Context: an optimization exercise on an open-source flow, tuned for small area. The choices shown serve that exercise and are no tape-out recipe. Where RTL was checked, it was by simulation tests only, not by an equivalence proof against the original. The series may have gaps, and a smaller design here may also do less where the tests do not look. The RTL of runs 3 and 4 was laid out without a check of its function. Power is estimated from default activity; no workload was simulated. No driver is modelled on the clock port, so clocking that relies on it looks cheaper here than on a real chip.

Run 1, M3 wires:
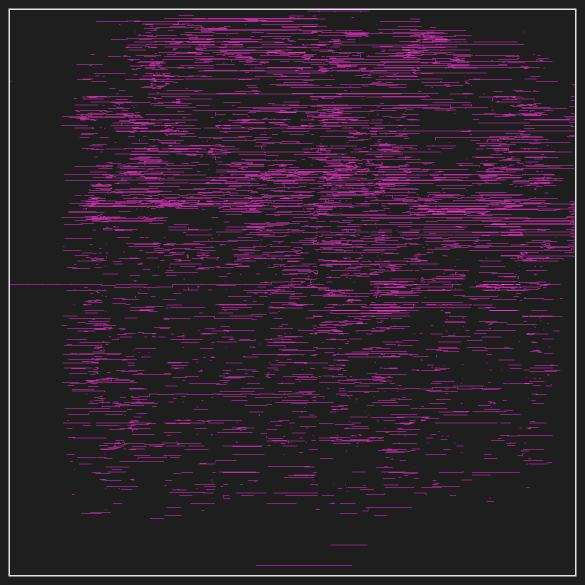
Run 1, wire density map:
27 x 27 tiles, from black (low) to pale yellow (high), scaled to the fullest tile. Values are wire area over tile area, all layers added.
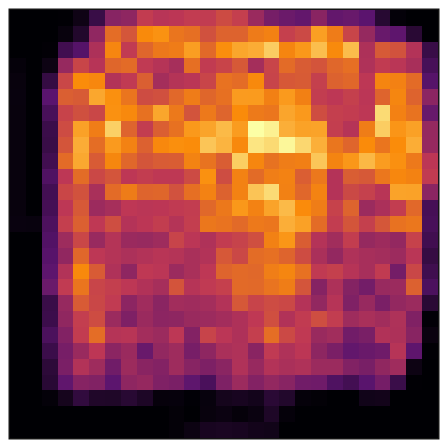
Run 1, CTS result over the die:
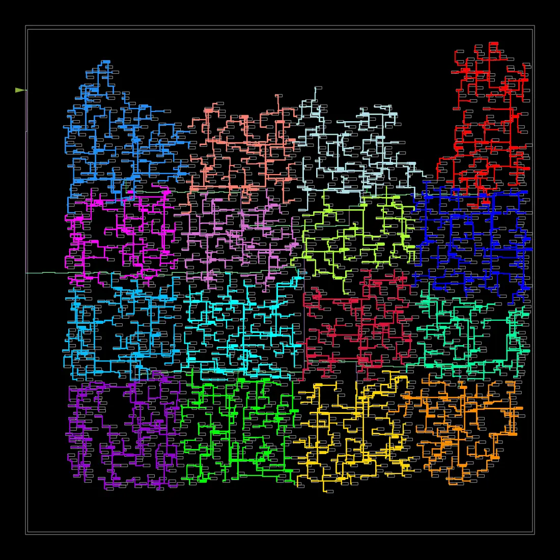
==> design.v <==
module Pc(
  input         clock,
  input         reset,
  input  [63:0] io_in,
  output [63:0] io_out,
  output [63:0] io_pc4
);
  reg [63:0] reg_;  
  assign io_out = reg_;  
  assign io_pc4 = $signed(reg_) + 64'sh4;  
  always @(posedge clock) begin
    if (reset) begin  
      reg_ <= 64'sh0;  
    end else begin
      reg_ <= io_in;  
    end
  end
endmodule
module RegFiles(
  input         clock,
  input         reset,
  input         io_reg_write,
  input  [4:0]  io_rs1,
  input  [4:0]  io_rs2,
  input  [4:0]  io_rd,
  input  [63:0] io_w_data,
  output [63:0] io_r_data1,
  output [63:0] io_r_data2
);
  reg [63:0] registers_0;  
  reg [63:0] registers_1;  
  reg [63:0] registers_2;  
  reg [63:0] registers_3;  
  reg [63:0] registers_4;  
  reg [63:0] registers_5;  
  reg [63:0] registers_6;  
  reg [63:0] registers_7;  
  reg [63:0] registers_8;  
  reg [63:0] registers_9;  
  reg [63:0] registers_10;  
  reg [63:0] registers_11;  
  reg [63:0] registers_12;  
  reg [63:0] registers_13;  
  reg [63:0] registers_14;  
  reg [63:0] registers_15;  
  reg [63:0] registers_16;  
  reg [63:0] registers_17;  
  reg [63:0] registers_18;  
  reg [63:0] registers_19;  
  reg [63:0] registers_20;  
  reg [63:0] registers_21;  
  reg [63:0] registers_22;  
  reg [63:0] registers_23;  
  reg [63:0] registers_24;  
  reg [63:0] registers_25;  
  reg [63:0] registers_26;  
  reg [63:0] registers_27;  
  reg [63:0] registers_28;  
  reg [63:0] registers_29;  
  reg [63:0] registers_30;  
  reg [63:0] registers_31;  
  wire [63:0] _GEN_1 = 5'h1 == io_rs1 ? $signed(registers_1) : $signed(registers_0);  
  wire [63:0] _GEN_2 = 5'h2 == io_rs1 ? $signed(registers_2) : $signed(_GEN_1);  
  wire [63:0] _GEN_3 = 5'h3 == io_rs1 ? $signed(registers_3) : $signed(_GEN_2);  
  wire [63:0] _GEN_4 = 5'h4 == io_rs1 ? $signed(registers_4) : $signed(_GEN_3);  
  wire [63:0] _GEN_5 = 5'h5 == io_rs1 ? $signed(registers_5) : $signed(_GEN_4);  
  wire [63:0] _GEN_6 = 5'h6 == io_rs1 ? $signed(registers_6) : $signed(_GEN_5);  
  wire [63:0] _GEN_7 = 5'h7 == io_rs1 ? $signed(registers_7) : $signed(_GEN_6);  
  wire [63:0] _GEN_8 = 5'h8 == io_rs1 ? $signed(registers_8) : $signed(_GEN_7);  
  wire [63:0] _GEN_9 = 5'h9 == io_rs1 ? $signed(registers_9) : $signed(_GEN_8);  
  wire [63:0] _GEN_10 = 5'ha == io_rs1 ? $signed(registers_10) : $signed(_GEN_9);  
  wire [63:0] _GEN_11 = 5'hb == io_rs1 ? $signed(registers_11) : $signed(_GEN_10);  
  wire [63:0] _GEN_12 = 5'hc == io_rs1 ? $signed(registers_12) : $signed(_GEN_11);  
  wire [63:0] _GEN_13 = 5'hd == io_rs1 ? $signed(registers_13) : $signed(_GEN_12);  
  wire [63:0] _GEN_14 = 5'he == io_rs1 ? $signed(registers_14) : $signed(_GEN_13);  
  wire [63:0] _GEN_15 = 5'hf == io_rs1 ? $signed(registers_15) : $signed(_GEN_14);  
  wire [63:0] _GEN_16 = 5'h10 == io_rs1 ? $signed(registers_16) : $signed(_GEN_15);  
  wire [63:0] _GEN_17 = 5'h11 == io_rs1 ? $signed(registers_17) : $signed(_GEN_16);  
  wire [63:0] _GEN_18 = 5'h12 == io_rs1 ? $signed(registers_18) : $signed(_GEN_17);  
  wire [63:0] _GEN_19 = 5'h13 == io_rs1 ? $signed(registers_19) : $signed(_GEN_18);  
  wire [63:0] _GEN_20 = 5'h14 == io_rs1 ? $signed(registers_20) : $signed(_GEN_19);  
  wire [63:0] _GEN_21 = 5'h15 == io_rs1 ? $signed(registers_21) : $signed(_GEN_20);  
  wire [63:0] _GEN_22 = 5'h16 == io_rs1 ? $signed(registers_22) : $signed(_GEN_21);  
  wire [63:0] _GEN_23 = 5'h17 == io_rs1 ? $signed(registers_23) : $signed(_GEN_22);  
  wire [63:0] _GEN_24 = 5'h18 == io_rs1 ? $signed(registers_24) : $signed(_GEN_23);  
  wire [63:0] _GEN_25 = 5'h19 == io_rs1 ? $signed(registers_25) : $signed(_GEN_24);  
  wire [63:0] _GEN_26 = 5'h1a == io_rs1 ? $signed(registers_26) : $signed(_GEN_25);  
  wire [63:0] _GEN_27 = 5'h1b == io_rs1 ? $signed(registers_27) : $signed(_GEN_26);  
  wire [63:0] _GEN_28 = 5'h1c == io_rs1 ? $signed(registers_28) : $signed(_GEN_27);  
  wire [63:0] _GEN_29 = 5'h1d == io_rs1 ? $signed(registers_29) : $signed(_GEN_28);  
  wire [63:0] _GEN_30 = 5'h1e == io_rs1 ? $signed(registers_30) : $signed(_GEN_29);  
  wire [63:0] _GEN_33 = 5'h1 == io_rs2 ? $signed(registers_1) : $signed(registers_0);  
  wire [63:0] _GEN_34 = 5'h2 == io_rs2 ? $signed(registers_2) : $signed(_GEN_33);  
  wire [63:0] _GEN_35 = 5'h3 == io_rs2 ? $signed(registers_3) : $signed(_GEN_34);  
  wire [63:0] _GEN_36 = 5'h4 == io_rs2 ? $signed(registers_4) : $signed(_GEN_35);  
  wire [63:0] _GEN_37 = 5'h5 == io_rs2 ? $signed(registers_5) : $signed(_GEN_36);  
  wire [63:0] _GEN_38 = 5'h6 == io_rs2 ? $signed(registers_6) : $signed(_GEN_37);  
  wire [63:0] _GEN_39 = 5'h7 == io_rs2 ? $signed(registers_7) : $signed(_GEN_38);  
  wire [63:0] _GEN_40 = 5'h8 == io_rs2 ? $signed(registers_8) : $signed(_GEN_39);  
  wire [63:0] _GEN_41 = 5'h9 == io_rs2 ? $signed(registers_9) : $signed(_GEN_40);  
  wire [63:0] _GEN_42 = 5'ha == io_rs2 ? $signed(registers_10) : $signed(_GEN_41);  
  wire [63:0] _GEN_43 = 5'hb == io_rs2 ? $signed(registers_11) : $signed(_GEN_42);  
  wire [63:0] _GEN_44 = 5'hc == io_rs2 ? $signed(registers_12) : $signed(_GEN_43);  
  wire [63:0] _GEN_45 = 5'hd == io_rs2 ? $signed(registers_13) : $signed(_GEN_44);  
  wire [63:0] _GEN_46 = 5'he == io_rs2 ? $signed(registers_14) : $signed(_GEN_45);  
  wire [63:0] _GEN_47 = 5'hf == io_rs2 ? $signed(registers_15) : $signed(_GEN_46);  
  wire [63:0] _GEN_48 = 5'h10 == io_rs2 ? $signed(registers_16) : $signed(_GEN_47);  
  wire [63:0] _GEN_49 = 5'h11 == io_rs2 ? $signed(registers_17) : $signed(_GEN_48);  
  wire [63:0] _GEN_50 = 5'h12 == io_rs2 ? $signed(registers_18) : $signed(_GEN_49);  
  wire [63:0] _GEN_51 = 5'h13 == io_rs2 ? $signed(registers_19) : $signed(_GEN_50);  
  wire [63:0] _GEN_52 = 5'h14 == io_rs2 ? $signed(registers_20) : $signed(_GEN_51);  
  wire [63:0] _GEN_53 = 5'h15 == io_rs2 ? $signed(registers_21) : $signed(_GEN_52);  
  wire [63:0] _GEN_54 = 5'h16 == io_rs2 ? $signed(registers_22) : $signed(_GEN_53);  
  wire [63:0] _GEN_55 = 5'h17 == io_rs2 ? $signed(registers_23) : $signed(_GEN_54);  
  wire [63:0] _GEN_56 = 5'h18 == io_rs2 ? $signed(registers_24) : $signed(_GEN_55);  
  wire [63:0] _GEN_57 = 5'h19 == io_rs2 ? $signed(registers_25) : $signed(_GEN_56);  
  wire [63:0] _GEN_58 = 5'h1a == io_rs2 ? $signed(registers_26) : $signed(_GEN_57);  
  wire [63:0] _GEN_59 = 5'h1b == io_rs2 ? $signed(registers_27) : $signed(_GEN_58);  
  wire [63:0] _GEN_60 = 5'h1c == io_rs2 ? $signed(registers_28) : $signed(_GEN_59);  
  wire [63:0] _GEN_61 = 5'h1d == io_rs2 ? $signed(registers_29) : $signed(_GEN_60);  
  wire [63:0] _GEN_62 = 5'h1e == io_rs2 ? $signed(registers_30) : $signed(_GEN_61);  
  assign io_r_data1 = 5'h1f == io_rs1 ? $signed(registers_31) : $signed(_GEN_30);  
  assign io_r_data2 = 5'h1f == io_rs2 ? $signed(registers_31) : $signed(_GEN_62);  
  always @(posedge clock) begin
    if (reset) begin  
      registers_0 <= 64'sh0;  
    end else if (io_reg_write) begin  
      if (io_rd != 5'h0) begin  
        if (5'h0 == io_rd) begin  
          registers_0 <= io_w_data;  
        end else begin
          registers_0 <= 64'sh0;  
        end
      end else begin
        registers_0 <= 64'sh0;  
      end
    end else begin
      registers_0 <= 64'sh0;  
    end
    if (reset) begin  
      registers_1 <= 64'sh0;  
    end else if (io_reg_write) begin  
      if (io_rd != 5'h0) begin  
        if (5'h1 == io_rd) begin  
          registers_1 <= io_w_data;  
        end
      end
    end
    if (reset) begin  
      registers_2 <= 64'sh0;  
    end else if (io_reg_write) begin  
      if (io_rd != 5'h0) begin  
        if (5'h2 == io_rd) begin  
          registers_2 <= io_w_data;  
        end
      end
    end
    if (reset) begin  
      registers_3 <= 64'sh0;  
    end else if (io_reg_write) begin  
      if (io_rd != 5'h0) begin  
        if (5'h3 == io_rd) begin  
          registers_3 <= io_w_data;  
        end
      end
    end
    if (reset) begin  
      registers_4 <= 64'sh0;  
    end else if (io_reg_write) begin  
      if (io_rd != 5'h0) begin  
        if (5'h4 == io_rd) begin  
          registers_4 <= io_w_data;  
        end
      end
    end
    if (reset) begin  
      registers_5 <= 64'sh0;  
    end else if (io_reg_write) begin  
      if (io_rd != 5'h0) begin  
        if (5'h5 == io_rd) begin  
          registers_5 <= io_w_data;  
        end
      end
    end
    if (reset) begin  
      registers_6 <= 64'sh0;  
    end else if (io_reg_write) begin  
      if (io_rd != 5'h0) begin  
        if (5'h6 == io_rd) begin  
          registers_6 <= io_w_data;  
        end
      end
    end
    if (reset) begin  
      registers_7 <= 64'sh0;  
    end else if (io_reg_write) begin  
      if (io_rd != 5'h0) begin  
        if (5'h7 == io_rd) begin  
          registers_7 <= io_w_data;  
        end
      end
    end
    if (reset) begin  
      registers_8 <= 64'sh0;  
    end else if (io_reg_write) begin  
      if (io_rd != 5'h0) begin  
        if (5'h8 == io_rd) begin  
          registers_8 <= io_w_data;  
        end
      end
    end
    if (reset) begin  
      registers_9 <= 64'sh0;  
    end else if (io_reg_write) begin  
      if (io_rd != 5'h0) begin  
        if (5'h9 == io_rd) begin  
          registers_9 <= io_w_data;  
        end
      end
    end
    if (reset) begin  
      registers_10 <= 64'sh0;  
    end else if (io_reg_write) begin  
      if (io_rd != 5'h0) begin  
        if (5'ha == io_rd) begin  
          registers_10 <= io_w_data;  
        end
      end
    end
    if (reset) begin  
      registers_11 <= 64'sh0;  
    end else if (io_reg_write) begin  
      if (io_rd != 5'h0) begin  
        if (5'hb == io_rd) begin  
          registers_11 <= io_w_data;  
        end
      end
    end
    if (reset) begin  
      registers_12 <= 64'sh0;  
    end else if (io_reg_write) begin  
      if (io_rd != 5'h0) begin  
        if (5'hc == io_rd) begin  
          registers_12 <= io_w_data;  
        end
      end
    end
    if (reset) begin  
      registers_13 <= 64'sh0;  
    end else if (io_reg_write) begin  
      if (io_rd != 5'h0) begin  
        if (5'hd == io_rd) begin  
          registers_13 <= io_w_data;  
        end
      end
    end
    if (reset) begin  
      registers_14 <= 64'sh0;  
    end else if (io_reg_write) begin  
      if (io_rd != 5'h0) begin  
        if (5'he == io_rd) begin  
          registers_14 <= io_w_data;  
        end
      end
    end
    if (reset) begin  
      registers_15 <= 64'sh0;  
    end else if (io_reg_write) begin  
      if (io_rd != 5'h0) begin  
        if (5'hf == io_rd) begin  
          registers_15 <= io_w_data;  
        end
      end
    end
    if (reset) begin  
      registers_16 <= 64'sh0;  
    end else if (io_reg_write) begin  
      if (io_rd != 5'h0) begin  
        if (5'h10 == io_rd) begin  
          registers_16 <= io_w_data;  
        end
      end
    end
    if (reset) begin  
      registers_17 <= 64'sh0;  
    end else if (io_reg_write) begin  
      if (io_rd != 5'h0) begin  
        if (5'h11 == io_rd) begin  
          registers_17 <= io_w_data;  
        end
      end
    end
    if (reset) begin  
      registers_18 <= 64'sh0;  
    end else if (io_reg_write) begin  
      if (io_rd != 5'h0) begin  
        if (5'h12 == io_rd) begin  
          registers_18 <= io_w_data;  
        end
      end
    end
    if (reset) begin  
      registers_19 <= 64'sh0;  
    end else if (io_reg_write) begin  
      if (io_rd != 5'h0) begin  
        if (5'h13 == io_rd) begin  
          registers_19 <= io_w_data;  
        end
      end
    end
    if (reset) begin  
      registers_20 <= 64'sh0;  
    end else if (io_reg_write) begin  
      if (io_rd != 5'h0) begin  
        if (5'h14 == io_rd) begin  
          registers_20 <= io_w_data;  
        end
      end
    end
    if (reset) begin  
      registers_21 <= 64'sh0;  
    end else if (io_reg_write) begin  
      if (io_rd != 5'h0) begin  
        if (5'h15 == io_rd) begin  
          registers_21 <= io_w_data;  
        end
      end
    end
    if (reset) begin  
      registers_22 <= 64'sh0;  
    end else if (io_reg_write) begin  
      if (io_rd != 5'h0) begin  
        if (5'h16 == io_rd) begin  
          registers_22 <= io_w_data;  
        end
      end
    end
    if (reset) begin  
      registers_23 <= 64'sh0;  
    end else if (io_reg_write) begin  
      if (io_rd != 5'h0) begin  
        if (5'h17 == io_rd) begin  
          registers_23 <= io_w_data;  
        end
      end
    end
    if (reset) begin  
      registers_24 <= 64'sh0;  
    end else if (io_reg_write) begin  
      if (io_rd != 5'h0) begin  
        if (5'h18 == io_rd) begin  
          registers_24 <= io_w_data;  
        end
      end
    end
    if (reset) begin  
      registers_25 <= 64'sh0;  
    end else if (io_reg_write) begin  
      if (io_rd != 5'h0) begin  
        if (5'h19 == io_rd) begin  
          registers_25 <= io_w_data;  
        end
      end
    end
    if (reset) begin  
      registers_26 <= 64'sh0;  
    end else if (io_reg_write) begin  
      if (io_rd != 5'h0) begin  
        if (5'h1a == io_rd) begin  
          registers_26 <= io_w_data;  
        end
      end
    end
    if (reset) begin  
      registers_27 <= 64'sh0;  
    end else if (io_reg_write) begin  
      if (io_rd != 5'h0) begin  
        if (5'h1b == io_rd) begin  
          registers_27 <= io_w_data;  
        end
      end
    end
    if (reset) begin  
      registers_28 <= 64'sh0;  
    end else if (io_reg_write) begin  
      if (io_rd != 5'h0) begin  
        if (5'h1c == io_rd) begin  
          registers_28 <= io_w_data;  
        end
      end
    end
    if (reset) begin  
      registers_29 <= 64'sh0;  
    end else if (io_reg_write) begin  
      if (io_rd != 5'h0) begin  
        if (5'h1d == io_rd) begin  
          registers_29 <= io_w_data;  
        end
      end
    end
    if (reset) begin  
      registers_30 <= 64'sh0;  
    end else if (io_reg_write) begin  
      if (io_rd != 5'h0) begin  
        if (5'h1e == io_rd) begin  
          registers_30 <= io_w_data;  
        end
      end
    end
    if (reset) begin  
      registers_31 <= 64'sh0;  
    end else if (io_reg_write) begin  
      if (io_rd != 5'h0) begin  
        if (5'h1f == io_rd) begin  
          registers_31 <= io_w_data;  
        end
      end
    end
  end
endmodule
module Alu(
  input  [63:0] io_oper_a,
  input  [63:0] io_oper_b,
  input  [4:0]  io_alu_ctrl,
  output [63:0] io_result,
  output        io_zero
);
  wire [63:0] _res_T_1 = $signed(io_oper_a) & $signed(io_oper_b);  
  wire [63:0] _res_T_3 = $signed(io_oper_a) | $signed(io_oper_b);  
  wire [63:0] _res_T_6 = $signed(io_oper_a) + $signed(io_oper_b);  
  wire [63:0] _res_T_9 = $signed(io_oper_a) - $signed(io_oper_b);  
  wire [63:0] _GEN_0 = 5'h6 == io_alu_ctrl ? $signed(_res_T_9) : $signed(64'sh0);  
  wire [63:0] _GEN_1 = 5'h2 == io_alu_ctrl ? $signed(_res_T_6) : $signed(_GEN_0);  
  wire [63:0] _GEN_2 = 5'h1 == io_alu_ctrl ? $signed(_res_T_3) : $signed(_GEN_1);  
  wire [63:0] res = 5'h0 == io_alu_ctrl ? $signed(_res_T_1) : $signed(_GEN_2);  
  assign io_result = 5'h0 == io_alu_ctrl ? $signed(_res_T_1) : $signed(_GEN_2);  
  assign io_zero = $signed(res) == 64'sh0;  
endmodule
module AluCtrl(
  input  [1:0] io_alu_op,
  input  [2:0] io_fun3,
  input        io_fun7,
  output [3:0] io_alu_ctrl
);
  wire [3:0] _io_alu_ctrl_T = {1'h0,io_fun7,2'h2};  
  wire [3:0] _GEN_0 = 3'h0 == io_fun3 ? _io_alu_ctrl_T : 4'h0;  
  wire [3:0] _GEN_1 = 3'h6 == io_fun3 ? 4'h1 : _GEN_0;  
  wire [3:0] _GEN_2 = 3'h7 == io_fun3 ? 4'h0 : _GEN_1;  
  wire [3:0] _GEN_3 = 2'h2 == io_alu_op ? _GEN_2 : 4'h0;  
  wire [3:0] _GEN_4 = 2'h1 == io_alu_op ? 4'h6 : _GEN_3;  
  assign io_alu_ctrl = 2'h0 == io_alu_op ? 4'h2 : _GEN_4;  
endmodule
module Ctrl(
  input  [31:0] io_inst,
  output        io_alu_src,
  output        io_mem_to_reg,
  output        io_reg_write,
  output        io_mem_read,
  output        io_mem_write,
  output        io_branch,
  output [1:0]  io_alu_op
);
  wire [6:0] opcode = io_inst[6:0];  
  wire  _io_alu_src_T_1 = ~io_inst[6];  
  wire  _io_mem_to_reg_T_4 = _io_alu_src_T_1 & ~io_inst[5];  
  wire  _io_mem_to_reg_T_6 = ~io_inst[4];  
  wire  _io_reg_write_T_5 = io_inst[5] & _io_mem_to_reg_T_6;  
  wire  alu_op0 = io_inst[6] & io_inst[5] & _io_mem_to_reg_T_6;  
  wire  alu_op1 = _io_alu_src_T_1 & io_inst[4];  
  assign io_alu_src = ~io_inst[6] & ~(io_inst[5] & io_inst[4]);  
  assign io_mem_to_reg = _io_alu_src_T_1 & ~io_inst[5] & ~io_inst[4];  
  assign io_reg_write = _io_alu_src_T_1 & ~(io_inst[5] & _io_mem_to_reg_T_6);  
  assign io_mem_read = _io_mem_to_reg_T_4 & _io_mem_to_reg_T_6;  
  assign io_mem_write = _io_alu_src_T_1 & _io_reg_write_T_5;  
  assign io_branch = opcode[6];  
  assign io_alu_op = {alu_op1,alu_op0};  
endmodule
module ImmGen(
  input  [31:0] io_instruction,
  output [63:0] io_i_imm,
  output [63:0] io_s_imm,
  output [63:0] io_b_imm,
  output [63:0] io_u_imm,
  output [63:0] io_j_imm
);
  wire [11:0] i_imm_12 = io_instruction[31:20];  
  wire [51:0] _i_imm_32_T_2 = i_imm_12[11] ? 52'hfffffffffffff : 52'h0;  
  wire [4:0] s_lower_half = io_instruction[11:7];  
  wire [6:0] s_upper_half = io_instruction[31:25];  
  wire [11:0] s_imm_12 = {s_upper_half,s_lower_half};  
  wire [51:0] _s_imm_64_T_2 = s_imm_12[11] ? 52'hfffffffffffff : 52'h0;  
  wire [3:0] sb_lower_half = io_instruction[11:8];  
  wire [5:0] sb_upper_half = io_instruction[30:25];  
  wire  sb_11thbit = io_instruction[7];  
  wire  sb_12thbit = io_instruction[31];  
  wire [12:0] sb_imm_13 = {sb_12thbit,sb_11thbit,sb_upper_half,sb_lower_half,1'h0};  
  wire [50:0] _sb_imm_64_T_2 = sb_imm_13[12] ? 51'h7ffffffffffff : 51'h0;  
  wire [19:0] u_imm_20 = io_instruction[31:12];  
  wire [43:0] _u_imm_64_T_2 = u_imm_20[19] ? 44'hfffffffffff : 44'h0;  
  wire [63:0] u_imm_64 = {_u_imm_64_T_2,u_imm_20};  
  wire [75:0] _GEN_0 = {u_imm_64, 12'h0};  
  wire [78:0] _io_u_imm_T = {{3'd0}, _GEN_0};  
  wire [9:0] uj_lower_half = io_instruction[30:21];  
  wire  uj_11thbit = io_instruction[20];  
  wire [7:0] uj_upper_half = io_instruction[19:12];  
  wire [20:0] uj_imm_21 = {sb_12thbit,uj_upper_half,uj_11thbit,uj_lower_half,1'h0};  
  wire [42:0] _uj_imm_64_T_2 = uj_imm_21[20] ? 43'h7ffffffffff : 43'h0;  
  assign io_i_imm = {_i_imm_32_T_2,i_imm_12};  
  assign io_s_imm = {_s_imm_64_T_2,s_upper_half,s_lower_half};  
  assign io_b_imm = {_sb_imm_64_T_2,sb_12thbit,sb_11thbit,sb_upper_half,sb_lower_half,1'h0};  
  assign io_u_imm = _io_u_imm_T[63:0];  
  assign io_j_imm = {_uj_imm_64_T_2,sb_12thbit,uj_upper_half,uj_11thbit,uj_lower_half,1'h0};  
endmodule
module Top(
  input         clock,
  input         reset,
  output [9:0]  imem_addr,
  input  [31:0] imem_inst,
  output [9:0]  dmem_addr,
  output [63:0] dmem_wdata,
  output        dmem_we,
  input  [63:0] dmem_rdata
);
  wire  pc_clock;  
  wire  pc_reset;  
  wire [63:0] pc_io_in;  
  wire [63:0] pc_io_out;  
  wire [63:0] pc_io_pc4;  
  wire [9:0] imem_io_address;  
  wire [31:0] imem_io_inst;  
  wire  reg_files_clock;  
  wire  reg_files_reset;  
  wire  reg_files_io_reg_write;  
  wire [4:0] reg_files_io_rs1;  
  wire [4:0] reg_files_io_rs2;  
  wire [4:0] reg_files_io_rd;  
  wire [63:0] reg_files_io_w_data;  
  wire [63:0] reg_files_io_r_data1;  
  wire [63:0] reg_files_io_r_data2;  
  wire [63:0] alu_io_oper_a;  
  wire [63:0] alu_io_oper_b;  
  wire [4:0] alu_io_alu_ctrl;  
  wire [63:0] alu_io_result;  
  wire  alu_io_zero;  
  wire [1:0] alu_ctrl_io_alu_op;  
  wire [2:0] alu_ctrl_io_fun3;  
  wire  alu_ctrl_io_fun7;  
  wire [3:0] alu_ctrl_io_alu_ctrl;  
  wire [31:0] ctrl_io_inst;  
  wire  ctrl_io_alu_src;  
  wire  ctrl_io_mem_to_reg;  
  wire  ctrl_io_reg_write;  
  wire  ctrl_io_mem_read;  
  wire  ctrl_io_mem_write;  
  wire  ctrl_io_branch;  
  wire [1:0] ctrl_io_alu_op;  
  wire [31:0] imm_gen_io_instruction;  
  wire [63:0] imm_gen_io_i_imm;  
  wire [63:0] imm_gen_io_s_imm;  
  wire [63:0] imm_gen_io_b_imm;  
  wire [63:0] imm_gen_io_u_imm;  
  wire [63:0] imm_gen_io_j_imm;  
  wire  dmem_io_mem_write;  
  wire  dmem_io_mem_read;  
  wire [9:0] dmem_io_address;  
  wire [63:0] dmem_io_write_data;  
  wire [63:0] dmem_io_read_data;  
  wire [63:0] _GEN_0 = imem_io_inst[6:0] == 7'h37 ? $signed(imm_gen_io_u_imm) : $signed(64'sh0);  
  wire [63:0] _GEN_1 = imem_io_inst[6:0] == 7'h17 ? $signed(imm_gen_io_u_imm) : $signed(_GEN_0);  
  wire [63:0] _GEN_2 = imem_io_inst[6:0] == 7'h6f ? $signed(imm_gen_io_j_imm) : $signed(_GEN_1);  
  wire [63:0] _GEN_3 = imem_io_inst[6:0] == 7'h63 ? $signed(imm_gen_io_b_imm) : $signed(_GEN_2);  
  wire [63:0] _GEN_4 = imem_io_inst[6:0] == 7'h23 ? $signed(imm_gen_io_s_imm) : $signed(_GEN_3);  
  wire [63:0] _GEN_5 = imem_io_inst[6:0] == 7'h13 ? $signed(imm_gen_io_i_imm) : $signed(_GEN_4);  
  wire [63:0] imm = imem_io_inst[6:0] == 7'h3 ? $signed(imm_gen_io_i_imm) : $signed(_GEN_5);  
  wire [63:0] _pc_io_in_T_2 = $signed(pc_io_out) + $signed(imm);  
  Pc pc (  
    .clock(pc_clock),
    .reset(pc_reset),
    .io_in(pc_io_in),
    .io_out(pc_io_out),
    .io_pc4(pc_io_pc4)
  );
  RegFiles reg_files (  
    .clock(reg_files_clock),
    .reset(reg_files_reset),
    .io_reg_write(reg_files_io_reg_write),
    .io_rs1(reg_files_io_rs1),
    .io_rs2(reg_files_io_rs2),
    .io_rd(reg_files_io_rd),
    .io_w_data(reg_files_io_w_data),
    .io_r_data1(reg_files_io_r_data1),
    .io_r_data2(reg_files_io_r_data2)
  );
  Alu alu (  
    .io_oper_a(alu_io_oper_a),
    .io_oper_b(alu_io_oper_b),
    .io_alu_ctrl(alu_io_alu_ctrl),
    .io_result(alu_io_result),
    .io_zero(alu_io_zero)
  );
  AluCtrl alu_ctrl (  
    .io_alu_op(alu_ctrl_io_alu_op),
    .io_fun3(alu_ctrl_io_fun3),
    .io_fun7(alu_ctrl_io_fun7),
    .io_alu_ctrl(alu_ctrl_io_alu_ctrl)
  );
  Ctrl ctrl (  
    .io_inst(ctrl_io_inst),
    .io_alu_src(ctrl_io_alu_src),
    .io_mem_to_reg(ctrl_io_mem_to_reg),
    .io_reg_write(ctrl_io_reg_write),
    .io_mem_read(ctrl_io_mem_read),
    .io_mem_write(ctrl_io_mem_write),
    .io_branch(ctrl_io_branch),
    .io_alu_op(ctrl_io_alu_op)
  );
  ImmGen imm_gen (  
    .io_instruction(imm_gen_io_instruction),
    .io_i_imm(imm_gen_io_i_imm),
    .io_s_imm(imm_gen_io_s_imm),
    .io_b_imm(imm_gen_io_b_imm),
    .io_u_imm(imm_gen_io_u_imm),
    .io_j_imm(imm_gen_io_j_imm)
  );
  assign imem_addr = imem_io_address;
  assign imem_io_inst = imem_inst;
  assign dmem_addr = dmem_io_address;
  assign dmem_wdata = dmem_io_write_data;
  assign dmem_we = dmem_io_mem_write & ~dmem_io_mem_read;  
  assign dmem_io_read_data = dmem_rdata;
  assign pc_clock = clock;
  assign pc_reset = reset;
  assign pc_io_in = alu_io_zero & ctrl_io_branch ? $signed(_pc_io_in_T_2) : $signed(pc_io_pc4);  
  assign imem_io_address = pc_io_out[11:2];  
  assign reg_files_clock = clock;
  assign reg_files_reset = reset;
  assign reg_files_io_reg_write = ctrl_io_reg_write;  
  assign reg_files_io_rs1 = imem_io_inst[19:15];  
  assign reg_files_io_rs2 = imem_io_inst[24:20];  
  assign reg_files_io_rd = imem_io_inst[11:7];  
  assign reg_files_io_w_data = ctrl_io_mem_to_reg ? $signed(dmem_io_read_data) : $signed(alu_io_result);  
  assign alu_io_oper_a = reg_files_io_r_data1;  
  assign alu_io_oper_b = ctrl_io_alu_src ? $signed(imm) : $signed(reg_files_io_r_data2);  
  assign alu_io_alu_ctrl = {{1'd0}, alu_ctrl_io_alu_ctrl};  
  assign alu_ctrl_io_alu_op = ctrl_io_alu_op;  
  assign alu_ctrl_io_fun3 = imem_io_inst[14:12];  
  assign alu_ctrl_io_fun7 = imem_io_inst[30];  
  assign ctrl_io_inst = imem_io_inst;  
  assign imm_gen_io_instruction = imem_io_inst;  
  assign dmem_io_mem_write = ctrl_io_mem_write;  
  assign dmem_io_mem_read = ctrl_io_mem_read;  
  assign dmem_io_address = alu_io_result[11:2];  
  assign dmem_io_write_data = reg_files_io_r_data2;  
endmodule
==> run.sh <==
#!/bin/bash
# synth_recipe.tcl (not shown) runs the flow's synth.tcl, then flattens the netlist and writes it again
# the make line also repeats each setting of config.mk as NAME=value (left out here)
make -C /OpenROAD-flow-scripts/flow DESIGN_CONFIG=/design/flow/config.mk WORK_HOME=/design/flow/orfs CLKGATE_MAP_FILE= SYNTH_SCRIPT=/design/flow/synth_recipe.tcl finish
==> config.mk <==
export PLATFORM = sky130hd
export DESIGN_NAME = Top
export DESIGN_NICKNAME = Top
export VERILOG_FILES = /design/flow/design.v
export SDC_FILE = /design/flow/constraint.sdc
export NUM_CORES = 8
export LEC_CHECK = 0
export CAP_MARGIN = 20
export CORE_MARGIN = 2
export CORE_UTILIZATION = 40
export SLEW_MARGIN = 20
==> constraint.sdc <==
create_clock -name core_clock -period 20.0 [get_ports {clock}]
set_input_delay 4.0000 -clock core_clock [delete_from_list [all_inputs] [get_ports {clock}]]
set_output_delay 4.0000 -clock core_clock [all_outputs]
set_load 0.01 [all_outputs]
==> impl_metrics.env, run 1 <==
export IMPL_nNetsFinal=14700
export IMPL_drive_gt1_frac=0.0667
export IMPL_critPathCaptureType="output pin"
export IMPL_dr_pass1_iters=8
export IMPL_ant_nets=0
export IMPL_routed_wl_um=496000
export IMPL_die_area_um2=283000
export IMPL_critPathRequiredTime_ns=16.00
export IMPL_grt_max_degree=202
export IMPL_switchingPower_uw=3930
export IMPL_port_buffers=182
export IMPL_netlist_cell_type_count=92
export IMPL_final_setup_tns_ns=0
export IMPL_cpMaxStageDelayCell="nor4_1"
export IMPL_area_growth_pct=10.8
export IMPL_drcViolationCount=0
export IMPL_clkPwrFrac=0.380
export IMPL_post_route_period_util=0.872
export IMPL_vias_per_cell=6.32
export IMPL_num_rows=193
export IMPL_rr_worst_depth=30
export IMPL_syn_avg_cell_area_um2=7.32
export IMPL_internal_power_uw=7320
export IMPL_cts_tree="yes"
export IMPL_status="complete, no violations"
export IMPL_synthTopCellsByArea="dfxtp_1 (37%), a21oi_1 (8.8%), nand2_1 (8.4%), a211oi_1 (7.4%), nor2_1 (6.9%)"
export IMPL_start_util=0.402
export IMPL_grt_ovfl_total=0
export IMPL_clk_insertion_delay_late_ns=0.90
export IMPL_synth_top_flop_cell="dfxtp_1"
export IMPL_cts_hold_buffers=0
export IMPL_hold_viol_final=0
export IMPL_antenna_found_initial=16
export IMPL_hp_start="reg_files.registers_28[60]"
export IMPL_synth_top_cell_area_share=0.370
export IMPL_setup_ws_ns=2.56
export IMPL_r2r_end="pc.reg_[11]"
export IMPL_r2r_start="reg_files.registers_1[34]"
export IMPL_synth_warnings=2
export IMPL_finalWorstPathRequiredPeriod_ns=17.44
export IMPL_synthArstFlopShare=0
export IMPL_hold_end="reg_files.registers_28[60]"
export IMPL_synth_most_common_cell="nand2_1"
export IMPL_drt_iter0_drc=15700
export IMPL_hpwlAfterDp_um=318000
export IMPL_cp_start_kind="primary input"
export IMPL_slowest_delay_ns=0.92
export IMPL_route_vias_total=116000
export IMPL_yosysSeqAreaShare=0.370
export IMPL_die_h_um=532
export IMPL_reg2reg_slack_ns=9.51
export IMPL_p_seq_frac=0.372
export IMPL_yosysTopAreaCell="dfxtp_1"
export IMPL_path_class="in2out"
export IMPL_cts_clk_slew_worst_paths_ns=0.06
export IMPL_p_per_area_nw_per_um2=91.2
export IMPL_die_x_um=532
export IMPL_io_pins=183
export IMPL_power_frac_comb=0.248
export IMPL_grt_pass1_vias=105000
export IMPL_synthTopCellsByCount="nand2_1 (2488), dfxtp_1 (2060), nor2_1 (2058)"
export IMPL_irDropWorstVdd_uv=87.6
export IMPL_grt_usage=0.332
## Picture notes: 'M3 wires'
share of all routed wire	9.9%
main direction	horizontal

## Picture notes: 'wire density map'
mean over tiles	0.30
nearly empty tiles	15%
tiles over half the peak	45%
fullest tile	0.70

## Picture notes: 'CTS result over the die'
root buffer cell: clkbuf_16
CTS buffer count: 223
H-tree Lvls: 4
clock sinks: 2060

run 1: metal layers:
layer | share of wire | track usage | wire length (um) | vias to the layer above
met5 | 0.000085 | 0 | 42 | -
met4 | 0.066 | 0.193 | 32500 | 8
li1 | - | - | - | 52900
met3 | 0.099 | 0.0684 | 48900 | 1430
met1 | 0.40 | 0.437 | 200000 | 54900
met2 | 0.43 | 0.502 | 214000 | 6436
run 1: cells in the final DEF, fill, tap and decap left out, drive strengths merged, types with 22 or more instances in the layout:
cell type and instances:
a21oi 1954, o32a 63, clkinv 41, a222oi 64, nor3 210, nand3 186
o21ai 502, conb 64, a31oi 79, xnor2 47, dfxtp 2060, mux2i 277
a22o 193, o22ai 456, nand2 2488, nor2 2060, nand2b 48, a21o 86
and2 25, inv 213, clkbuf 351, nor2b 46, a211oi 1099, nor4 80
o221ai 88, o21bai 34, a221oi 208, mux2 73, nand4 82, a22oi 333
ha 203, o21a 22, clkdlybuf4s50 176, buf 304, o211ai 90
run 1: cells by family after synthesis:
| logic type | after synthesis | share of synthesized area |
|---|---|---|
| adder cells (fa/ha/maj) | 206 | 0.0233 |
| buffers and inverters | 1783 | 0.0605 |
| flip-flops | 2060 | 0.370 |
| AND/OR/NAND/NOR | 5310 | 0.193 |
| multiplexers | 353 | 0.0329 |
| other | 1 | 0.0000337 |
| XOR/XNOR | 59 | 0.00464 |
| AO/OA/AOI/OAI | 5435 | 0.316 |
run 1: cell type report:
type,instances,area [um2]
timing repair buffer,481,4230
clock buffer,350,6670
antenna,8,20.0
tap,3705,4640
multi-input combinational,11400,65100
fill,28100,153000
sequential,2060,41200
clock inverter,65,808
inverter,203,762
run 1: stage by stage:
step | utilization | cell area, um2 | hold WS, ns | total power [uW] | std cells
after floorplan | - | 112000 | 0.444 | 5780 | 15300
after global placement | 0.418 | 116000 | 0.453 | 6970 | 17900
after detailed placement | 0.418 | 116000 | 0.460 | 6960 | 17900
after CTS | 0.445 | 123000 | 0.468 | 11200 | 18300
after global routing | 0.446 | 123000 | 0.483 | 11500 | 18300
final | 0.446 | 123000 | 0.469 | 11300 | 18300
run 1: power by group through the flow:
stage	Clock, uW	Sequential (uW)	Combinational [uW]
after floorplan	0	4260	1510
after global placement	0	4270	2700
after detailed placement	0	4270	2690
after CTS	4300	4180	2700
after global routing	4460	4190	2880
final	4280	4180	2790
## Run 2: files that changed since run 1, shown whole
==> design.v <==
module Top(
  input         clock,
  input         reset,
  output [9:0]  imem_addr,
  input  [31:0] imem_inst,
  output [9:0]  dmem_addr,
  output [63:0] dmem_wdata,
  output        dmem_we,
  input  [63:0] dmem_rdata
);
  reg  [2:0]  phase;
  reg         clr;        
  reg  [9:0]  pc;         
  reg         cy;         
  reg         eqf;        
  reg  [9:0]  addr_r;     
  reg  [55:0] sbuf;       
  wire [31:0] inst = imem_inst;
  wire [4:0]  rd  = inst[11:7];
  wire [4:0]  rs1 = inst[19:15];
  wire [4:0]  rs2 = inst[24:20];
  wire is_br  = inst[6];
  wire is_st  = ~inst[6] & inst[5] & ~inst[4];
  wire is_r   = inst[5] & inst[4];             
  wire wr_op  = ~inst[6] & ~(inst[5] & ~inst[4]);
  wire p0     = (phase == 3'd0);
  wire p7     = (phase == 3'd7);
  wire [255:0] tap0;      
  wire [127:0] tap1;      
  wire [7:0]   wd;
  genvar i;
  assign tap0[7:0] = 8'd0;
  assign tap1[3:0] = 4'd0;
  generate
    for (i = 1; i < 32; i = i + 1) begin : g_reg
      reg [63:0] r;
      wire we = clr | (wr_op & (rd == i));
      always @(posedge clock)
        r <= {we ? wd : r[7:0], r[63:8]};
      assign tap0[8*i+7:8*i] = r[7:0];
      assign tap1[4*i+3:4*i] = r[11:8];
    end
  endgenerate
  wire [7:0] a  = tap0[8*rs1 +: 8];
  wire [3:0] a1 = tap1[4*rs1 +: 4];
  wire [7:0] b  = tap0[8*rs2 +: 8];
  wire [11:0] imm  = is_st ? {inst[31:25], inst[11:7]} : inst[31:20];
  wire [7:0]  immb = p0 ? imm[7:0] :
                     (phase == 3'd1) ? {{4{imm[11]}}, imm[11:8]} : {8{imm[11]}};
  wire       use_b = is_r | is_br;
  wire [7:0] opb   = use_b ? b : immb;
  wire       inv   = (is_r & inst[30]) | is_br;
  wire       cin   = p0 ? inv : cy;
  wire [8:0] sum   = {1'b0, a} + {1'b0, opb ^ {8{inv}}} + {8'd0, cin};
  wire [7:0] lg    = inst[12] ? (a & opb) : (a | opb);
  wire [7:0] alu   = inst[13] ? lg : sum[7:0];
  wire [7:0] ldb   = dmem_rdata[8*phase +: 8];
  assign wd = clr ? 8'd0 : (inst[4] ? alu : ldb);
  wire       zb    = (sum[7:0] == 8'd0);
  wire [3:0] ahi   = a1 + imm[11:8] + {3'd0, sum[8]};
  wire [9:0] addr0 = {ahi, sum[7:2]};
  wire [9:0] boff  = {inst[7], inst[30:25], inst[11:9]};
  wire       taken = is_br & eqf & zb;
  always @(posedge clock) begin
    cy   <= sum[8];
    eqf  <= zb & (p0 | eqf);
    sbuf <= {b, sbuf[55:8]};
    if (p0) addr_r <= addr0;
    if (reset) begin
      phase <= 3'd0;
      clr   <= 1'b1;
      pc    <= 10'd0;
    end else begin
      phase <= phase + 3'd1;
      if (p7) begin
        clr <= 1'b0;
        if (!clr) pc <= pc + (taken ? boff : 10'd1);
      end
    end
  end
  assign imem_addr  = pc;
  assign dmem_addr  = p0 ? addr0 : addr_r;
  assign dmem_wdata = {b, sbuf};
  assign dmem_we    = is_st & p7 & ~clr;
endmodule
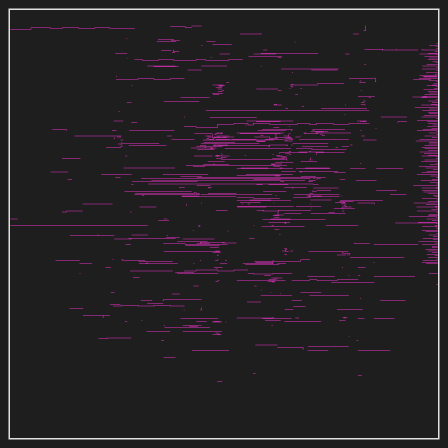
Run 2: M3 wires
nets with wire on the layer	370
main direction	horizontal

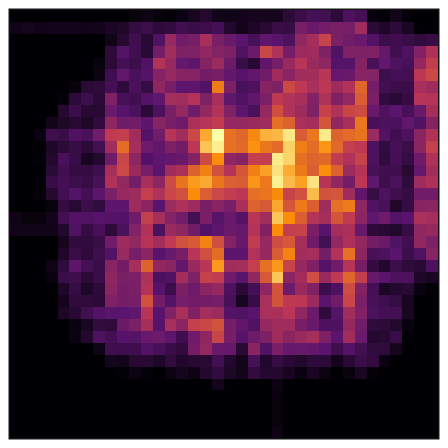
Run 2: wire density map
36 x 36 tiles, from black (low) to pale yellow (high), scaled to the fullest tile. Values are wire area over tile area, all layers added.
tiles over half the peak	12%
densest ninth of the die	centre
fullest tile	0.62

==> run 2 against run 1 <==
Still clean. Via count down 77%. Clock power shrank 16%. Critical path depth is 3 higher. Sequential share of layout area rose by 33 points. Clock-buffer cell count decreased by 77. Utilization increased by 3.6 points. Synthesized cell count down 79%. Non-clock buffer count decreased by 253. Combinational power decreased by 89%. Clock skew decreased by 0.029 ns. Global-route usage shrank 16 points. Area after synthesis decreased by 53%.
==> impl_metrics.env, run 2 <==
export IMPL_status="complete, no violations"
export IMPL_grt_use_met1=0.243
export IMPL_fillers=11000
export IMPL_p_seq_frac=0.514
export IMPL_final_setup_tns_ns=0
export IMPL_ant_nets=0
export IMPL_routed_wl_um=119000
export IMPL_hold_end="g_reg[30].r[13]"
export IMPL_yosysTopAreaCell="dfxtp_1"
export IMPL_port_buffers=177
export IMPL_cts_sinks=2066
export IMPL_grt_ovfl_total=0
export IMPL_critPathRequiredTime_ns=16.00
export IMPL_synthArstFlopShare=0
export IMPL_nNetsFinal=3688
export IMPL_drt_iter0_drc=1930
export IMPL_irDropWorstVdd_uv=100
export IMPL_synthTopCellsByCount="dfxtp_1 (2066), a22o_1 (225), mux4_2 (152)"
export IMPL_dr_pass1_iters=5
export IMPL_cts_made_buffers=185
export IMPL_gr_usage_met2=0.269
export IMPL_cts_htree_levels=4
export IMPL_cp_start_kind="primary input"
export IMPL_internal_power_uw=6380
export IMPL_finalWorstPathRequiredPeriod_ns=15.12
export IMPL_antenna_found_initial=6
export IMPL_synth_top_flop_cell="dfxtp_1"
export IMPL_seq_area_um2=41400
export IMPL_reg2reg_slack_ns=12.49
export IMPL_p_total_uw=8060
export IMPL_top_usage_layer="met2"
export IMPL_post_route_period_util=0.756
export IMPL_synth_top_cell_area_share=0.794
export IMPL_grt_met3_usage=0.0432
export IMPL_r2r_end="pc[9]"
export IMPL_dp_cells=5118
export IMPL_yosysSeqAreaShare=0.794
export IMPL_cts_clk_slew_worst_paths_ns=0.06
export IMPL_layout_commonest_cell="dfxtp_1"
export IMPL_critPathCaptureType="output pin"
export IMPL_vias_per_cell=4.80
export IMPL_io_pins=183
export IMPL_synthTopCellsByArea="dfxtp_1 (79%), mux4_2 (6.6%), a22o_1 (3.8%), mux2i_1 (0.96%), a21oi_1 (0.64%)"
export IMPL_cts_root_buf="clkbuf_16"
export IMPL_grt_usage=0.177
export IMPL_hold_viol_final=0
export IMPL_power_frac_comb=0.037
export IMPL_synth_warnings=1
export IMPL_drcViolationCount=0
export IMPL_clk_insertion_delay_late_ns=0.77
export IMPL_start_util=0.403
export IMPL_die_area_um2=133000
export IMPL_grt_max_degree=68
## run 2: cell types whose count changed in the layout (fill, tap and decap cells not counted), moves of 169 or more
cell and delta:
a211oi_1 -1093, a21oi_1 -1866, a221oi_1 -202, a22oi_1 -329, buf_4 -237, ha_1 -181, inv_1 -169, mux2i_1 -215
nand2_1 -2355, nor2_1 -1925, o21ai_0 -459, o22ai_1 -426
## run 2: cell families after synthesis
logic type      after synthesis  synth area share
simple gates                298            0.0275
buf+inv                     148            0.0153
compound gates              469            0.0704
xor+xnor                     13           0.00219
mux                         232            0.0821
flops                      2066             0.794
fa+ha+maj                    34           0.00862
## run 2: layout make-up
type,count,area share
well taps,1742,0.0350
diodes,1,0.0000402
repair buffers,228,0.0347
multi-input cells,1046,0.161
flip-flops and latches,2066,0.664
clock inverters,67,0.0156
inverters,36,0.00217
clock buffers,273,0.0875
## run 2: through the flow
| step | utilization | area, um2 | worst slack [ns] | hold slack [ns] |
|---|---|---|---|---|
| 6_report | 0.482 | 62300 | 4.88 | 0.308 |
| 2_1_floorplan | - | 52100 | 7.56 | 0.310 |
| 5_1_grt | 0.482 | 62300 | 4.44 | 0.304 |
| 4_1_cts | 0.482 | 62300 | 4.87 | 0.306 |
| 3_5_place_dp | 0.432 | 55900 | 4.88 | 0.312 |
| 3_3_place_gp | 0.432 | 55800 | 4.88 | 0.309 |
## run 2: power groups by stage
stage	Sequential, uW	Clock, uW	Combinational [uW]
after floorplan	4240	0	151
after global placement	4240	0	296
after detailed placement	4240	0	297
after CTS	4140	3680	299
after global routing	4140	3860	314
final	4140	3610	300
## run 2: critical path, stage by stage
cell,delay (ns)
buf_4,0.42
buf_4,0.67
mux4_2,0.63
mux2i_1,0.21
o32ai_1,0.15
a31o_1,0.37
xor2_1,0.23
a21oi_1,0.11
fa_1,0.45
inv_1,0.10
fa_1,0.21
nor2b_1,0.05
o21ai_0,0.17
a21boi_0,0.21
o311ai_0,0.81
nand2b_1,0.12
a21oi_1,0.33
fa_1,0.23
inv_1,0.07
a21o_1,0.16
a21oi_1,0.17
xnor2_1,0.16
xnor2_1,0.11
o21ai_0,0.29
clkdlybuf4s50_1,0.60
## run 2: layer usage
layer  vias up  routed length, um  part of all wire
met1     12900              54600              0.46
met3       250               8870             0.074
met5         -                 16           0.00013
met4         4               3860             0.032
met2      1012              51800              0.43
li1      12000                  -                 -
==> run 3, diff against run 2 <==
--- a/design.v
+++ b/design.v
@@ -1,3 +1,31 @@
+module ao222n(input a1, input a2, input b1, input b2, input c1, input c2, output y);
+  assign y = ~((a1 & a2) | (b1 & b2) | (c1 & c2));
+endmodule
+module ao22n(input a1, input a2, input b1, input b2, output y);
+  assign y = ~((a1 & a2) | (b1 & b2));
+endmodule
+module wmux(input s, input sn, input a, input b, output y);
+  assign y = (s & a) | (sn & b);
+endmodule
+module sel31(input [30:0] s, input [30:0] d, output y);
+  wire [10:0] n;
+  genvar k;
+  generate
+    for (k = 0; k < 10; k = k + 1) begin : g
+      ao222n u(.a1(s[3*k]), .a2(d[3*k]), .b1(s[3*k+1]), .b2(d[3*k+1]),
+               .c1(s[3*k+2]), .c2(d[3*k+2]), .y(n[k]));
+    end
+  endgenerate
+  assign n[10] = ~(s[30] & d[30]);
+  assign y = ~&n;
+endmodule
+module sel8(input [7:0] s, input [7:0] d, output y);
+  wire [2:0] n;
+  ao222n u0(.a1(s[0]), .a2(d[0]), .b1(s[1]), .b2(d[1]), .c1(s[2]), .c2(d[2]), .y(n[0]));
+  ao222n u1(.a1(s[3]), .a2(d[3]), .b1(s[4]), .b2(d[4]), .c1(s[5]), .c2(d[5]), .y(n[1]));
+  ao22n  u2(.a1(s[6]), .a2(d[6]), .b1(s[7]), .b2(d[7]), .y(n[2]));
+  assign y = ~&n;
+endmodule
 module Top(
   input         clock,
   input         reset,
@@ -25,25 +53,51 @@
   wire wr_op  = ~inst[6] & ~(inst[5] & ~inst[4]);
   wire p0     = (phase == 3'd0);
   wire p7     = (phase == 3'd7);
-  wire [255:0] tap0;      
-  wire [127:0] tap1;      
-  wire [7:0]   wd;
-  genvar i;
-  assign tap0[7:0] = 8'd0;
-  assign tap1[3:0] = 4'd0;
+  wire [30:0] sa, sb, sw, swn;
+  genvar i, j;
+  generate
+    for (i = 0; i < 31; i = i + 1) begin : g_sel
+      assign sa[i]  = (rs1 == i + 1);
+      assign sb[i]  = (rs2 == i + 1);
+      assign sw[i]  = clr | (wr_op & (rd == i + 1));
+      assign swn[i] = ~sw[i];
+    end
+  endgenerate
+  wire [7:0] tap0 [0:30];   
+  wire [3:0] tap1 [0:30];   
+  wire [7:0] wd;
   generate
     for (i = 1; i < 32; i = i + 1) begin : g_reg
-      reg [63:0] r;
-      wire we = clr | (wr_op & (rd == i));
+      reg  [63:0] r;
+      wire [7:0]  nb;
+      for (j = 0; j < 8; j = j + 1) begin : g_w
+        wmux u(.s(sw[i-1]), .sn(swn[i-1]), .a(wd[j]), .b(r[j]), .y(nb[j]));
+      end
       always @(posedge clock)
-        r <= {we ? wd : r[7:0], r[63:8]};
-      assign tap0[8*i+7:8*i] = r[7:0];
-      assign tap1[4*i+3:4*i] = r[11:8];
+        r <= {nb, r[63:8]};
+      assign tap0[i-1] = r[7:0];
+      assign tap1[i-1] = r[11:8];
     end
   endgenerate
-  wire [7:0] a  = tap0[8*rs1 +: 8];
-  wire [3:0] a1 = tap1[4*rs1 +: 4];
-  wire [7:0] b  = tap0[8*rs2 +: 8];
+  wire [7:0] a, b;
+  wire [3:0] a1;
+  generate
+    for (j = 0; j < 8; j = j + 1) begin : g_rd
+      wire [30:0] da, db;
+      for (i = 0; i < 31; i = i + 1) begin : g_c
+        assign da[i] = tap0[i][j];
+      end
+      sel31 ua(.s(sa), .d(da), .y(a[j]));
+      sel31 ub(.s(sb), .d(da), .y(b[j]));
+    end
+    for (j = 0; j < 4; j = j + 1) begin : g_rd1
+      wire [30:0] da;
+      for (i = 0; i < 31; i = i + 1) begin : g_c
+        assign da[i] = tap1[i][j];
+      end
+      sel31 ua(.s(sa), .d(da), .y(a1[j]));
+    end
+  endgenerate
   wire [11:0] imm  = is_st ? {inst[31:25], inst[11:7]} : inst[31:20];
   wire [7:0]  immb = p0 ? imm[7:0] :
                      (phase == 3'd1) ? {{4{imm[11]}}, imm[11:8]} : {8{imm[11]}};
@@ -54,8 +108,21 @@
   wire [8:0] sum   = {1'b0, a} + {1'b0, opb ^ {8{inv}}} + {8'd0, cin};
   wire [7:0] lg    = inst[12] ? (a & opb) : (a | opb);
   wire [7:0] alu   = inst[13] ? lg : sum[7:0];
-  wire [7:0] ldb   = dmem_rdata[8*phase +: 8];
-  assign wd = clr ? 8'd0 : (inst[4] ? alu : ldb);
+  wire [7:0] sl;
+  wire [7:0] ldb;
+  generate
+    for (i = 0; i < 8; i = i + 1) begin : g_ph
+      assign sl[i] = (phase == i) & ~inst[4] & ~clr;
+    end
+    for (j = 0; j < 8; j = j + 1) begin : g_ld
+      wire [7:0] dd;
+      for (i = 0; i < 8; i = i + 1) begin : g_c
+        assign dd[i] = dmem_rdata[8*i+j];
+      end
+      sel8 u(.s(sl), .d(dd), .y(ldb[j]));
+    end
+  endgenerate
+  assign wd = ldb | (alu & {8{inst[4] & ~clr}});
   wire       zb    = (sum[7:0] == 8'd0);
   wire [3:0] ahi   = a1 + imm[11:8] + {3'd0, sum[8]};
   wire [9:0] addr0 = {ahi, sum[7:2]};
--- a/config.mk
+++ b/config.mk
@@ -7,5 +7,9 @@
 export LEC_CHECK = 0
 export CAP_MARGIN = 20
 export CORE_MARGIN = 2
-export CORE_UTILIZATION = 40
+export CORE_UTILIZATION = 65
+export CTS_CLUSTER_DIAMETER = 60
+export CTS_CLUSTER_SIZE = 30
 export SLEW_MARGIN = 20
+export SYNTH_HIERARCHICAL = 1
+export SYNTH_MINIMUM_KEEP_SIZE = 0
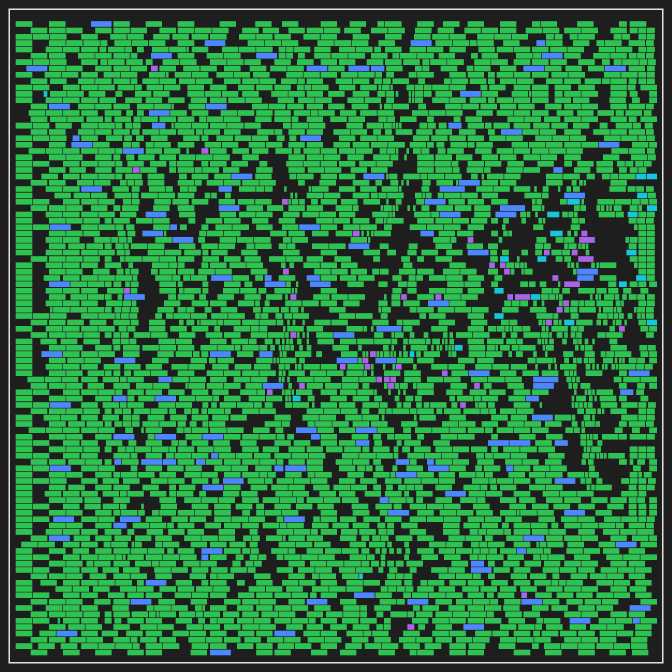
Run 3: drive-strength map
colour	size	cells	share
cyan	drive 2	23	0.67%
green	drive 1 or less	3227	94%
blue	drive 6 and up	132	3.9%
purple	drive 3 to 4	44	1.3%

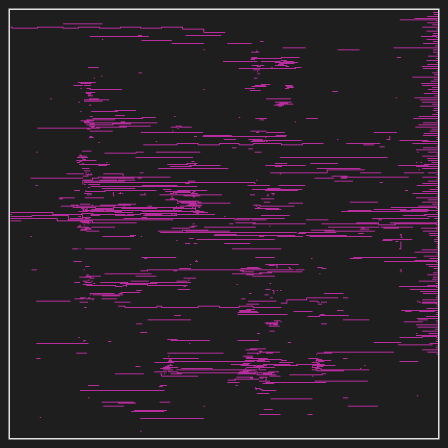
Run 3: M3 wires
main direction	horizontal
longest straight run	111 um
nets with wire on the layer	511

==> run 3 against run 2 <==
Final cell count decreased by 19%. Worst setup slack improved by 0.16 ns. Global-route usage increased by 11 points. Critical path type unchanged. Die area decreased by 41%. Sequential power about the same. Highest routed layer unchanged. Still clean. Via count decreased by 1.5%. Total power decreased by 19%. Sequential share of layout area increased by 8.2 points.
==> impl_metrics.env, run 3 <==
export IMPL_start_util=0.659
export IMPL_drt_iter0_drc=3577
export IMPL_die_x_um=279
export IMPL_synth_top_cell_area_share=0.839
export IMPL_slowest_delay_ns=0.68
export IMPL_grt_pass1_vias=25100
export IMPL_routed_wl_um=113000
export IMPL_multi_input_area_um2=7700
export IMPL_die_h_um=279
export IMPL_synth_xor_area_frac=0.00338
export IMPL_cts_made_buffers=93
export IMPL_crit_family="compound AO/OA/AOI/OAI gates"
export IMPL_crit_path_frequent_cell="fa_1"
export IMPL_synth_compound_area_frac=0.110
export IMPL_cts_tree="yes"
export IMPL_cts_root_buf="clkbuf_16"
export IMPL_ant_nets=0
export IMPL_hpwlAfterDp_um=75500
export IMPL_hold_viol_final=0
export IMPL_utilization=0.741
export IMPL_dr_pass1_iters=10
export IMPL_fillers=4457
export IMPL_synth_top_flop_cell="dfxtp_1"
export IMPL_synthAdderAreaFrac=0.00934
export IMPL_mostFrequentLayoutCells="dfxtp_1 (2066), a22o_1 (248), a222oi_1 (216)"
export IMPL_synth_most_common_cell="dfxtp_1"
export IMPL_yosysTopAreaCell="dfxtp_1"
export IMPL_vias_per_cell=5.86
export IMPL_drive_gt1_frac=0.0581
export IMPL_port_buffers=177
export IMPL_drcViolationCount=0
export IMPL_nNetsFinal=3500
export IMPL_final_setup_tns_ns=0
export IMPL_irDropWorstVdd_uv=112
export IMPL_synthTopCellsByCount="dfxtp_1 (2066), a22o_1 (248), a222oi_1 (216)"
export IMPL_clk_insertion_delay_late_ns=0.69
export IMPL_cts_sinks=2066
export IMPL_cp_start_kind="primary input"
export IMPL_netlist_cell_type_count=53
export IMPL_io_pins=183
export IMPL_synth_warnings=7
export IMPL_status="complete, no violations"
export IMPL_path_buf_inv=2
export IMPL_path_class="in2out"
export IMPL_route_vias_total=25800
export IMPL_path_cells="clkdlybuf4s50_1 > nand2b_1 > nor3_1 > a222oi_1 > nand4_1 > a2111o_1 > mux2_2 > xnor2_1 > fa_1 > a211oi_1 > o21ai_1 > a221oi_2 > o21bai_1 > fa_1 > fa_1 > xnor2_1 > o21ai_1 > clkdlybuf4s50_1"
export IMPL_grt_ovfl_total=0
export IMPL_grt_max_degree=37
export IMPL_yosysSeqAreaShare=0.839
export IMPL_synth_top_family_by_area="compound AO/OA/AOI/OAI gates"
export IMPL_cts_htree_levels=3
export IMPL_synthArstFlopShare=0
export IMPL_layout_commonest_cell="dfxtp_1"
export IMPL_p_per_area_nw_per_um2=117
export IMPL_grt_usage=0.284
export IMPL_cts_clk_slew_worst_paths_ns=0.10
run 3: cell types whose count changed in the layout (fill, tap and decap cells not counted), sizes merged, moves of 29 or more:
cell    before  now
nand2       86   53
mux4       153    0
inv         39   68
a222oi       0  216
o22ai       29    0
nand4        2   42
clkbuf     273   97
a221o       32    2
a21o         8   39
mux2i       50   11
a21oi       70   29
run 3: per-layer routing:
layer	routed length, um	track usage	up-vias	share of wire
met5	14	0	-	0.00012
met4	5520	0.131	2	0.049
met3	8920	0.0531	267	0.079
met2	49600	0.441	1296	0.44
met1	48800	0.390	12500	0.43
li1	-	-	11700	-
run 3: stage by stage:
stage               instances  instance area (um2)  hold WS (ns)  power [uW]
finish                   4398                55500         0.316        6500
global route             4395                55500         0.321        6690
CTS                      4395                55500         0.319        6530
detailed placement       4248                52400         0.312        4360
global placement         4248                52400         0.309        4360
floorplan                3105                49300         0.310        4300
run 3: logic make-up (layout without fill, tap and decap cells):
group                      Yosys count  in the layout
AOI/OAI and AO/OA                  604            604
xor gates and xnor gates            19             19
adders and majority gates           36             36
buffers and inverters               78            399
DFF                               2066           2066
muxes                               17             17
other                                0              3
and+or+nand+nor                    285            285
run 3: layout make-up:
| cell class | instances | area share |
|---|---|---|
| multi-input combinational | 961 | 0.139 |
| sequential | 2066 | 0.746 |
| inverter | 45 | 0.00304 |
| antenna | 3 | 0.000135 |
| clock inverter | 50 | 0.0120 |
| timing repair buffer | 207 | 0.0360 |
| clock buffer | 97 | 0.0426 |
| tap | 969 | 0.0219 |
run 3: where the power goes:
part,internal [uW],switching (uW)
Sequential,4140,9.80
Clock,922,1310
Combinational,50.4,72.8
Total,5110,1390
run 3: final timing paths:
check / depth (start not counted) / slack (ns) / start / end
setup / recovery: 18 / 5.04 / imem_inst[22] / dmem_addr[8]
hold / removal: 0 / 0.32 / g_reg[21].r[25] / g_reg[21].r[17]
setup reg to reg: 21 / 12.85 / g_reg[25].r[0] / pc[9]
hold reg to reg: 0 / 0.32 / g_reg[21].r[25] / g_reg[21].r[17]
run 3: Yosys stat by module, one instance, submodules excluded:
module | area [um2] | flops+latches
sel31 | 27.5 | 0
ao22n | 12.5 | 0
wmux | 8.76 | 0
ao222n | 10.0 | 0
Top | 44300 | 2066
sel8 | 5.00 | 0
==> run 4, diff against run 3 <==
--- a/config.mk
+++ b/config.mk
@@ -7,7 +7,7 @@
 export LEC_CHECK = 0
 export CAP_MARGIN = 20
 export CORE_MARGIN = 2
-export CORE_UTILIZATION = 65
+export CORE_UTILIZATION = 40
 export CTS_CLUSTER_DIAMETER = 60
 export CTS_CLUSTER_SIZE = 30
 export SLEW_MARGIN = 20
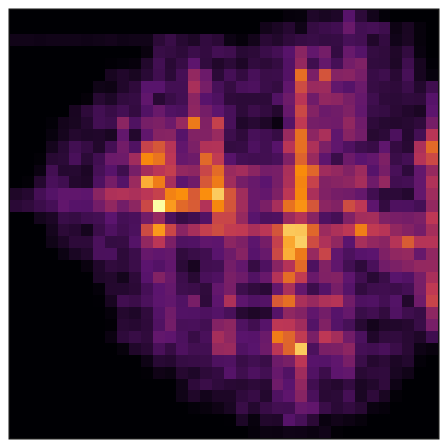
Run 4: wire density map
36 x 36 tiles, from black (low) to pale yellow (high), scaled to the fullest tile. Values are wire area over tile area, all layers added.
tiles over half the peak	6.6%
fullest tile	0.74
mean over tiles	0.14
emptiest ninth of the die	south-west
nearly empty tiles	26%

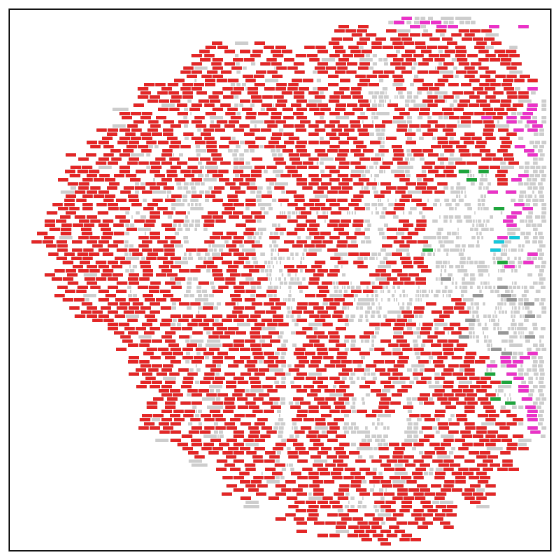
Run 4: register map, names as in the netlist
Other sequential cells in the stronger grey, the rest of the logic in the fainter grey.
colour	signal	placed flops
red	g_reg.r	1984
cyan	phase	3
magenta	sbuf	56
green	addr_r	10
not coloured	13

==> run 4 against run 3 <==
Sequential cell count did not move. Synthesized cell count did not move. Clock skew rose by 0.022 ns. Total power rose by 4.6%. Largest power group unchanged. Via count fell by 2.1%. Wire length fell by 4.8%. Area after synthesis did not move. Die area rose by 61%. Global-route usage fell by 12 points. Design area rose by 2.9%. Still clean.
==> impl_metrics.env, run 4 <==
export IMPL_ant_nets=0
export IMPL_final_setup_tns_ns=0
export IMPL_power_frac_comb=0.018
export IMPL_irDropWorstVdd_uv=71.1
export IMPL_grt_ovfl_total=0
export IMPL_pg_seq_uw=4150
export IMPL_switchingPower_uw=1510
export IMPL_synthTopCellsByCount="dfxtp_1 (2066), a22o_1 (248), a222oi_1 (216)"
export IMPL_post_route_period_util=0.759
export IMPL_dp_cells=4909
export IMPL_wl_met2_um=45800
export IMPL_dr_pass1_iters=11
export IMPL_pg_clk_uw=2530
export IMPL_mostFrequentLayoutCells="dfxtp_1 (2066), a22o_1 (248), a222oi_1 (216)"
export IMPL_synth_warnings=7
export IMPL_worstHoldPathType="reg2reg"
export IMPL_die_h_um=355
export IMPL_start_util=0.404
export IMPL_synth_top_flop_cell="dfxtp_1"
export IMPL_io_pins=183
export IMPL_die_x_um=355
export IMPL_drive_gt1_frac=0.0705
export IMPL_synth_xor_area_frac=0.00338
export IMPL_synth_most_common_cell="dfxtp_1"
export IMPL_p_sw_frac=0.222
export IMPL_hpwlAfterDp_um=75400
export IMPL_synth_top_family_by_area="compound AO/OA/AOI/OAI gates"
export IMPL_drcViolationCount=0
export IMPL_wl_met1_um=50000
export IMPL_synthAdderAreaFrac=0.00934
export IMPL_area_growth_pct=15.8
export IMPL_yosysTopAreaCell="dfxtp_1"
export IMPL_critPathMaxFanout=8
export IMPL_nNetsFinal=3516
export IMPL_multi_input_area_um2=7690
export IMPL_p_seq_frac=0.610
export IMPL_synthTopCellsByArea="dfxtp_1 (84%), a22o_1 (4.4%), a222oi_1 (4.4%), nor2_1 (0.67%), ha_1 (0.61%)"
export IMPL_finalWorstPathRequiredPeriod_ns=15.19
export IMPL_cp_start_kind="primary input"
export IMPL_cts_root_buf="clkbuf_16"
export IMPL_syn_avg_cell_area_um2=15.9
export IMPL_critPathRequiredTime_ns=16.00
export IMPL_powerComb_uw=123
export IMPL_internal_power_uw=5290
export IMPL_grt_usage=0.166
export IMPL_cts_htree_levels=3
export IMPL_rr_worst_depth=21
export IMPL_fillers=10600
export IMPL_yosysSeqAreaShare=0.839
export IMPL_hold_depth=0
export IMPL_cts_clk_slew_worst_paths_ns=0.09
export IMPL_cts_tree="yes"
export IMPL_seq_area_um2=41400
export IMPL_path_class="in2out"
export IMPL_p_per_area_nw_per_um2=119
export IMPL_dr_wl_met3_um=8030
export IMPL_routed_wl_um=107000
export IMPL_cts_hold_buffers=0
export IMPL_power_top_group="registers"
export IMPL_synth_compound_area_frac=0.110
export IMPL_instances_no_fill=5098
export IMPL_synth_top_cell_area_share=0.839
export IMPL_synthMuxAreaShare=0.00360
export IMPL_route_vias_total=25200
export IMPL_hold_viol_final=0
export IMPL_clkPwrFrac=0.372
export IMPL_synthArstFlopShare=0
export IMPL_cts_made_buffers=104
export IMPL_drt_iter0_drc=3401
export IMPL_netlist_cell_type_count=53
export IMPL_status="complete, no violations"
export IMPL_grt_pass1_vias=23700
==> run 4: per-stage QoR <==
stage                     hold slack (ns)  area (um2)  utilization  power (uW)  worst slack, ns
after detailed placement            0.312       53300        0.437        4360             4.91
after global placement              0.309       53300        0.437        4360             4.91
after global routing                0.289       57100        0.468        7030             4.60
final                               0.283       57100        0.468        6800             4.81
after floorplan                     0.310       49300            -        4300             7.72
after CTS                           0.281       57100        0.468        6860             4.88
==> run 4: layout make-up <==
type | instances | share of cell area
Inverter | 45 | 0.00296
Clock buffer | 112 | 0.0470
Timing Repair Buffer | 212 | 0.0356
Multi-Input combinational cell | 961 | 0.135
Clock inverter | 77 | 0.0192
Tap cell | 1625 | 0.0356
Sequential cell | 2066 | 0.725
==> run 4: cells by family (layout without fill, tap and decap cells) <==
kind of cell	after synthesis	after routing
adder cells (fa/ha/maj)	36	36
multiplexers	17	17
flip-flops	2066	2066
AO/OA/AOI/OAI	604	604
XOR/XNOR	19	19
buffers and inverters	78	446
AND/OR/NAND/NOR	285	285
==> run 4: modules after synthesis (local to each module, per instance) <==
module  copies in the design  cells inside  flops+latches
ao22n                      8             1              0
sel31                     20             4              0
ao222n                   216             1              0
sel8                       8             1              0
wmux                     248             1              0
Top                        1          2545           2066
==> run 4: routing by layer <==
| metal | GRT usage | up-vias |
|---|---|---|
| met1 | 0.234 | 12300 |
| met3 | 0.0339 | 219 |
| met5 | 0 | - |
| met4 | 0.0588 | 14 |
| li1 | - | 11800 |
| met2 | 0.253 | 988 |
==> run 4: worst max-delay path, cell delays in order <==
cell	delay, ns
clkdlybuf4s50_1	0.64
nand2b_1	0.55
nor2_1	0.32
a222oi_1	0.61
nand4_1	0.35
a2111o_1	0.59
mux2_2	0.34
xnor2_1	0.14
fa_1	0.51
a211oi_1	0.32
o21ai_1	0.14
a221oi_2	0.37
o21bai_1	0.19
fa_1	0.43
a21o_1	0.17
a21oi_1	0.24
xnor2_1	0.11
o21ai_1	0.46
clkdlybuf4s50_1	0.68
==> run 4: path summary, 6_finish.rpt <==
check                                     start              end  slack [ns]
worst max-delay path              imem_inst[22]     dmem_addr[9]        4.81
worst min-delay path            g_reg[25].r[63]  g_reg[25].r[55]        0.28
worst max register to register   g_reg[10].r[0]            pc[9]       13.25
worst min register to register  g_reg[25].r[63]  g_reg[25].r[55]        0.28
==> run 5, diff against run 4 <==
--- a/design.v
+++ b/design.v
@@ -6,6 +6,21 @@
 endmodule
 module wmux(input s, input sn, input a, input b, output y);
   assign y = (s & a) | (sn & b);
+endmodule
+module fadd(input a, input b, input ci, output s, output co);
+  assign {co, s} = {1'b0, a} + {1'b0, b} + {1'b0, ci};
+endmodule
+module radd #(parameter W = 8) (input [W-1:0] a, input [W-1:0] b, input ci,
+                                output [W-1:0] s, output co);
+  wire [W:0] c;
+  assign c[0] = ci;
+  genvar k;
+  generate
+    for (k = 0; k < W; k = k + 1) begin : g
+      fadd u(.a(a[k]), .b(b[k]), .ci(c[k]), .s(s[k]), .co(c[k+1]));
+    end
+  endgenerate
+  assign co = c[W];
 endmodule
 module sel31(input [30:0] s, input [30:0] d, output y);
   wire [10:0] n;
@@ -105,7 +120,8 @@
   wire [7:0] opb   = use_b ? b : immb;
   wire       inv   = (is_r & inst[30]) | is_br;
   wire       cin   = p0 ? inv : cy;
-  wire [8:0] sum   = {1'b0, a} + {1'b0, opb ^ {8{inv}}} + {8'd0, cin};
+  wire [8:0] sum;
+  radd #(8) u_alu(.a(a), .b(opb ^ {8{inv}}), .ci(cin), .s(sum[7:0]), .co(sum[8]));
   wire [7:0] lg    = inst[12] ? (a & opb) : (a | opb);
   wire [7:0] alu   = inst[13] ? lg : sum[7:0];
   wire [7:0] sl;
@@ -124,10 +140,15 @@
   endgenerate
   assign wd = ldb | (alu & {8{inst[4] & ~clr}});
   wire       zb    = (sum[7:0] == 8'd0);
-  wire [3:0] ahi   = a1 + imm[11:8] + {3'd0, sum[8]};
+  wire [3:0] ahi;
+  wire       ahi_co;
+  radd #(4) u_ahi(.a(a1), .b(imm[11:8]), .ci(sum[8]), .s(ahi), .co(ahi_co));
   wire [9:0] addr0 = {ahi, sum[7:2]};
   wire [9:0] boff  = {inst[7], inst[30:25], inst[11:9]};
   wire       taken = is_br & eqf & zb;
+  wire [9:0] pc_nx;
+  wire       pc_co;
+  radd #(10) u_pc(.a(pc), .b(taken ? boff : 10'd0), .ci(~taken), .s(pc_nx), .co(pc_co));
   always @(posedge clock) begin
     cy   <= sum[8];
     eqf  <= zb & (p0 | eqf);
@@ -141,7 +162,7 @@
       phase <= phase + 3'd1;
       if (p7) begin
         clr <= 1'b0;
-        if (!clr) pc <= pc + (taken ? boff : 10'd1);
+        if (!clr) pc <= pc_nx;
       end
     end
   end
==> flow/run.sh (new file) <==
#!/bin/bash
# Own layout flow: the standard flow (standard.sh), with two changes:
#  - port buffers use the smallest buffer cell (buf_1) instead of the default pick
#  - clock tree: clkbuf_16 leaf buffers driving clusters of up to 30 flip-flops,
#    clkbuf_8 above them, and no dummy loads
set -euo pipefail
export BUFFER_PORTS_ARGS="-buffer_cell sky130_fd_sc_hd__buf_1"
export CTS_ARGS="-sink_clustering_enable -repair_clock_nets -dont_use_dummy_load -sink_clustering_size 30 -sink_clustering_max_diameter 50 -buf_list sky130_fd_sc_hd__clkbuf_8 -root_buf sky130_fd_sc_hd__clkbuf_8 -sink_clustering_buffer sky130_fd_sc_hd__clkbuf_16"
bash standard.sh finish > standard_flow.log 2>&1
==> standard.sh (new file) <==
#!/bin/bash
# synth_recipe.tcl (not shown) runs the flow's synth.tcl, then flattens the netlist and writes it again
# the make line also repeats each setting of config.mk as NAME=value (left out here)
make -C /OpenROAD-flow-scripts/flow DESIGN_CONFIG=/design/flow/config.mk WORK_HOME=/design/flow/orfs CLKGATE_MAP_FILE= SYNTH_SCRIPT=/design/flow/synth_recipe.tcl "${@:-finish}"
--- a/config.mk
+++ b/config.mk
@@ -7,9 +7,7 @@
 export LEC_CHECK = 0
 export CAP_MARGIN = 20
 export CORE_MARGIN = 2
-export CORE_UTILIZATION = 40
-export CTS_CLUSTER_DIAMETER = 60
-export CTS_CLUSTER_SIZE = 30
+export CORE_UTILIZATION = 70
 export SLEW_MARGIN = 20
 export SYNTH_HIERARCHICAL = 1
 export SYNTH_MINIMUM_KEEP_SIZE = 0
removed: run.sh
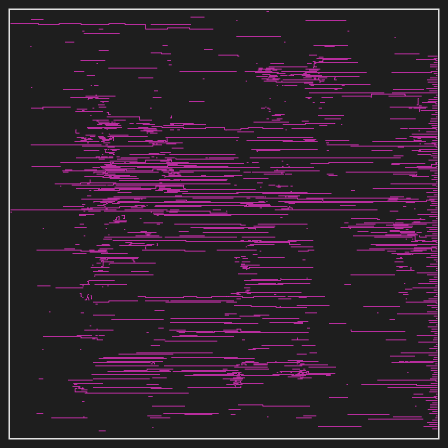
Run 5: M3 wires
wire length on this layer	11800 um
nets with wire on the layer	604
main direction	horizontal

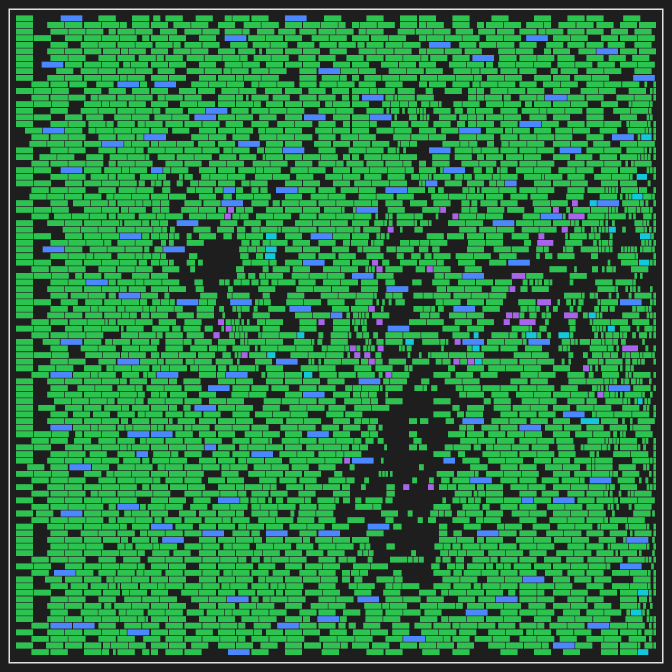
Run 5: drive-strength map
colour	size	cells	share
purple	drive 3 to 4	44	1.3%
cyan	drive 2	26	0.77%
blue	drive 6 and up	117	3.5%
green	drive 1 or less	3173	94%

==> run 5 against run 4 <==
Global-route usage rose by 17 points. Total power down 5.5%. Register-to-register slack worse by 5.0 ns. Wire length is 15% higher. Via count grew 5.2%. Still clean. Sequential share of layout area rose by 4.2 points.
==> impl_metrics.env, run 5 <==
export IMPL_layout_commonest_cell="dfxtp_1"
export IMPL_wl_met1_um=49300
export IMPL_setup_viol=0
export IMPL_cts_tree="yes"
export IMPL_vias_per_cell=6.17
export IMPL_fmax_mhz=58.4
export IMPL_yosysTopAreaCell="dfxtp_1"
export IMPL_arrival_ns=13.13
export IMPL_largest_reg_flops=1984
export IMPL_io_pins=183
export IMPL_path_class="in2out"
export IMPL_syn_area_um2=49000
export IMPL_place_ws_ns=3.12
export IMPL_drive_gt1_frac=0.0557
export IMPL_cpMaxStageDelayCell="a222oi_1"
export IMPL_ys_ff_latch=2066
export IMPL_critPathCaptureType="output pin"
export IMPL_slowest_delay_ns=0.67
export IMPL_critPathMaxFanout=9
export IMPL_place_congestion=0.974
export IMPL_cts_resized=0
export IMPL_critPathRequiredTime_ns=16.00
export IMPL_cts_sinks=2066
export IMPL_antenna_found_initial=11
export IMPL_postSynthCellCount=3065
export IMPL_grt_usage=0.340
export IMPL_area_growth_pct=10.0
export IMPL_synth_edf_count=0
export IMPL_grt_pass1_wl_um=175000
export IMPL_port_buffers=177
export IMPL_tightest_slew_ns=1.20
export IMPL_drcViolationCount=0
export IMPL_synth_top_flop_cell="dfxtp_1"
export IMPL_highest_layer="met5"
export IMPL_cts_made_buffers=117
export IMPL_regMostFlops="g.r"
export IMPL_netlist_cell_type_count=46
export IMPL_synthTopCellsByArea="dfxtp_1 (84%), a22o_1 (4.4%), a222oi_1 (4.4%), fa_1 (0.90%), nand2_1 (0.67%)"
export IMPL_post_route_period_util=0.857
export IMPL_die_area_um2=72200
export IMPL_cts_htree_levels=3
export IMPL_routed_wl_um=124000
export IMPL_grt_pass1_vias=26400
export IMPL_worstHoldPathType="reg2reg"
export IMPL_grt_max_degree=55
export IMPL_top_regs="g.r (1984), sbuf (56)"
export IMPL_crit_path_frequent_cell="fa_1"
export IMPL_synth_top_cell_area_share=0.844
export IMPL_rsz0062_at_grt="false"
export IMPL_leakagePower_uw=0.0212
export IMPL_num_rows=97
export IMPL_fin_skew_ns=0.129
export IMPL_finalWorstPathRequiredPeriod_ns=17.13
export IMPL_yosysSeqAreaShare=0.844
export IMPL_cts_buffer_depth=3
export IMPL_die_h_um=269
export IMPL_p_per_area_nw_per_um2=119
export IMPL_wl_per_cell_um=28.7
export IMPL_cts_clk_slew_worst_paths_ns=0.10
export IMPL_synthArstFlopShare=0
export IMPL_max_slew_margin_rel=0.196
export IMPL_drt_iter0_drc=4312
export IMPL_drv_slew=0
export IMPL_cts_hold_buffers=0
export IMPL_mostFrequentLayoutCells="dfxtp_1 (2065), a22o_1 (248), a222oi_1 (216)"
export IMPL_wl_met2_um=55900
export IMPL_route_vias_total=26600
export IMPL_postCtsSetupBuffers=0
export IMPL_syn_avg_cell_area_um2=16.0
export IMPL_die_x_um=269
export IMPL_cts_root_buf="clkbuf_8"
export IMPL_synthTopCellsByCount="dfxtp_1 (2066), a22o_1 (248), a222oi_1 (216)"
export IMPL_dr_wl_met3_um=11800
export IMPL_dr_pass1_iters=14
export IMPL_hold_viol_final=0
export IMPL_synth_warnings=7
export IMPL_coreArea_um2=69700
export IMPL_irDropWorstVdd_uv=97.2
export IMPL_nNetsFinal=3488
export IMPL_grt_ovfl_total=0
export IMPL_ant_nets=0
export IMPL_path_cells="buf_1 > nand2b_1 > nor3_1 > a222oi_1 > nand4_1 > a2111o_1 > a22oi_1 > xor2_1 > fa_1 > fa_1 > fa_1 > fa_1 > fa_1 > fa_1 > fa_1 > fa_1 > fa_1 > fa_1 > fa_1 > fa_1 > nand2_1 > nand2_1 > buf_1"
export IMPL_hpwlAfterDp_um=78900
export IMPL_status="complete, no violations"
export IMPL_start_util=0.704
export IMPL_clk_insertion_delay_late_ns=0.86
export IMPL_cp_start_kind="primary input"
export IMPL_synth_most_common_cell="dfxtp_1"
export IMPL_final_setup_tns_ns=0
export IMPL_setup_ws_ns=2.87
export IMPL_drv_cap=0
[run 5: cell types whose count changed after synthesis, moves of 9 or more]
cell     change
nor2_1      -16
a21oi_1     +15
inv_1       -17
fa_1        +18
o21ai_1     -12
ha_1        -18
mux2i_1      -9
xnor2_1     -12
nand2_1     +34
[run 5: worst max-delay path, delay by kind of cell]
family                     cells  cell delay, ns
adders and majority gates     12            5.07
and+or+nand+nor                5            1.51
xor gates and xnor gates       1            0.16
buffers and inverters          2            0.75
AOI/OAI and AO/OA              3            1.63
[run 5: worst paths after layout]
path,startpoint,to,slack [ns],cells after the start
max,imem_inst[22],dmem_addr[9],2.87,23
min,g_reg[31].r[55],g_reg[31].r[47],0.22,0
min reg2reg,g_reg[31].r[55],g_reg[31].r[47],0.22,0
max reg2reg,g_reg[10].r[0],pc[9],8.24,29
[run 5: stage by stage]
stage | hold WS [ns] | util | cells | total power [uW] | area [um2]
global placement | 0.309 | 0.733 | 4183 | 4330 | 51100
global route | 0.213 | 0.774 | 4305 | 6580 | 53900
detailed placement | 0.312 | 0.733 | 4183 | 4330 | 51100
floorplan | 0.310 | - | 3065 | 4290 | 49000
finish | 0.215 | 0.774 | 4306 | 6420 | 53900
CTS | 0.218 | 0.774 | 4300 | 6440 | 53900
[run 5: routing by layer]
layer	vias up	GRT usage
li1	11500	-
met3	381	0.0707
met2	1674	0.540
met5	-	0
met1	12900	0.451
met4	10	0.160
[run 5: logic make-up after synthesis]
| family | synth area share |
|---|---|
| compound gates | 0.109 |
| simple gates | 0.0295 |
| mux | 0.000408 |
| flops | 0.844 |
| fa+ha+maj | 0.0105 |
| buf+inv | 0.00526 |
| xor+xnor | 0.00143 |
[run 5: power breakdown]
part / internal, uW / switching [uW] / total, uW / leakage (uW)
clock: 981 / 1200 / 2180 / 0.00140
sequential: 4130 / 10.4 / 4150 / 0.0166
combinational: 26.1 / 70.3 / 96.4 / 0.00314
[run 5: layout make-up]
class                      instances  area [um2]
sequential                      2066       41400
fill                            3742       15700
multi-input combinational        936        7530
clock buffer                     117        2830
tap                              940        1180
timing repair buffer             214         942
inverter                          27         101
antenna                            6        15.0
==> run 6, diff against run 5 <==
==> flow/run.sh (replaced) <==
#!/bin/bash
# Own layout flow: the standard flow (standard.sh), with two changes:
#  - port buffers use the smallest buffer cell (buf_1) instead of the default pick
#  - clock tree: clkbuf_16 leaf buffers driving clusters of up to 30 flip-flops,
#    clkbuf_8 above them, and no dummy loads
set -euo pipefail
export BUFFER_PORTS_ARGS="-buffer_cell sky130_fd_sc_hd__buf_1"
export CTS_ARGS="-sink_clustering_enable -repair_clock_nets -dont_use_dummy_load -sink_clustering_size 30 -sink_clustering_max_diameter 60 -buf_list sky130_fd_sc_hd__clkbuf_8 -root_buf sky130_fd_sc_hd__clkbuf_8 -sink_clustering_buffer sky130_fd_sc_hd__clkbuf_16"
bash standard.sh finish > standard_flow.log 2>&1
--- a/config.mk
+++ b/config.mk
@@ -7,7 +7,7 @@
 export LEC_CHECK = 0
 export CAP_MARGIN = 20
 export CORE_MARGIN = 2
-export CORE_UTILIZATION = 70
+export CORE_UTILIZATION = 65
 export SLEW_MARGIN = 20
 export SYNTH_HIERARCHICAL = 1
 export SYNTH_MINIMUM_KEEP_SIZE = 0
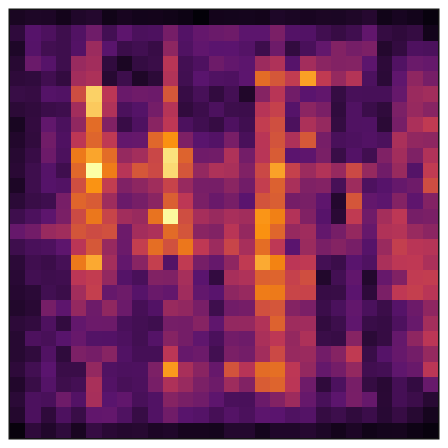
Run 6: wire density map
28 x 28 tiles, from black (low) to pale yellow (high), scaled to the fullest tile. Values are wire area over tile area, all layers added.
fullest tile	0.76
mean over tiles	0.24
tiles over half the peak	14%
emptiest ninth of the die	south-west
nearly empty tiles	0.10%
densest ninth of the die	centre

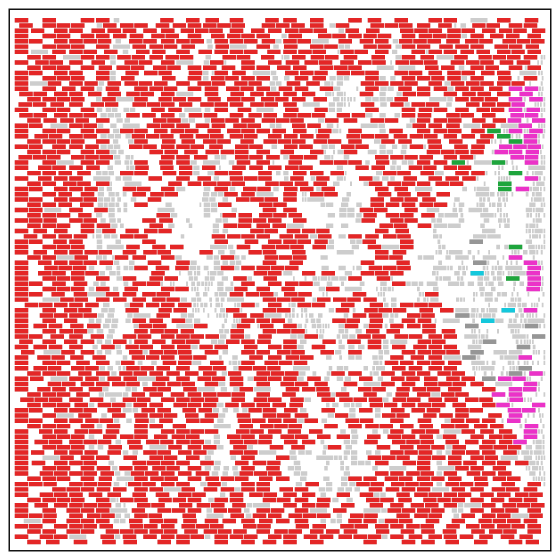
Run 6: register map, names as in the netlist
Other sequential cells in the stronger grey, the rest of the logic in the fainter grey.
colour	signal	placed flops
green	addr_r	10
magenta	sbuf	56
red	g_reg.r	1984
cyan	phase	3

==> run 6 against run 5 <==
Clock skew up 0.0010 ns. Via count down 5.4%. Total power down 4.1%. Clock-buffer cell count down 24. Non-clock buffer count up 1. Register-to-register slack better by 0.62 ns. Hold slack better by 0.056 ns. Sequential share of layout area up 0.78 points. Combinational power down 2%. Synthesized cell count unchanged. Largest cell class unchanged.
==> impl_metrics.env, run 6 <==
export IMPL_p_per_area_nw_per_um2=115
export IMPL_cts_hold_buffers=0
export IMPL_cpMaxStageDelayCell="a222oi_1"
export IMPL_die_x_um=279
export IMPL_synth_top_cell_area_share=0.844
export IMPL_clk_insertion_delay_late_ns=0.85
export IMPL_regMostFlops="g.r"
export IMPL_hpwlAfterDp_um=75400
export IMPL_synth_top_flop_cell="dfxtp_1"
export IMPL_final_setup_tns_ns=0
export IMPL_reg2reg_slack_ns=8.86
export IMPL_fin_skew_ns=0.130
export IMPL_fillers=4833
export IMPL_syn_area_um2=49000
export IMPL_setup_viol=0
export IMPL_antenna_found_initial=10
export IMPL_worstHoldPathType="reg2reg"
export IMPL_finalInstanceArea_um2=53400
export IMPL_path_cells="buf_1 > nand2b_1 > nor2_1 > a222oi_1 > nand4_1 > a2111o_1 > a22oi_1 > xor2_1 > fa_1 > fa_1 > fa_1 > fa_1 > fa_1 > fa_1 > fa_1 > fa_1 > fa_1 > fa_1 > fa_1 > fa_1 > nand2_1 > nand2_1 > buf_1"
export IMPL_synth_warnings=7
export IMPL_arrival_ns=12.79
export IMPL_cp_start_kind="primary input"
export IMPL_synth_most_common_cell="dfxtp_1"
export IMPL_route_vias_total=25100
export IMPL_hold_depth=0
export IMPL_hold_viol_final=0
export IMPL_synthArstFlopShare=0
export IMPL_r2r_start="g_reg[22].r[0]"
export IMPL_synth_edf_count=0
export IMPL_drive_gt1_frac=0.0497
export IMPL_grt_pass1_vias=24900
export IMPL_rr_worst_depth=29
export IMPL_cts_clk_slew_worst_paths_ns=0.10
export IMPL_dpl_instance_area_um2=51100
export IMPL_postCtsSetupBuffers=0
export IMPL_netlist_cell_type_count=46
export IMPL_finalWorstPathRequiredPeriod_ns=16.79
export IMPL_synthTopCellsByArea="dfxtp_1 (84%), a22o_1 (4.4%), a222oi_1 (4.4%), fa_1 (0.90%), nand2_1 (0.67%)"
export IMPL_status="complete, no violations"
export IMPL_cts_resized=0
export IMPL_cts_buffer_depth=3
export IMPL_num_rows=100
export IMPL_crit_path_frequent_cell="fa_1"
export IMPL_drv_cap=0
export IMPL_drv_slew=0
export IMPL_max_slew_margin_rel=0.196
export IMPL_critPathMaxFanout=9
export IMPL_rsz0062_at_grt="false"
export IMPL_cts_root_buf="clkbuf_8"
export IMPL_largest_reg_flops=1984
export IMPL_postSynthCellCount=3065
export IMPL_port_buffers=177
export IMPL_critPathRequiredTime_ns=16.00
export IMPL_tightest_slew_ns=1.20
export IMPL_ant_nets=0
export IMPL_die_area_um2=77600
export IMPL_drt_iter0_drc=3625
export IMPL_nNetsFinal=3465
export IMPL_hold_end="g_reg[10].r[4]"
export IMPL_multi_input_area_um2=7540
export IMPL_die_h_um=279
export IMPL_cts_sinks=2066
export IMPL_synthTopCellsByCount="dfxtp_1 (2066), a22o_1 (248), a222oi_1 (216)"
export IMPL_cts_tree="yes"
export IMPL_mostFrequentLayoutCells="dfxtp_1 (2065), a22o_1 (248), a222oi_1 (216)"
export IMPL_place_congestion=0.956
export IMPL_dr_pass1_iters=13
export IMPL_leakagePower_uw=0.0209
export IMPL_path_buf_inv=2
export IMPL_fmax_mhz=59.6
export IMPL_io_pins=183
export IMPL_slowest_delay_ns=0.60
export IMPL_irDropWorstVdd_uv=105
export IMPL_grt_ovfl_total=0
export IMPL_yosysSeqAreaShare=0.844
export IMPL_hp_start="g_reg[10].r[12]"
export IMPL_wl_per_cell_um=25.6
export IMPL_r2r_end="pc[9]"
export IMPL_cts_made_buffers=93
export IMPL_cts_htree_levels=3
export IMPL_ys_ff_latch=2066
export IMPL_vias_per_cell=5.82
export IMPL_grt_max_degree=55
export IMPL_syn_avg_cell_area_um2=16.0
export IMPL_coreArea_um2=74600
export IMPL_area_growth_pct=8.92
export IMPL_routed_wl_um=111000
export IMPL_grt_usage=0.280
export IMPL_yosysTopAreaCell="dfxtp_1"
export IMPL_seq_area_um2=41400
export IMPL_crit_family="adder cells"
export IMPL_start_util=0.658
export IMPL_top_regs="g.r (1984), sbuf (56)"
export IMPL_critPathCaptureType="output pin"
export IMPL_grt_pass1_wl_um=159000
export IMPL_layout_commonest_cell="dfxtp_1"
-- run 6: cell counts after synthesis --
No cell type changed its count.
-- run 6: how the worst max path moves through the flow --
stage	start	end	slack [ns]	cells past startpoint
global route	imem_inst[22]	dmem_addr[9]	2.99	23
floorplan	imem_inst[22]	dmem_addr[9]	5.15	23
global placement	imem_inst[20]	dmem_addr[9]	3.57	23
detailed placement	imem_inst[20]	dmem_addr[9]	3.40	23
finish	imem_inst[22]	dmem_addr[9]	3.21	23
CTS	imem_inst[20]	dmem_addr[9]	3.39	23
-- run 6: logic make-up after synthesis --
kind of cell	Yosys count	synth area share
buffers and inverters	63	0.00526
AO/OA/AOI/OAI	601	0.109
AND/OR/NAND/NOR	297	0.0295
XOR/XNOR	8	0.00143
multiplexers	2	0.000408
adder cells (fa/ha/maj)	28	0.0105
flip-flops	2066	0.844
-- run 6: cell type report --
cell class	instances	share of cell area
Inverter	27	0.00190
Sequential cell	2066	0.774
Clock buffer	93	0.0417
Timing Repair Buffer	215	0.0178
Tap cell	969	0.0227
Antenna cell	8	0.000375
Multi-Input combinational cell	936	0.141
-- run 6: worst register-to-register path, delay by kind of cell (launching register included) --
| kind | cells | cell delay (ns) |
|---|---|---|
| DFF | 1 | 0.36 |
| AOI/OAI and AO/OA | 4 | 1.61 |
| adders and majority gates | 18 | 7.48 |
| xor gates and xnor gates | 1 | 0.16 |
| buffers and inverters | 1 | 0.12 |
| and+or+nand+nor | 5 | 1.34 |
-- run 6: report_power, final --
group / internal, uW / switching, uW / total (uW)
Combinational: 25.8 / 68.9 / 94.8
Clock: 783 / 1140 / 1920
Sequential: 4130 / 9.13 / 4140
-- run 6: stage by stage --
step | total power [uW] | hold WS (ns) | instances | worst slack (ns) | util
2_1_floorplan | 4290 | 0.310 | 3065 | 5.15 | -
3_3_place_gp | 4330 | 0.309 | 4213 | 3.57 | 0.686
3_5_place_dp | 4330 | 0.312 | 4213 | 3.40 | 0.686
4_1_cts | 6190 | 0.265 | 4306 | 3.39 | 0.715
5_1_grt | 6340 | 0.277 | 4311 | 2.99 | 0.716
6_report | 6160 | 0.271 | 4314 | 3.21 | 0.716
-- run 6: layer usage --
layer	vias up	global-route usage	wire length (um)
met3	271	0.0515	8410
met1	12200	0.397	49300
met4	8	0.117	4860
li1	11500	-	-
met2	1168	0.430	47900
met5	-	0	36
==> run 7, diff against run 6 <==
==> flow/run.sh (replaced) <==
#!/bin/bash
# Own layout flow: the standard flow (standard.sh), with two changes:
#  - port buffers use the smallest buffer cell (buf_1) instead of the default pick
#  - clock tree: clkbuf_16 leaf buffers driving clusters of up to 30 flip-flops,
#    clkbuf_8 above them, and no dummy loads
set -euo pipefail
export BUFFER_PORTS_ARGS="-buffer_cell sky130_fd_sc_hd__buf_1"
export CTS_ARGS="-sink_clustering_enable -repair_clock_nets -dont_use_dummy_load -sink_clustering_size 30 -sink_clustering_max_diameter 80 -buf_list sky130_fd_sc_hd__clkbuf_8 -root_buf sky130_fd_sc_hd__clkbuf_8 -sink_clustering_buffer sky130_fd_sc_hd__clkbuf_16"
bash standard.sh finish > standard_flow.log 2>&1
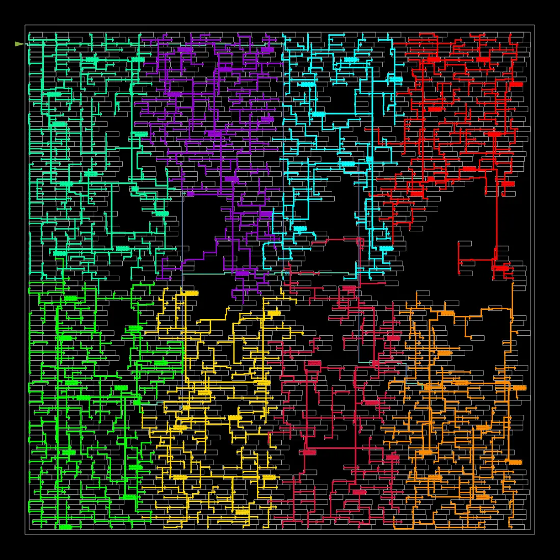
Run 7: CTS result over the die
seq_cells: 2066
clock sinks: 2066
CTS buffer count: 80
root buffer cell: clkbuf_8
H-tree Lvls: 3

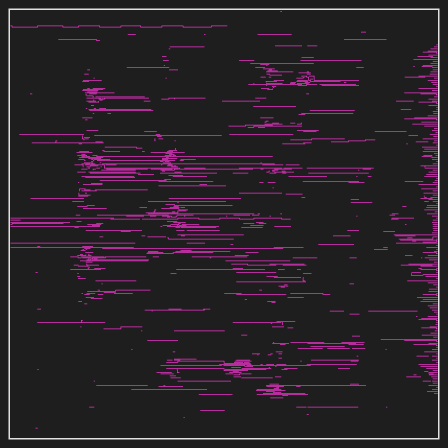
Run 7: M3 wires
longest straight run	118 um
share of all routed wire	7.6%
main direction	horizontal
nets with wire on the layer	507

==> run 7 against run 6 <==
Sequential share of layout area is 0.49 points higher. Design area is 0.63% lower. Critical endpoint unchanged. Still clean on timing, DRC and antenna. Register-to-register slack worse by 0.09 ns.
==> impl_metrics.env, run 7 <==
export IMPL_synthTopCellsByArea="dfxtp_1 (84%), a22o_1 (4.4%), a222oi_1 (4.4%), fa_1 (0.90%), nand2_1 (0.67%)"
export IMPL_start_util=0.658
export IMPL_synthTopCellsByCount="dfxtp_1 (2066), a22o_1 (248), a222oi_1 (216)"
export IMPL_synth_most_common_cell="dfxtp_1"
export IMPL_max_slew_margin_rel=0.218
export IMPL_cts_buffer_depth=3
export IMPL_critPathRequiredTime_ns=16.00
export IMPL_port_buffers=177
export IMPL_routed_wl_um=109000
export IMPL_io_pins=183
export IMPL_largest_reg_flops=1984
export IMPL_synthArstFlopShare=0
export IMPL_final_setup_tns_ns=0
export IMPL_mostFrequentLayoutCells="dfxtp_1 (2065), a22o_1 (248), a222oi_1 (216)"
export IMPL_hold_viol_final=0
export IMPL_path_cells="buf_1 > nand2b_1 > nor2_1 > a222oi_1 > nand4_1 > a2111o_1 > a22oi_1 > xor2_1 > fa_1 > fa_1 > fa_1 > fa_1 > fa_1 > fa_1 > fa_1 > fa_1 > fa_1 > fa_1 > fa_1 > fa_1 > nand2_1 > nand2_1 > buf_1"
export IMPL_crit_path_frequent_cell="fa_1"
export IMPL_dr_wl_met3_um=8280
export IMPL_path_buf_inv=2
export IMPL_critPathMaxFanout=9
export IMPL_crit_family="adder cells"
export IMPL_syn_avg_cell_area_um2=16.0
export IMPL_postSynthCellCount=3065
export IMPL_worstHoldPathType="reg2reg"
export IMPL_grt_ovfl_total=0
export IMPL_antenna_found_initial=8
export IMPL_seq_area_um2=41400
export IMPL_grt_pass1_wl_um=156000
export IMPL_grt_max_degree=55
export IMPL_fillers=4887
export IMPL_cts_resized=0
export IMPL_leakagePower_uw=0.0207
export IMPL_dr_pass1_iters=11
export IMPL_arrival_ns=12.80
export IMPL_place_congestion=0.956
export IMPL_coreArea_um2=74600
export IMPL_grt_usage=0.276
export IMPL_cp_start_kind="primary input"
export IMPL_dpl_instance_area_um2=51100
export IMPL_status="complete, no violations"
export IMPL_critPathCaptureType="output pin"
export IMPL_die_area_um2=77600
export IMPL_fin_skew_ns=0.0785
export IMPL_layout_commonest_cell="dfxtp_1"
export IMPL_setup_viol=0
export IMPL_netlist_cell_type_count=46
export IMPL_synth_edf_count=0
export IMPL_yosysTopAreaCell="dfxtp_1"
export IMPL_fmax_mhz=59.5
export IMPL_drt_iter0_drc=3630
export IMPL_cts_clk_slew_worst_paths_ns=0.10
export IMPL_drive_gt1_frac=0.0460
export IMPL_setup_ws_ns=3.20
export IMPL_drv_cap=0
run 7: cell counts after synthesis:
Identical to the previous run, type by type.
run 7: layout make-up:
cell class / count / area share
Timing Repair Buffer: 215 / 0.0179
Clock buffer: 80 / 0.0358
Sequential cell: 2066 / 0.779
Antenna cell: 3 / 0.000141
Multi-Input combinational cell: 936 / 0.142
Inverter: 27 / 0.00191
Tap cell: 969 / 0.0228
run 7: kinds of logic (layout without fill, tap and decap cells):
logic type                 Yosys count  in the layout  share of synthesized area
xor gates and xnor gates             8              8                    0.00143
other                                0              3                          0
muxes                                2              2                   0.000408
AOI/OAI and AO/OA                  601            601                      0.109
buffers and inverters               63            322                    0.00526
adders and majority gates           28             28                     0.0105
DFF                               2066           2066                      0.844
and+or+nand+nor                    297            297                     0.0295
run 7: final timing paths:
kind / startpoint / end / slack (ns) / cells after the start
hold reg to reg: g_reg[4].r[35] / g_reg[4].r[27] / 0.31 / 0
setup / recovery: imem_inst[22] / dmem_addr[9] / 3.20 / 23
setup reg to reg: g_reg[22].r[0] / pc[9] / 8.77 / 29
hold / removal: g_reg[4].r[35] / g_reg[4].r[27] / 0.31 / 0
run 7: metrics by stage:
stage                     cells   util  hold WS (ns)
after detailed placement   4213  0.686         0.312
after floorplan            3065      -         0.310
after global routing       4296  0.712         0.310
final                      4296  0.712         0.306
after global placement     4213  0.686         0.309
after CTS                  4293  0.711         0.307
run 7: per-layer routing:
metal  up-vias  global-route usage
met5         -                   0
met3       255              0.0464
li1      11500                   -
met2      1171               0.424
met1     12300               0.393
met4        10               0.114
run 7: modules after synthesis (local to each module, per instance), excerpt:
module / times used / cells inside / flip-flops and latches
sel8: 8 / 1 / 0
ao22n: 8 / 1 / 0
fadd: 22 / 1 / 0
wmux: 248 / 1 / 0
Top: 1 / 2483 / 2066
sel31: 20 / 4 / 0
ao222n: 216 / 1 / 0
run 7: power by group:
group / switching [uW] / internal, uW / total, uW
clock network: 1110 / 675 / 1780
registers: 8.99 / 4140 / 4140
logic: 68.8 / 25.8 / 94.6
==> run 8, diff against run 7 <==
==> flow/run.sh (replaced) <==
#!/bin/bash
# Own layout flow: the standard flow (standard.sh) with two changes:
#  - port buffers use the smallest buffer cell (buf_1) instead of the default pick
#  - clock tree synthesis without dummy loads, clustering as in config.mk
set -euo pipefail
export BUFFER_PORTS_ARGS="-buffer_cell sky130_fd_sc_hd__buf_1"
export CTS_ARGS="-sink_clustering_enable -repair_clock_nets -dont_use_dummy_load -sink_clustering_size 30 -sink_clustering_max_diameter 60"
bash standard.sh finish > standard_flow.log 2>&1
--- a/config.mk
+++ b/config.mk
@@ -8,6 +8,8 @@
 export CAP_MARGIN = 20
 export CORE_MARGIN = 2
 export CORE_UTILIZATION = 65
+export CTS_CLUSTER_DIAMETER = 60
+export CTS_CLUSTER_SIZE = 30
 export SLEW_MARGIN = 20
 export SYNTH_HIERARCHICAL = 1
 export SYNTH_MINIMUM_KEEP_SIZE = 0
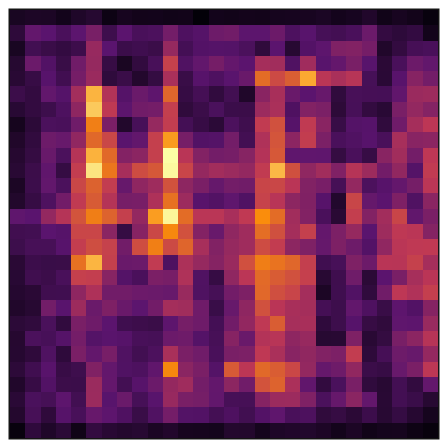
Run 8: wire density map
28 x 28 tiles, from black (low) to pale yellow (high), scaled to the fullest tile. Values are wire area over tile area, all layers added.
densest ninth of the die	centre
fullest tile	0.78
nearly empty tiles	0.10%
tiles over half the peak	14%
mean over tiles	0.24

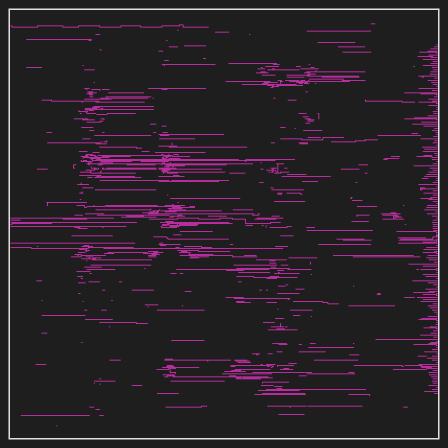
Run 8: M3 wires
nets with wire on the layer	496
main direction	horizontal
share of all routed wire	7.6%
wire length on this layer	8360 um

==> run 8 against run 7 <==
Global-route usage increased by 0.53 points. Non-clock buffer count unchanged. Total power increased by 3.2%. Via count decreased by 0.12%. Wire length increased by 1.6%. Sequential power about the same. Final cell count increased by 0.37%. Clock power increased by 11%. Fmax increased by 0.48%.
==> impl_metrics.env, run 8 <==
export IMPL_status="complete, no violations"
export IMPL_p_per_area_nw_per_um2=116
export IMPL_dr_pass1_iters=11
export IMPL_hpwlAfterDp_um=75400
export IMPL_cts_root_buf="clkbuf_16"
export IMPL_synthTopCellsByArea="dfxtp_1 (84%), a22o_1 (4.4%), a222oi_1 (4.4%), fa_1 (0.90%), nand2_1 (0.67%)"
export IMPL_synth_edf_count=0
export IMPL_synthMuxAreaShare=0.000408
export IMPL_num_rows=100
export IMPL_grt_pass1_wl_um=159000
export IMPL_syn_area_um2=49000
export IMPL_synth_most_common_cell="dfxtp_1"
export IMPL_regMostFlops="g.r"
export IMPL_cts_resized=0
export IMPL_start_util=0.658
export IMPL_path_class="in2out"
export IMPL_io_pins=183
export IMPL_fillers=4820
export IMPL_yosysTopAreaCell="dfxtp_1"
export IMPL_mostFrequentLayoutCells="dfxtp_1 (2065), a22o_1 (248), a222oi_1 (216)"
export IMPL_cts_htree_levels=3
export IMPL_coreArea_um2=74600
export IMPL_postCtsSetupBuffers=0
export IMPL_instances_no_fill=4312
export IMPL_hold_depth=0
export IMPL_synthAdderAreaFrac=0.0105
export IMPL_place_congestion=0.956
export IMPL_cts_made_buffers=93
export IMPL_setup_ws_ns=3.28
export IMPL_synth_compound_area_frac=0.109
export IMPL_grt_ovfl_total=0
export IMPL_utilization=0.718
export IMPL_grt_usage=0.282
export IMPL_cts_clk_slew_worst_paths_ns=0.10
export IMPL_hold_slack_ns=0.283
export IMPL_cts_sinks=2066
export IMPL_crit_start="imem_inst[20]"
export IMPL_antenna_found_initial=10
export IMPL_routed_wl_um=111000
export IMPL_rr_worst_depth=29
export IMPL_drv_cap=0
export IMPL_nNetsFinal=3465
export IMPL_yosysSeqAreaShare=0.844
export IMPL_place_ws_ns=3.40
export IMPL_die_x_um=279
export IMPL_finalWorstPathRequiredPeriod_ns=16.72
export IMPL_cp_start_kind="primary input"
export IMPL_irDropWorstVdd_uv=105
export IMPL_worstHoldPathType="reg2reg"
export IMPL_critPathCaptureType="output pin"
export IMPL_post_route_period_util=0.836
export IMPL_area_growth_pct=9.12
export IMPL_drive_gt1_frac=0.0497
export IMPL_finalInstanceArea_um2=53500
export IMPL_synth_top_flop_cell="dfxtp_1"
export IMPL_drv_slew=0
export IMPL_die_area_um2=77600
export IMPL_die_h_um=279
export IMPL_top_regs="g.r (1984), sbuf (56)"
export IMPL_drcViolationCount=0
export IMPL_synth_top_cell_area_share=0.844
export IMPL_arrival_ns=12.72
export IMPL_leakagePower_uw=0.0209
export IMPL_synthArstFlopShare=0
export IMPL_layout_commonest_cell="dfxtp_1"
export IMPL_postSynthCellCount=3065
export IMPL_p_total_uw=6220
export IMPL_synth_warnings=7
export IMPL_multi_input_area_um2=7540
export IMPL_fin_skew_ns=0.0955
export IMPL_r2r_start="g_reg[10].r[0]"
export IMPL_ant_nets=0
export IMPL_seq_area_um2=41400
export IMPL_critPathRequiredTime_ns=16.00
export IMPL_max_slew_margin_rel=0.212
export IMPL_port_buffers=177
==> run 8: critical path: stages <==
cell,delay [ns]
buf_1,0.52
nand2_1,0.40
nor3_1,0.97
a222oi_1,0.32
nand4_1,0.23
a2111o_1,0.29
a22oi_1,0.21
xor2_1,0.22
fa_1,0.44
fa_1,0.40
fa_1,0.42
fa_1,0.41
fa_1,0.43
fa_1,0.41
fa_1,0.40
fa_1,0.42
fa_1,0.41
fa_1,0.41
fa_1,0.41
fa_1,0.51
nand2_1,0.05
nand2_1,0.22
buf_1,0.18
==> run 8: cells by family after synthesis <==
group	Yosys count
adder cells (fa/ha/maj)	28
flip-flops	2066
multiplexers	2
AND/OR/NAND/NOR	297
buffers and inverters	63
AO/OA/AOI/OAI	601
XOR/XNOR	8
==> run 8: worst min path at each step <==
stage | startpoint | to | slack (ns)
final | g_reg[16].r[56] | g_reg[16].r[48] | 0.28
after CTS | g_reg[16].r[56] | g_reg[16].r[48] | 0.28
after detailed placement | g_reg[21].r[16] | g_reg[21].r[8] | 0.31
after global placement | g_reg[14].r[38] | g_reg[14].r[30] | 0.31
after global routing | g_reg[31].r[55] | g_reg[31].r[47] | 0.28
after floorplan | g_reg[10].r[18] | g_reg[10].r[10] | 0.31
==> run 8: routing by layer <==
layer | vias up | track usage | routed length (um)
met2 | 1149 | 0.431 | 48100
met4 | 8 | 0.124 | 4960
met3 | 271 | 0.0519 | 8360
met5 | - | 0 | 40
li1 | 11500 | - | -
met1 | 12200 | 0.396 | 49400
==> run 8: layout make-up <==
type / instances / share of cell area
clock buffers: 93 / 0.0435
diodes: 6 / 0.000281
well taps: 969 / 0.0227
flip-flops and latches: 2066 / 0.773
inverters: 27 / 0.00189
multi-input cells: 936 / 0.141
repair buffers: 215 / 0.0177
==> run 8: power breakdown <==
| part | leakage (uW) | total, uW | switching (uW) | internal [uW] |
|---|---|---|---|---|
| clock | 0.00115 | 1980 | 1150 | 832 |
| combinational | 0.00315 | 94.6 | 68.8 | 25.8 |
| sequential | 0.0166 | 4140 | 9.14 | 4130 |
| total | 0.0209 | 6220 | 1220 | 4990 |
==> run 8: modules after synthesis, one instance, submodules excluded, excerpt <==
module	flip-flops and latches	times used	cell area [um2]
ao22n	0	8	12.5
ao222n	0	216	10.0
wmux	0	248	8.76
Top	2066	1	43600
fadd	0	22	20.0
sel8	0	8	5.00
sel31	0	20	27.5
==> run 9, diff against run 8 <==
--- a/design.v
+++ b/design.v
@@ -6,6 +6,12 @@
 endmodule
 module wmux(input s, input sn, input a, input b, output y);
   assign y = (s & a) | (sn & b);
+endmodule
+module nor2m(input a, input b, output y);
+  assign y = ~(a | b);
+endmodule
+module nand2m(input a, input b, output y);
+  assign y = ~(a & b);
 endmodule
 module fadd(input a, input b, input ci, output s, output co);
   assign {co, s} = {1'b0, a} + {1'b0, b} + {1'b0, ci};
@@ -68,14 +74,28 @@
   wire wr_op  = ~inst[6] & ~(inst[5] & ~inst[4]);
   wire p0     = (phase == 3'd0);
   wire p7     = (phase == 3'd7);
+  wire [3:0] alo_n, blo_n, wlo, wlo_n;
+  wire [7:0] ahi_n, bhi_n, whi, whi_n;
   wire [30:0] sa, sb, sw, swn;
   genvar i, j;
   generate
+    for (i = 0; i < 4; i = i + 1) begin : g_plo
+      assign alo_n[i] = ~(rs1[1:0] == i);
+      assign blo_n[i] = ~(rs2[1:0] == i);
+      assign wlo[i]   = clr | (wr_op & (rd[1:0] == i));
+      assign wlo_n[i] = ~wlo[i];
+    end
+    for (i = 0; i < 8; i = i + 1) begin : g_phi
+      assign ahi_n[i] = ~(rs1[4:2] == i);
+      assign bhi_n[i] = ~(rs2[4:2] == i);
+      assign whi[i]   = clr | (rd[4:2] == i);
+      assign whi_n[i] = ~whi[i];
+    end
     for (i = 0; i < 31; i = i + 1) begin : g_sel
-      assign sa[i]  = (rs1 == i + 1);
-      assign sb[i]  = (rs2 == i + 1);
-      assign sw[i]  = clr | (wr_op & (rd == i + 1));
-      assign swn[i] = ~sw[i];
+      nor2m  ua(.a(alo_n[(i + 1) % 4]), .b(ahi_n[(i + 1) / 4]), .y(sa[i]));
+      nor2m  ub(.a(blo_n[(i + 1) % 4]), .b(bhi_n[(i + 1) / 4]), .y(sb[i]));
+      nor2m  uw(.a(wlo_n[(i + 1) % 4]), .b(whi_n[(i + 1) / 4]), .y(sw[i]));
+      nand2m un(.a(wlo[(i + 1) % 4]),   .b(whi[(i + 1) / 4]),   .y(swn[i]));
     end
   endgenerate
   wire [7:0] tap0 [0:30];   
@@ -148,22 +168,21 @@
   wire       taken = is_br & eqf & zb;
   wire [9:0] pc_nx;
   wire       pc_co;
-  radd #(10) u_pc(.a(pc), .b(taken ? boff : 10'd0), .ci(~taken), .s(pc_nx), .co(pc_co));
+  wire       pc_up = p7 & ~clr;    
+  radd #(10) u_pc(.a(pc), .b((pc_up & taken) ? boff : 10'd0), .ci(pc_up & ~taken),
+                  .s(pc_nx), .co(pc_co));
   always @(posedge clock) begin
     cy   <= sum[8];
     eqf  <= zb & (p0 | eqf);
     sbuf <= {b, sbuf[55:8]};
     if (p0) addr_r <= addr0;
+    pc <= reset ? 10'd0 : pc_nx;
     if (reset) begin
       phase <= 3'd0;
       clr   <= 1'b1;
-      pc    <= 10'd0;
     end else begin
       phase <= phase + 3'd1;
-      if (p7) begin
-        clr <= 1'b0;
-        if (!clr) pc <= pc_nx;
-      end
+      if (p7) clr <= 1'b0;
     end
   end
   assign imem_addr  = pc;
==> flow/run.sh (replaced) <==
#!/bin/bash
# Own layout flow: the standard flow (standard.sh), with two changes:
#  - port buffers use the smallest buffer cell (buf_1) instead of the default pick
#  - clock tree: clkbuf_16 leaf buffers driving clusters of up to 30 flip-flops,
#    clkbuf_8 above them, and no dummy loads
set -euo pipefail
export BUFFER_PORTS_ARGS="-buffer_cell sky130_fd_sc_hd__buf_1"
export CTS_ARGS="-sink_clustering_enable -repair_clock_nets -dont_use_dummy_load -sink_clustering_size 30 -sink_clustering_max_diameter 80 -buf_list sky130_fd_sc_hd__clkbuf_8 -root_buf sky130_fd_sc_hd__clkbuf_8 -sink_clustering_buffer sky130_fd_sc_hd__clkbuf_16"
bash standard.sh finish > standard_flow.log 2>&1
--- a/config.mk
+++ b/config.mk
@@ -8,8 +8,7 @@
 export CAP_MARGIN = 20
 export CORE_MARGIN = 2
 export CORE_UTILIZATION = 65
-export CTS_CLUSTER_DIAMETER = 60
-export CTS_CLUSTER_SIZE = 30
+export PLACE_DENSITY = 0.8
 export SLEW_MARGIN = 20
 export SYNTH_HIERARCHICAL = 1
 export SYNTH_MINIMUM_KEEP_SIZE = 0
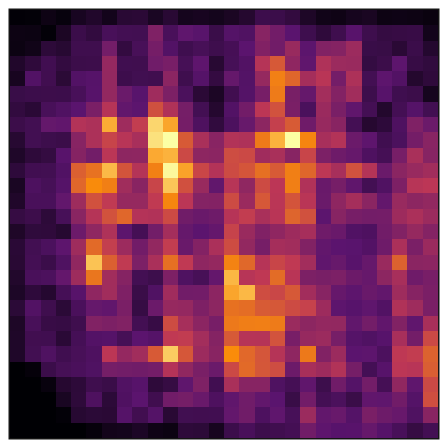
Run 9: wire density map
28 x 28 tiles, from black (low) to pale yellow (high), scaled to the fullest tile. Values are wire area over tile area, all layers added.
mean over tiles	0.25
fullest tile	0.79
nearly empty tiles	2.6%
tiles over half the peak	15%
emptiest ninth of the die	south-west
densest ninth of the die	centre

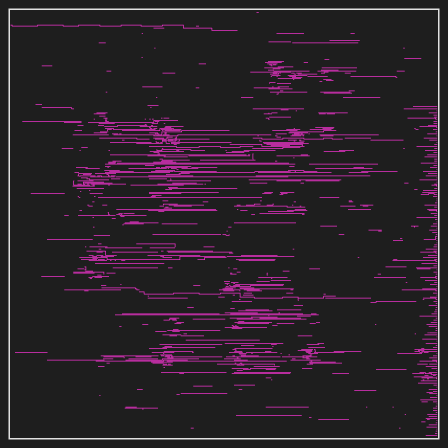
Run 9: M3 wires
nets with wire on the layer	525
longest straight run	132 um

==> run 9 against run 8 <==
Total power decreased by 3.2%. Critical endpoint unchanged. Wire length increased by 5.1%. Clock-buffer cell count decreased by 14. Non-clock buffer count decreased by 9.
==> impl_metrics.env, run 9 <==
export IMPL_wl_per_cell_um=27.2
export IMPL_postCtsSetupBuffers=0
export IMPL_drcViolationCount=0
export IMPL_grt_pass1_wl_um=165000
export IMPL_instances_no_fill=4279
export IMPL_r2r_end="pc[9]"
export IMPL_io_pins=183
export IMPL_rsz0062_at_grt="false"
export IMPL_synth_most_common_cell="dfxtp_1"
export IMPL_synth_warnings=7
export IMPL_grt_pass1_vias=24700
export IMPL_layout_commonest_cell="dfxtp_1"
export IMPL_path_depth=24
export IMPL_postSynthCellCount=3039
export IMPL_hpwlAfterDp_um=78300
export IMPL_crit_family="adder cells"
export IMPL_crit_end="dmem_addr[9]"
export IMPL_start_util=0.656
export IMPL_p_per_area_nw_per_um2=114
export IMPL_cpMaxStageDelayCell="nand2b_1"
export IMPL_grt_max_degree=32
export IMPL_p_total_uw=6020
export IMPL_dp_cells=4196
export IMPL_vias_per_cell=5.94
export IMPL_drv_slew=0
export IMPL_num_rows=100
export IMPL_synthTopCellsByArea="dfxtp_1 (85%), a22o_1 (4.5%), a222oi_1 (4.4%), fa_1 (0.90%), nor2_1 (0.87%)"
export IMPL_die_x_um=278
export IMPL_cts_buffer_depth=3
export IMPL_reg2reg_slack_ns=9.32
export IMPL_rr_worst_depth=29
export IMPL_r2r_start="g_reg[25].r[0]"
export IMPL_critPathRequiredTime_ns=16.00
export IMPL_fin_skew_ns=0.0935
export IMPL_cts_root_buf="clkbuf_8"
export IMPL_path_buf_inv=2
export IMPL_synth_edf_count=0
export IMPL_max_slew_margin_rel=0.130
export IMPL_ys_ff_latch=2066
export IMPL_top_regs="g.r (1984), sbuf (56)"
export IMPL_finalWorstPathRequiredPeriod_ns=16.81
export IMPL_regMostFlops="g.r"
export IMPL_cts_clk_slew_worst_paths_ns=0.10
export IMPL_synth_top_flop_cell="dfxtp_1"
export IMPL_area_growth_pct=8.10
export IMPL_die_area_um2=77300
export IMPL_worstHoldPathType="reg2reg"
export IMPL_drt_iter0_drc=4058
export IMPL_cts_hold_buffers=0
export IMPL_post_route_period_util=0.840
export IMPL_ant_nets=0
export IMPL_cts_htree_levels=3
export IMPL_cts_tree="yes"
export IMPL_port_buffers=177
export IMPL_slowest_delay_ns=0.78
export IMPL_dr_pass1_iters=11
export IMPL_grt_usage=0.296
export IMPL_fillers=4689
export IMPL_arrival_ns=12.81
export IMPL_crit_path_frequent_cell="fa_1"
export IMPL_syn_avg_cell_area_um2=16.1
export IMPL_synth_top_cell_area_share=0.847
export IMPL_nNetsFinal=3434
export IMPL_mostFrequentLayoutCells="dfxtp_1 (2066), a22o_1 (248), a222oi_1 (216)"
export IMPL_cts_made_buffers=79
export IMPL_place_congestion=0.974
export IMPL_die_h_um=278
export IMPL_route_vias_total=25400
export IMPL_setup_viol=0
export IMPL_cts_sinks=2066
export IMPL_coreArea_um2=74400
export IMPL_tightest_slew_ns=1.29
export IMPL_cp_start_kind="primary input"
export IMPL_hold_viol_final=0
export IMPL_cts_resized=0
export IMPL_grt_ovfl_total=0
export IMPL_utilization=0.709
export IMPL_drive_gt1_frac=0.0420
export IMPL_antenna_found_initial=4
export IMPL_netlist_cell_type_count=47
export IMPL_fmax_mhz=59.5
export IMPL_irDropWorstVdd_uv=119
export IMPL_leakagePower_uw=0.0208
export IMPL_final_setup_tns_ns=0
export IMPL_syn_area_um2=48800
export IMPL_synthArstFlopShare=0
export IMPL_drv_cap=0
export IMPL_status="complete, no violations"
export IMPL_crit_start="imem_inst[20]"
export IMPL_yosysSeqAreaShare=0.847
export IMPL_path_cells="buf_1 > nand2b_1 > nor2_1 > a222oi_1 > nand4_1 > a2111o_1 > nand2_1 > o31ai_1 > xnor2_1 > fa_1 > fa_1 > fa_1 > fa_1 > fa_1 > fa_1 > fa_1 > fa_1 > fa_1 > fa_1 > fa_1 > fa_1 > nand2_1 > nand2_1 > buf_1"
==> run 9: cell count changes after synthesis, sizes merged, moves of 7 or more <==
cell and delta:
nor2 +41, nor2b +10, a21o -31, nand2 +22
nor3 -17, a21oi -35, nand2b -14, inv -7
or2 +8, clkbuf -17
==> run 9: how the worst min path moves through the flow <==
stage	from	endpoint	slack, ns
6_report	g_reg[10].r[33]	g_reg[10].r[25]	0.28
5_1_grt	g_reg[29].r[56]	g_reg[29].r[48]	0.28
4_1_cts	g_reg[10].r[33]	g_reg[10].r[25]	0.26
3_5_place_dp	g_reg[19].r[62]	g_reg[19].r[54]	0.31
3_3_place_gp	g_reg[13].r[29]	g_reg[13].r[21]	0.31
2_1_floorplan	g_reg[10].r[18]	g_reg[10].r[10]	0.31
==> run 9: cell families (layout without fill, tap and decap cells) <==
logic type	Yosys count	in the layout	synth area share
and+or+nand+nor	353	353	0.0341
xor gates and xnor gates	8	8	0.00144
other	0	4	0
muxes	2	2	0.000410
DFF	2066	2066	0.847
buffers and inverters	38	305	0.00315
adders and majority gates	29	29	0.0108
AOI/OAI and AO/OA	543	543	0.103
==> run 9: layout make-up <==
| cell class | count | area (um2) | area share |
|---|---|---|---|
| repair buffers | 206 | 882 | 0.0167 |
| flip-flops and latches | 2066 | 41400 | 0.784 |
| multi-input cells | 935 | 7340 | 0.139 |
| diodes | 4 | 10.0 | 0.000190 |
| clock buffers | 79 | 1880 | 0.0356 |
| inverters | 20 | 75.1 | 0.00142 |
| well taps | 969 | 1210 | 0.0230 |
==> run 9: layer usage <==
layer,global-route usage,up-vias,part of all wire
met5,0,-,0.00014
met4,0.127,2,0.048
met3,0.0540,314,0.080
met2,0.471,1362,0.45
met1,0.404,12400,0.42
li1,-,11400,-
==> run 9: power breakdown <==
part           internal (uW)  total, uW  leakage, uW  switching (uW)
logic                   25.2       91.5      0.00322            66.3
registers               4130       4140       0.0166            8.92
clock network            668       1780     0.000927            1110
==> run 9: metrics by stage <==
stage,instance area (um2),setup slack [ns],hold WS (ns)
finish,52800,3.19,0.279
global route,52800,3.16,0.277
CTS,52700,3.38,0.258
detailed placement,50900,3.39,0.312
global placement,50900,3.55,0.309
floorplan,48800,5.40,0.310

==> notes/layouts.md <==
Pictures saved along the way, in no particular order.

Drive-strength map.
picture 1
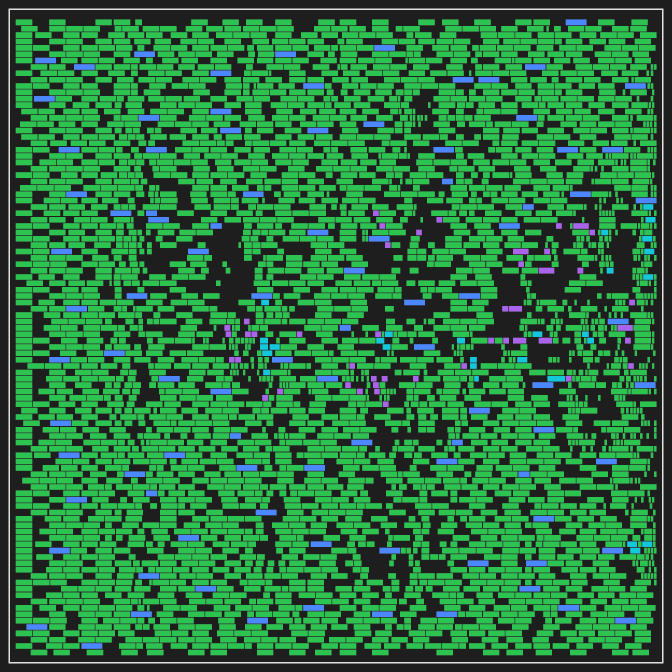
picture 2
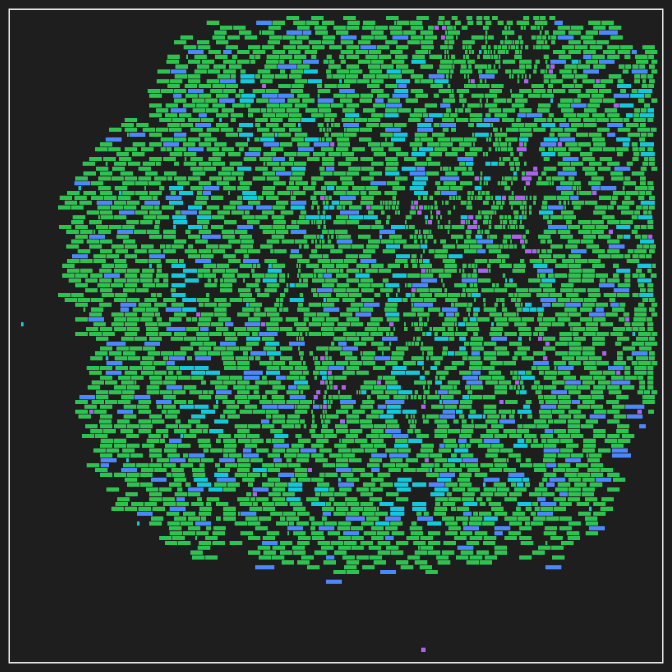
Run 6 is picture 1.
Run 2 is picture 2.

Key to picture 1:
colour	size	cells	share
cyan	drive 2	28	0.84%
purple	drive 3 to 4	45	1.3%
green	drive 1 or less	3171	95%
blue	drive 6 and up	93	2.8%

==> what the ideal ports hide <==
The flow's constraints put no driver on any port. The routed layouts listed below were extracted and timed again, unchanged, in two steps. Step 1 assumes that a clkbuf_16 drives the clock port and a buf_2 every other input. Step 2, shift: input delay + t, output delay - t, t = (earliest + latest rising clock arrival at the registers) / 2. This alone moves slack from input paths to output paths. Three values: ideal, step 1, step 2; two values: the first two.
run | t, ns | slack for setup (ns) | hold slack, ns | worst data-port slew with drivers (ns)
run 1 | 0.974 | 2.562 / 2.426 / 2.426 | 0.469 / 0.469 / 0.469 | 0.15
run 2 | 0.835 | 4.879 / 4.856 / 4.856 | 0.308 / 0.308 / 0.308 | 0.11
run 3 | 0.740 | 5.038 / 4.977 / 4.977 | 0.316 / 0.316 / 0.316 | 0.13
run 4 | 0.780 | 4.812 / 4.786 / 4.786 | 0.283 / 0.283 / 0.283 | 0.19
run 5 | 0.854 | 2.865 / 2.766 / 2.766 | 0.215 / 0.215 / 0.215 | 0.18
run 6 | 0.850 | 3.209 / 3.074 / 3.074 | 0.271 / 0.271 / 0.271 | 0.13
run 7 | 0.829 | 3.202 / 3.068 / 3.068 | 0.306 / 0.306 / 0.306 | 0.13
run 8 | 0.720 | 3.282 / 3.180 / 3.180 | 0.283 / 0.283 / 0.283 | 0.12
run 9 | 0.816 | 3.195 / 3.159 / 3.159 | 0.279 / 0.279 / 0.279 | 0.13
After both steps setup and hold are still met in every run listed. For run 1, which loses most, drivers alone change the setup slack by -0.136 ns; drivers and shift together by -0.136 ns.
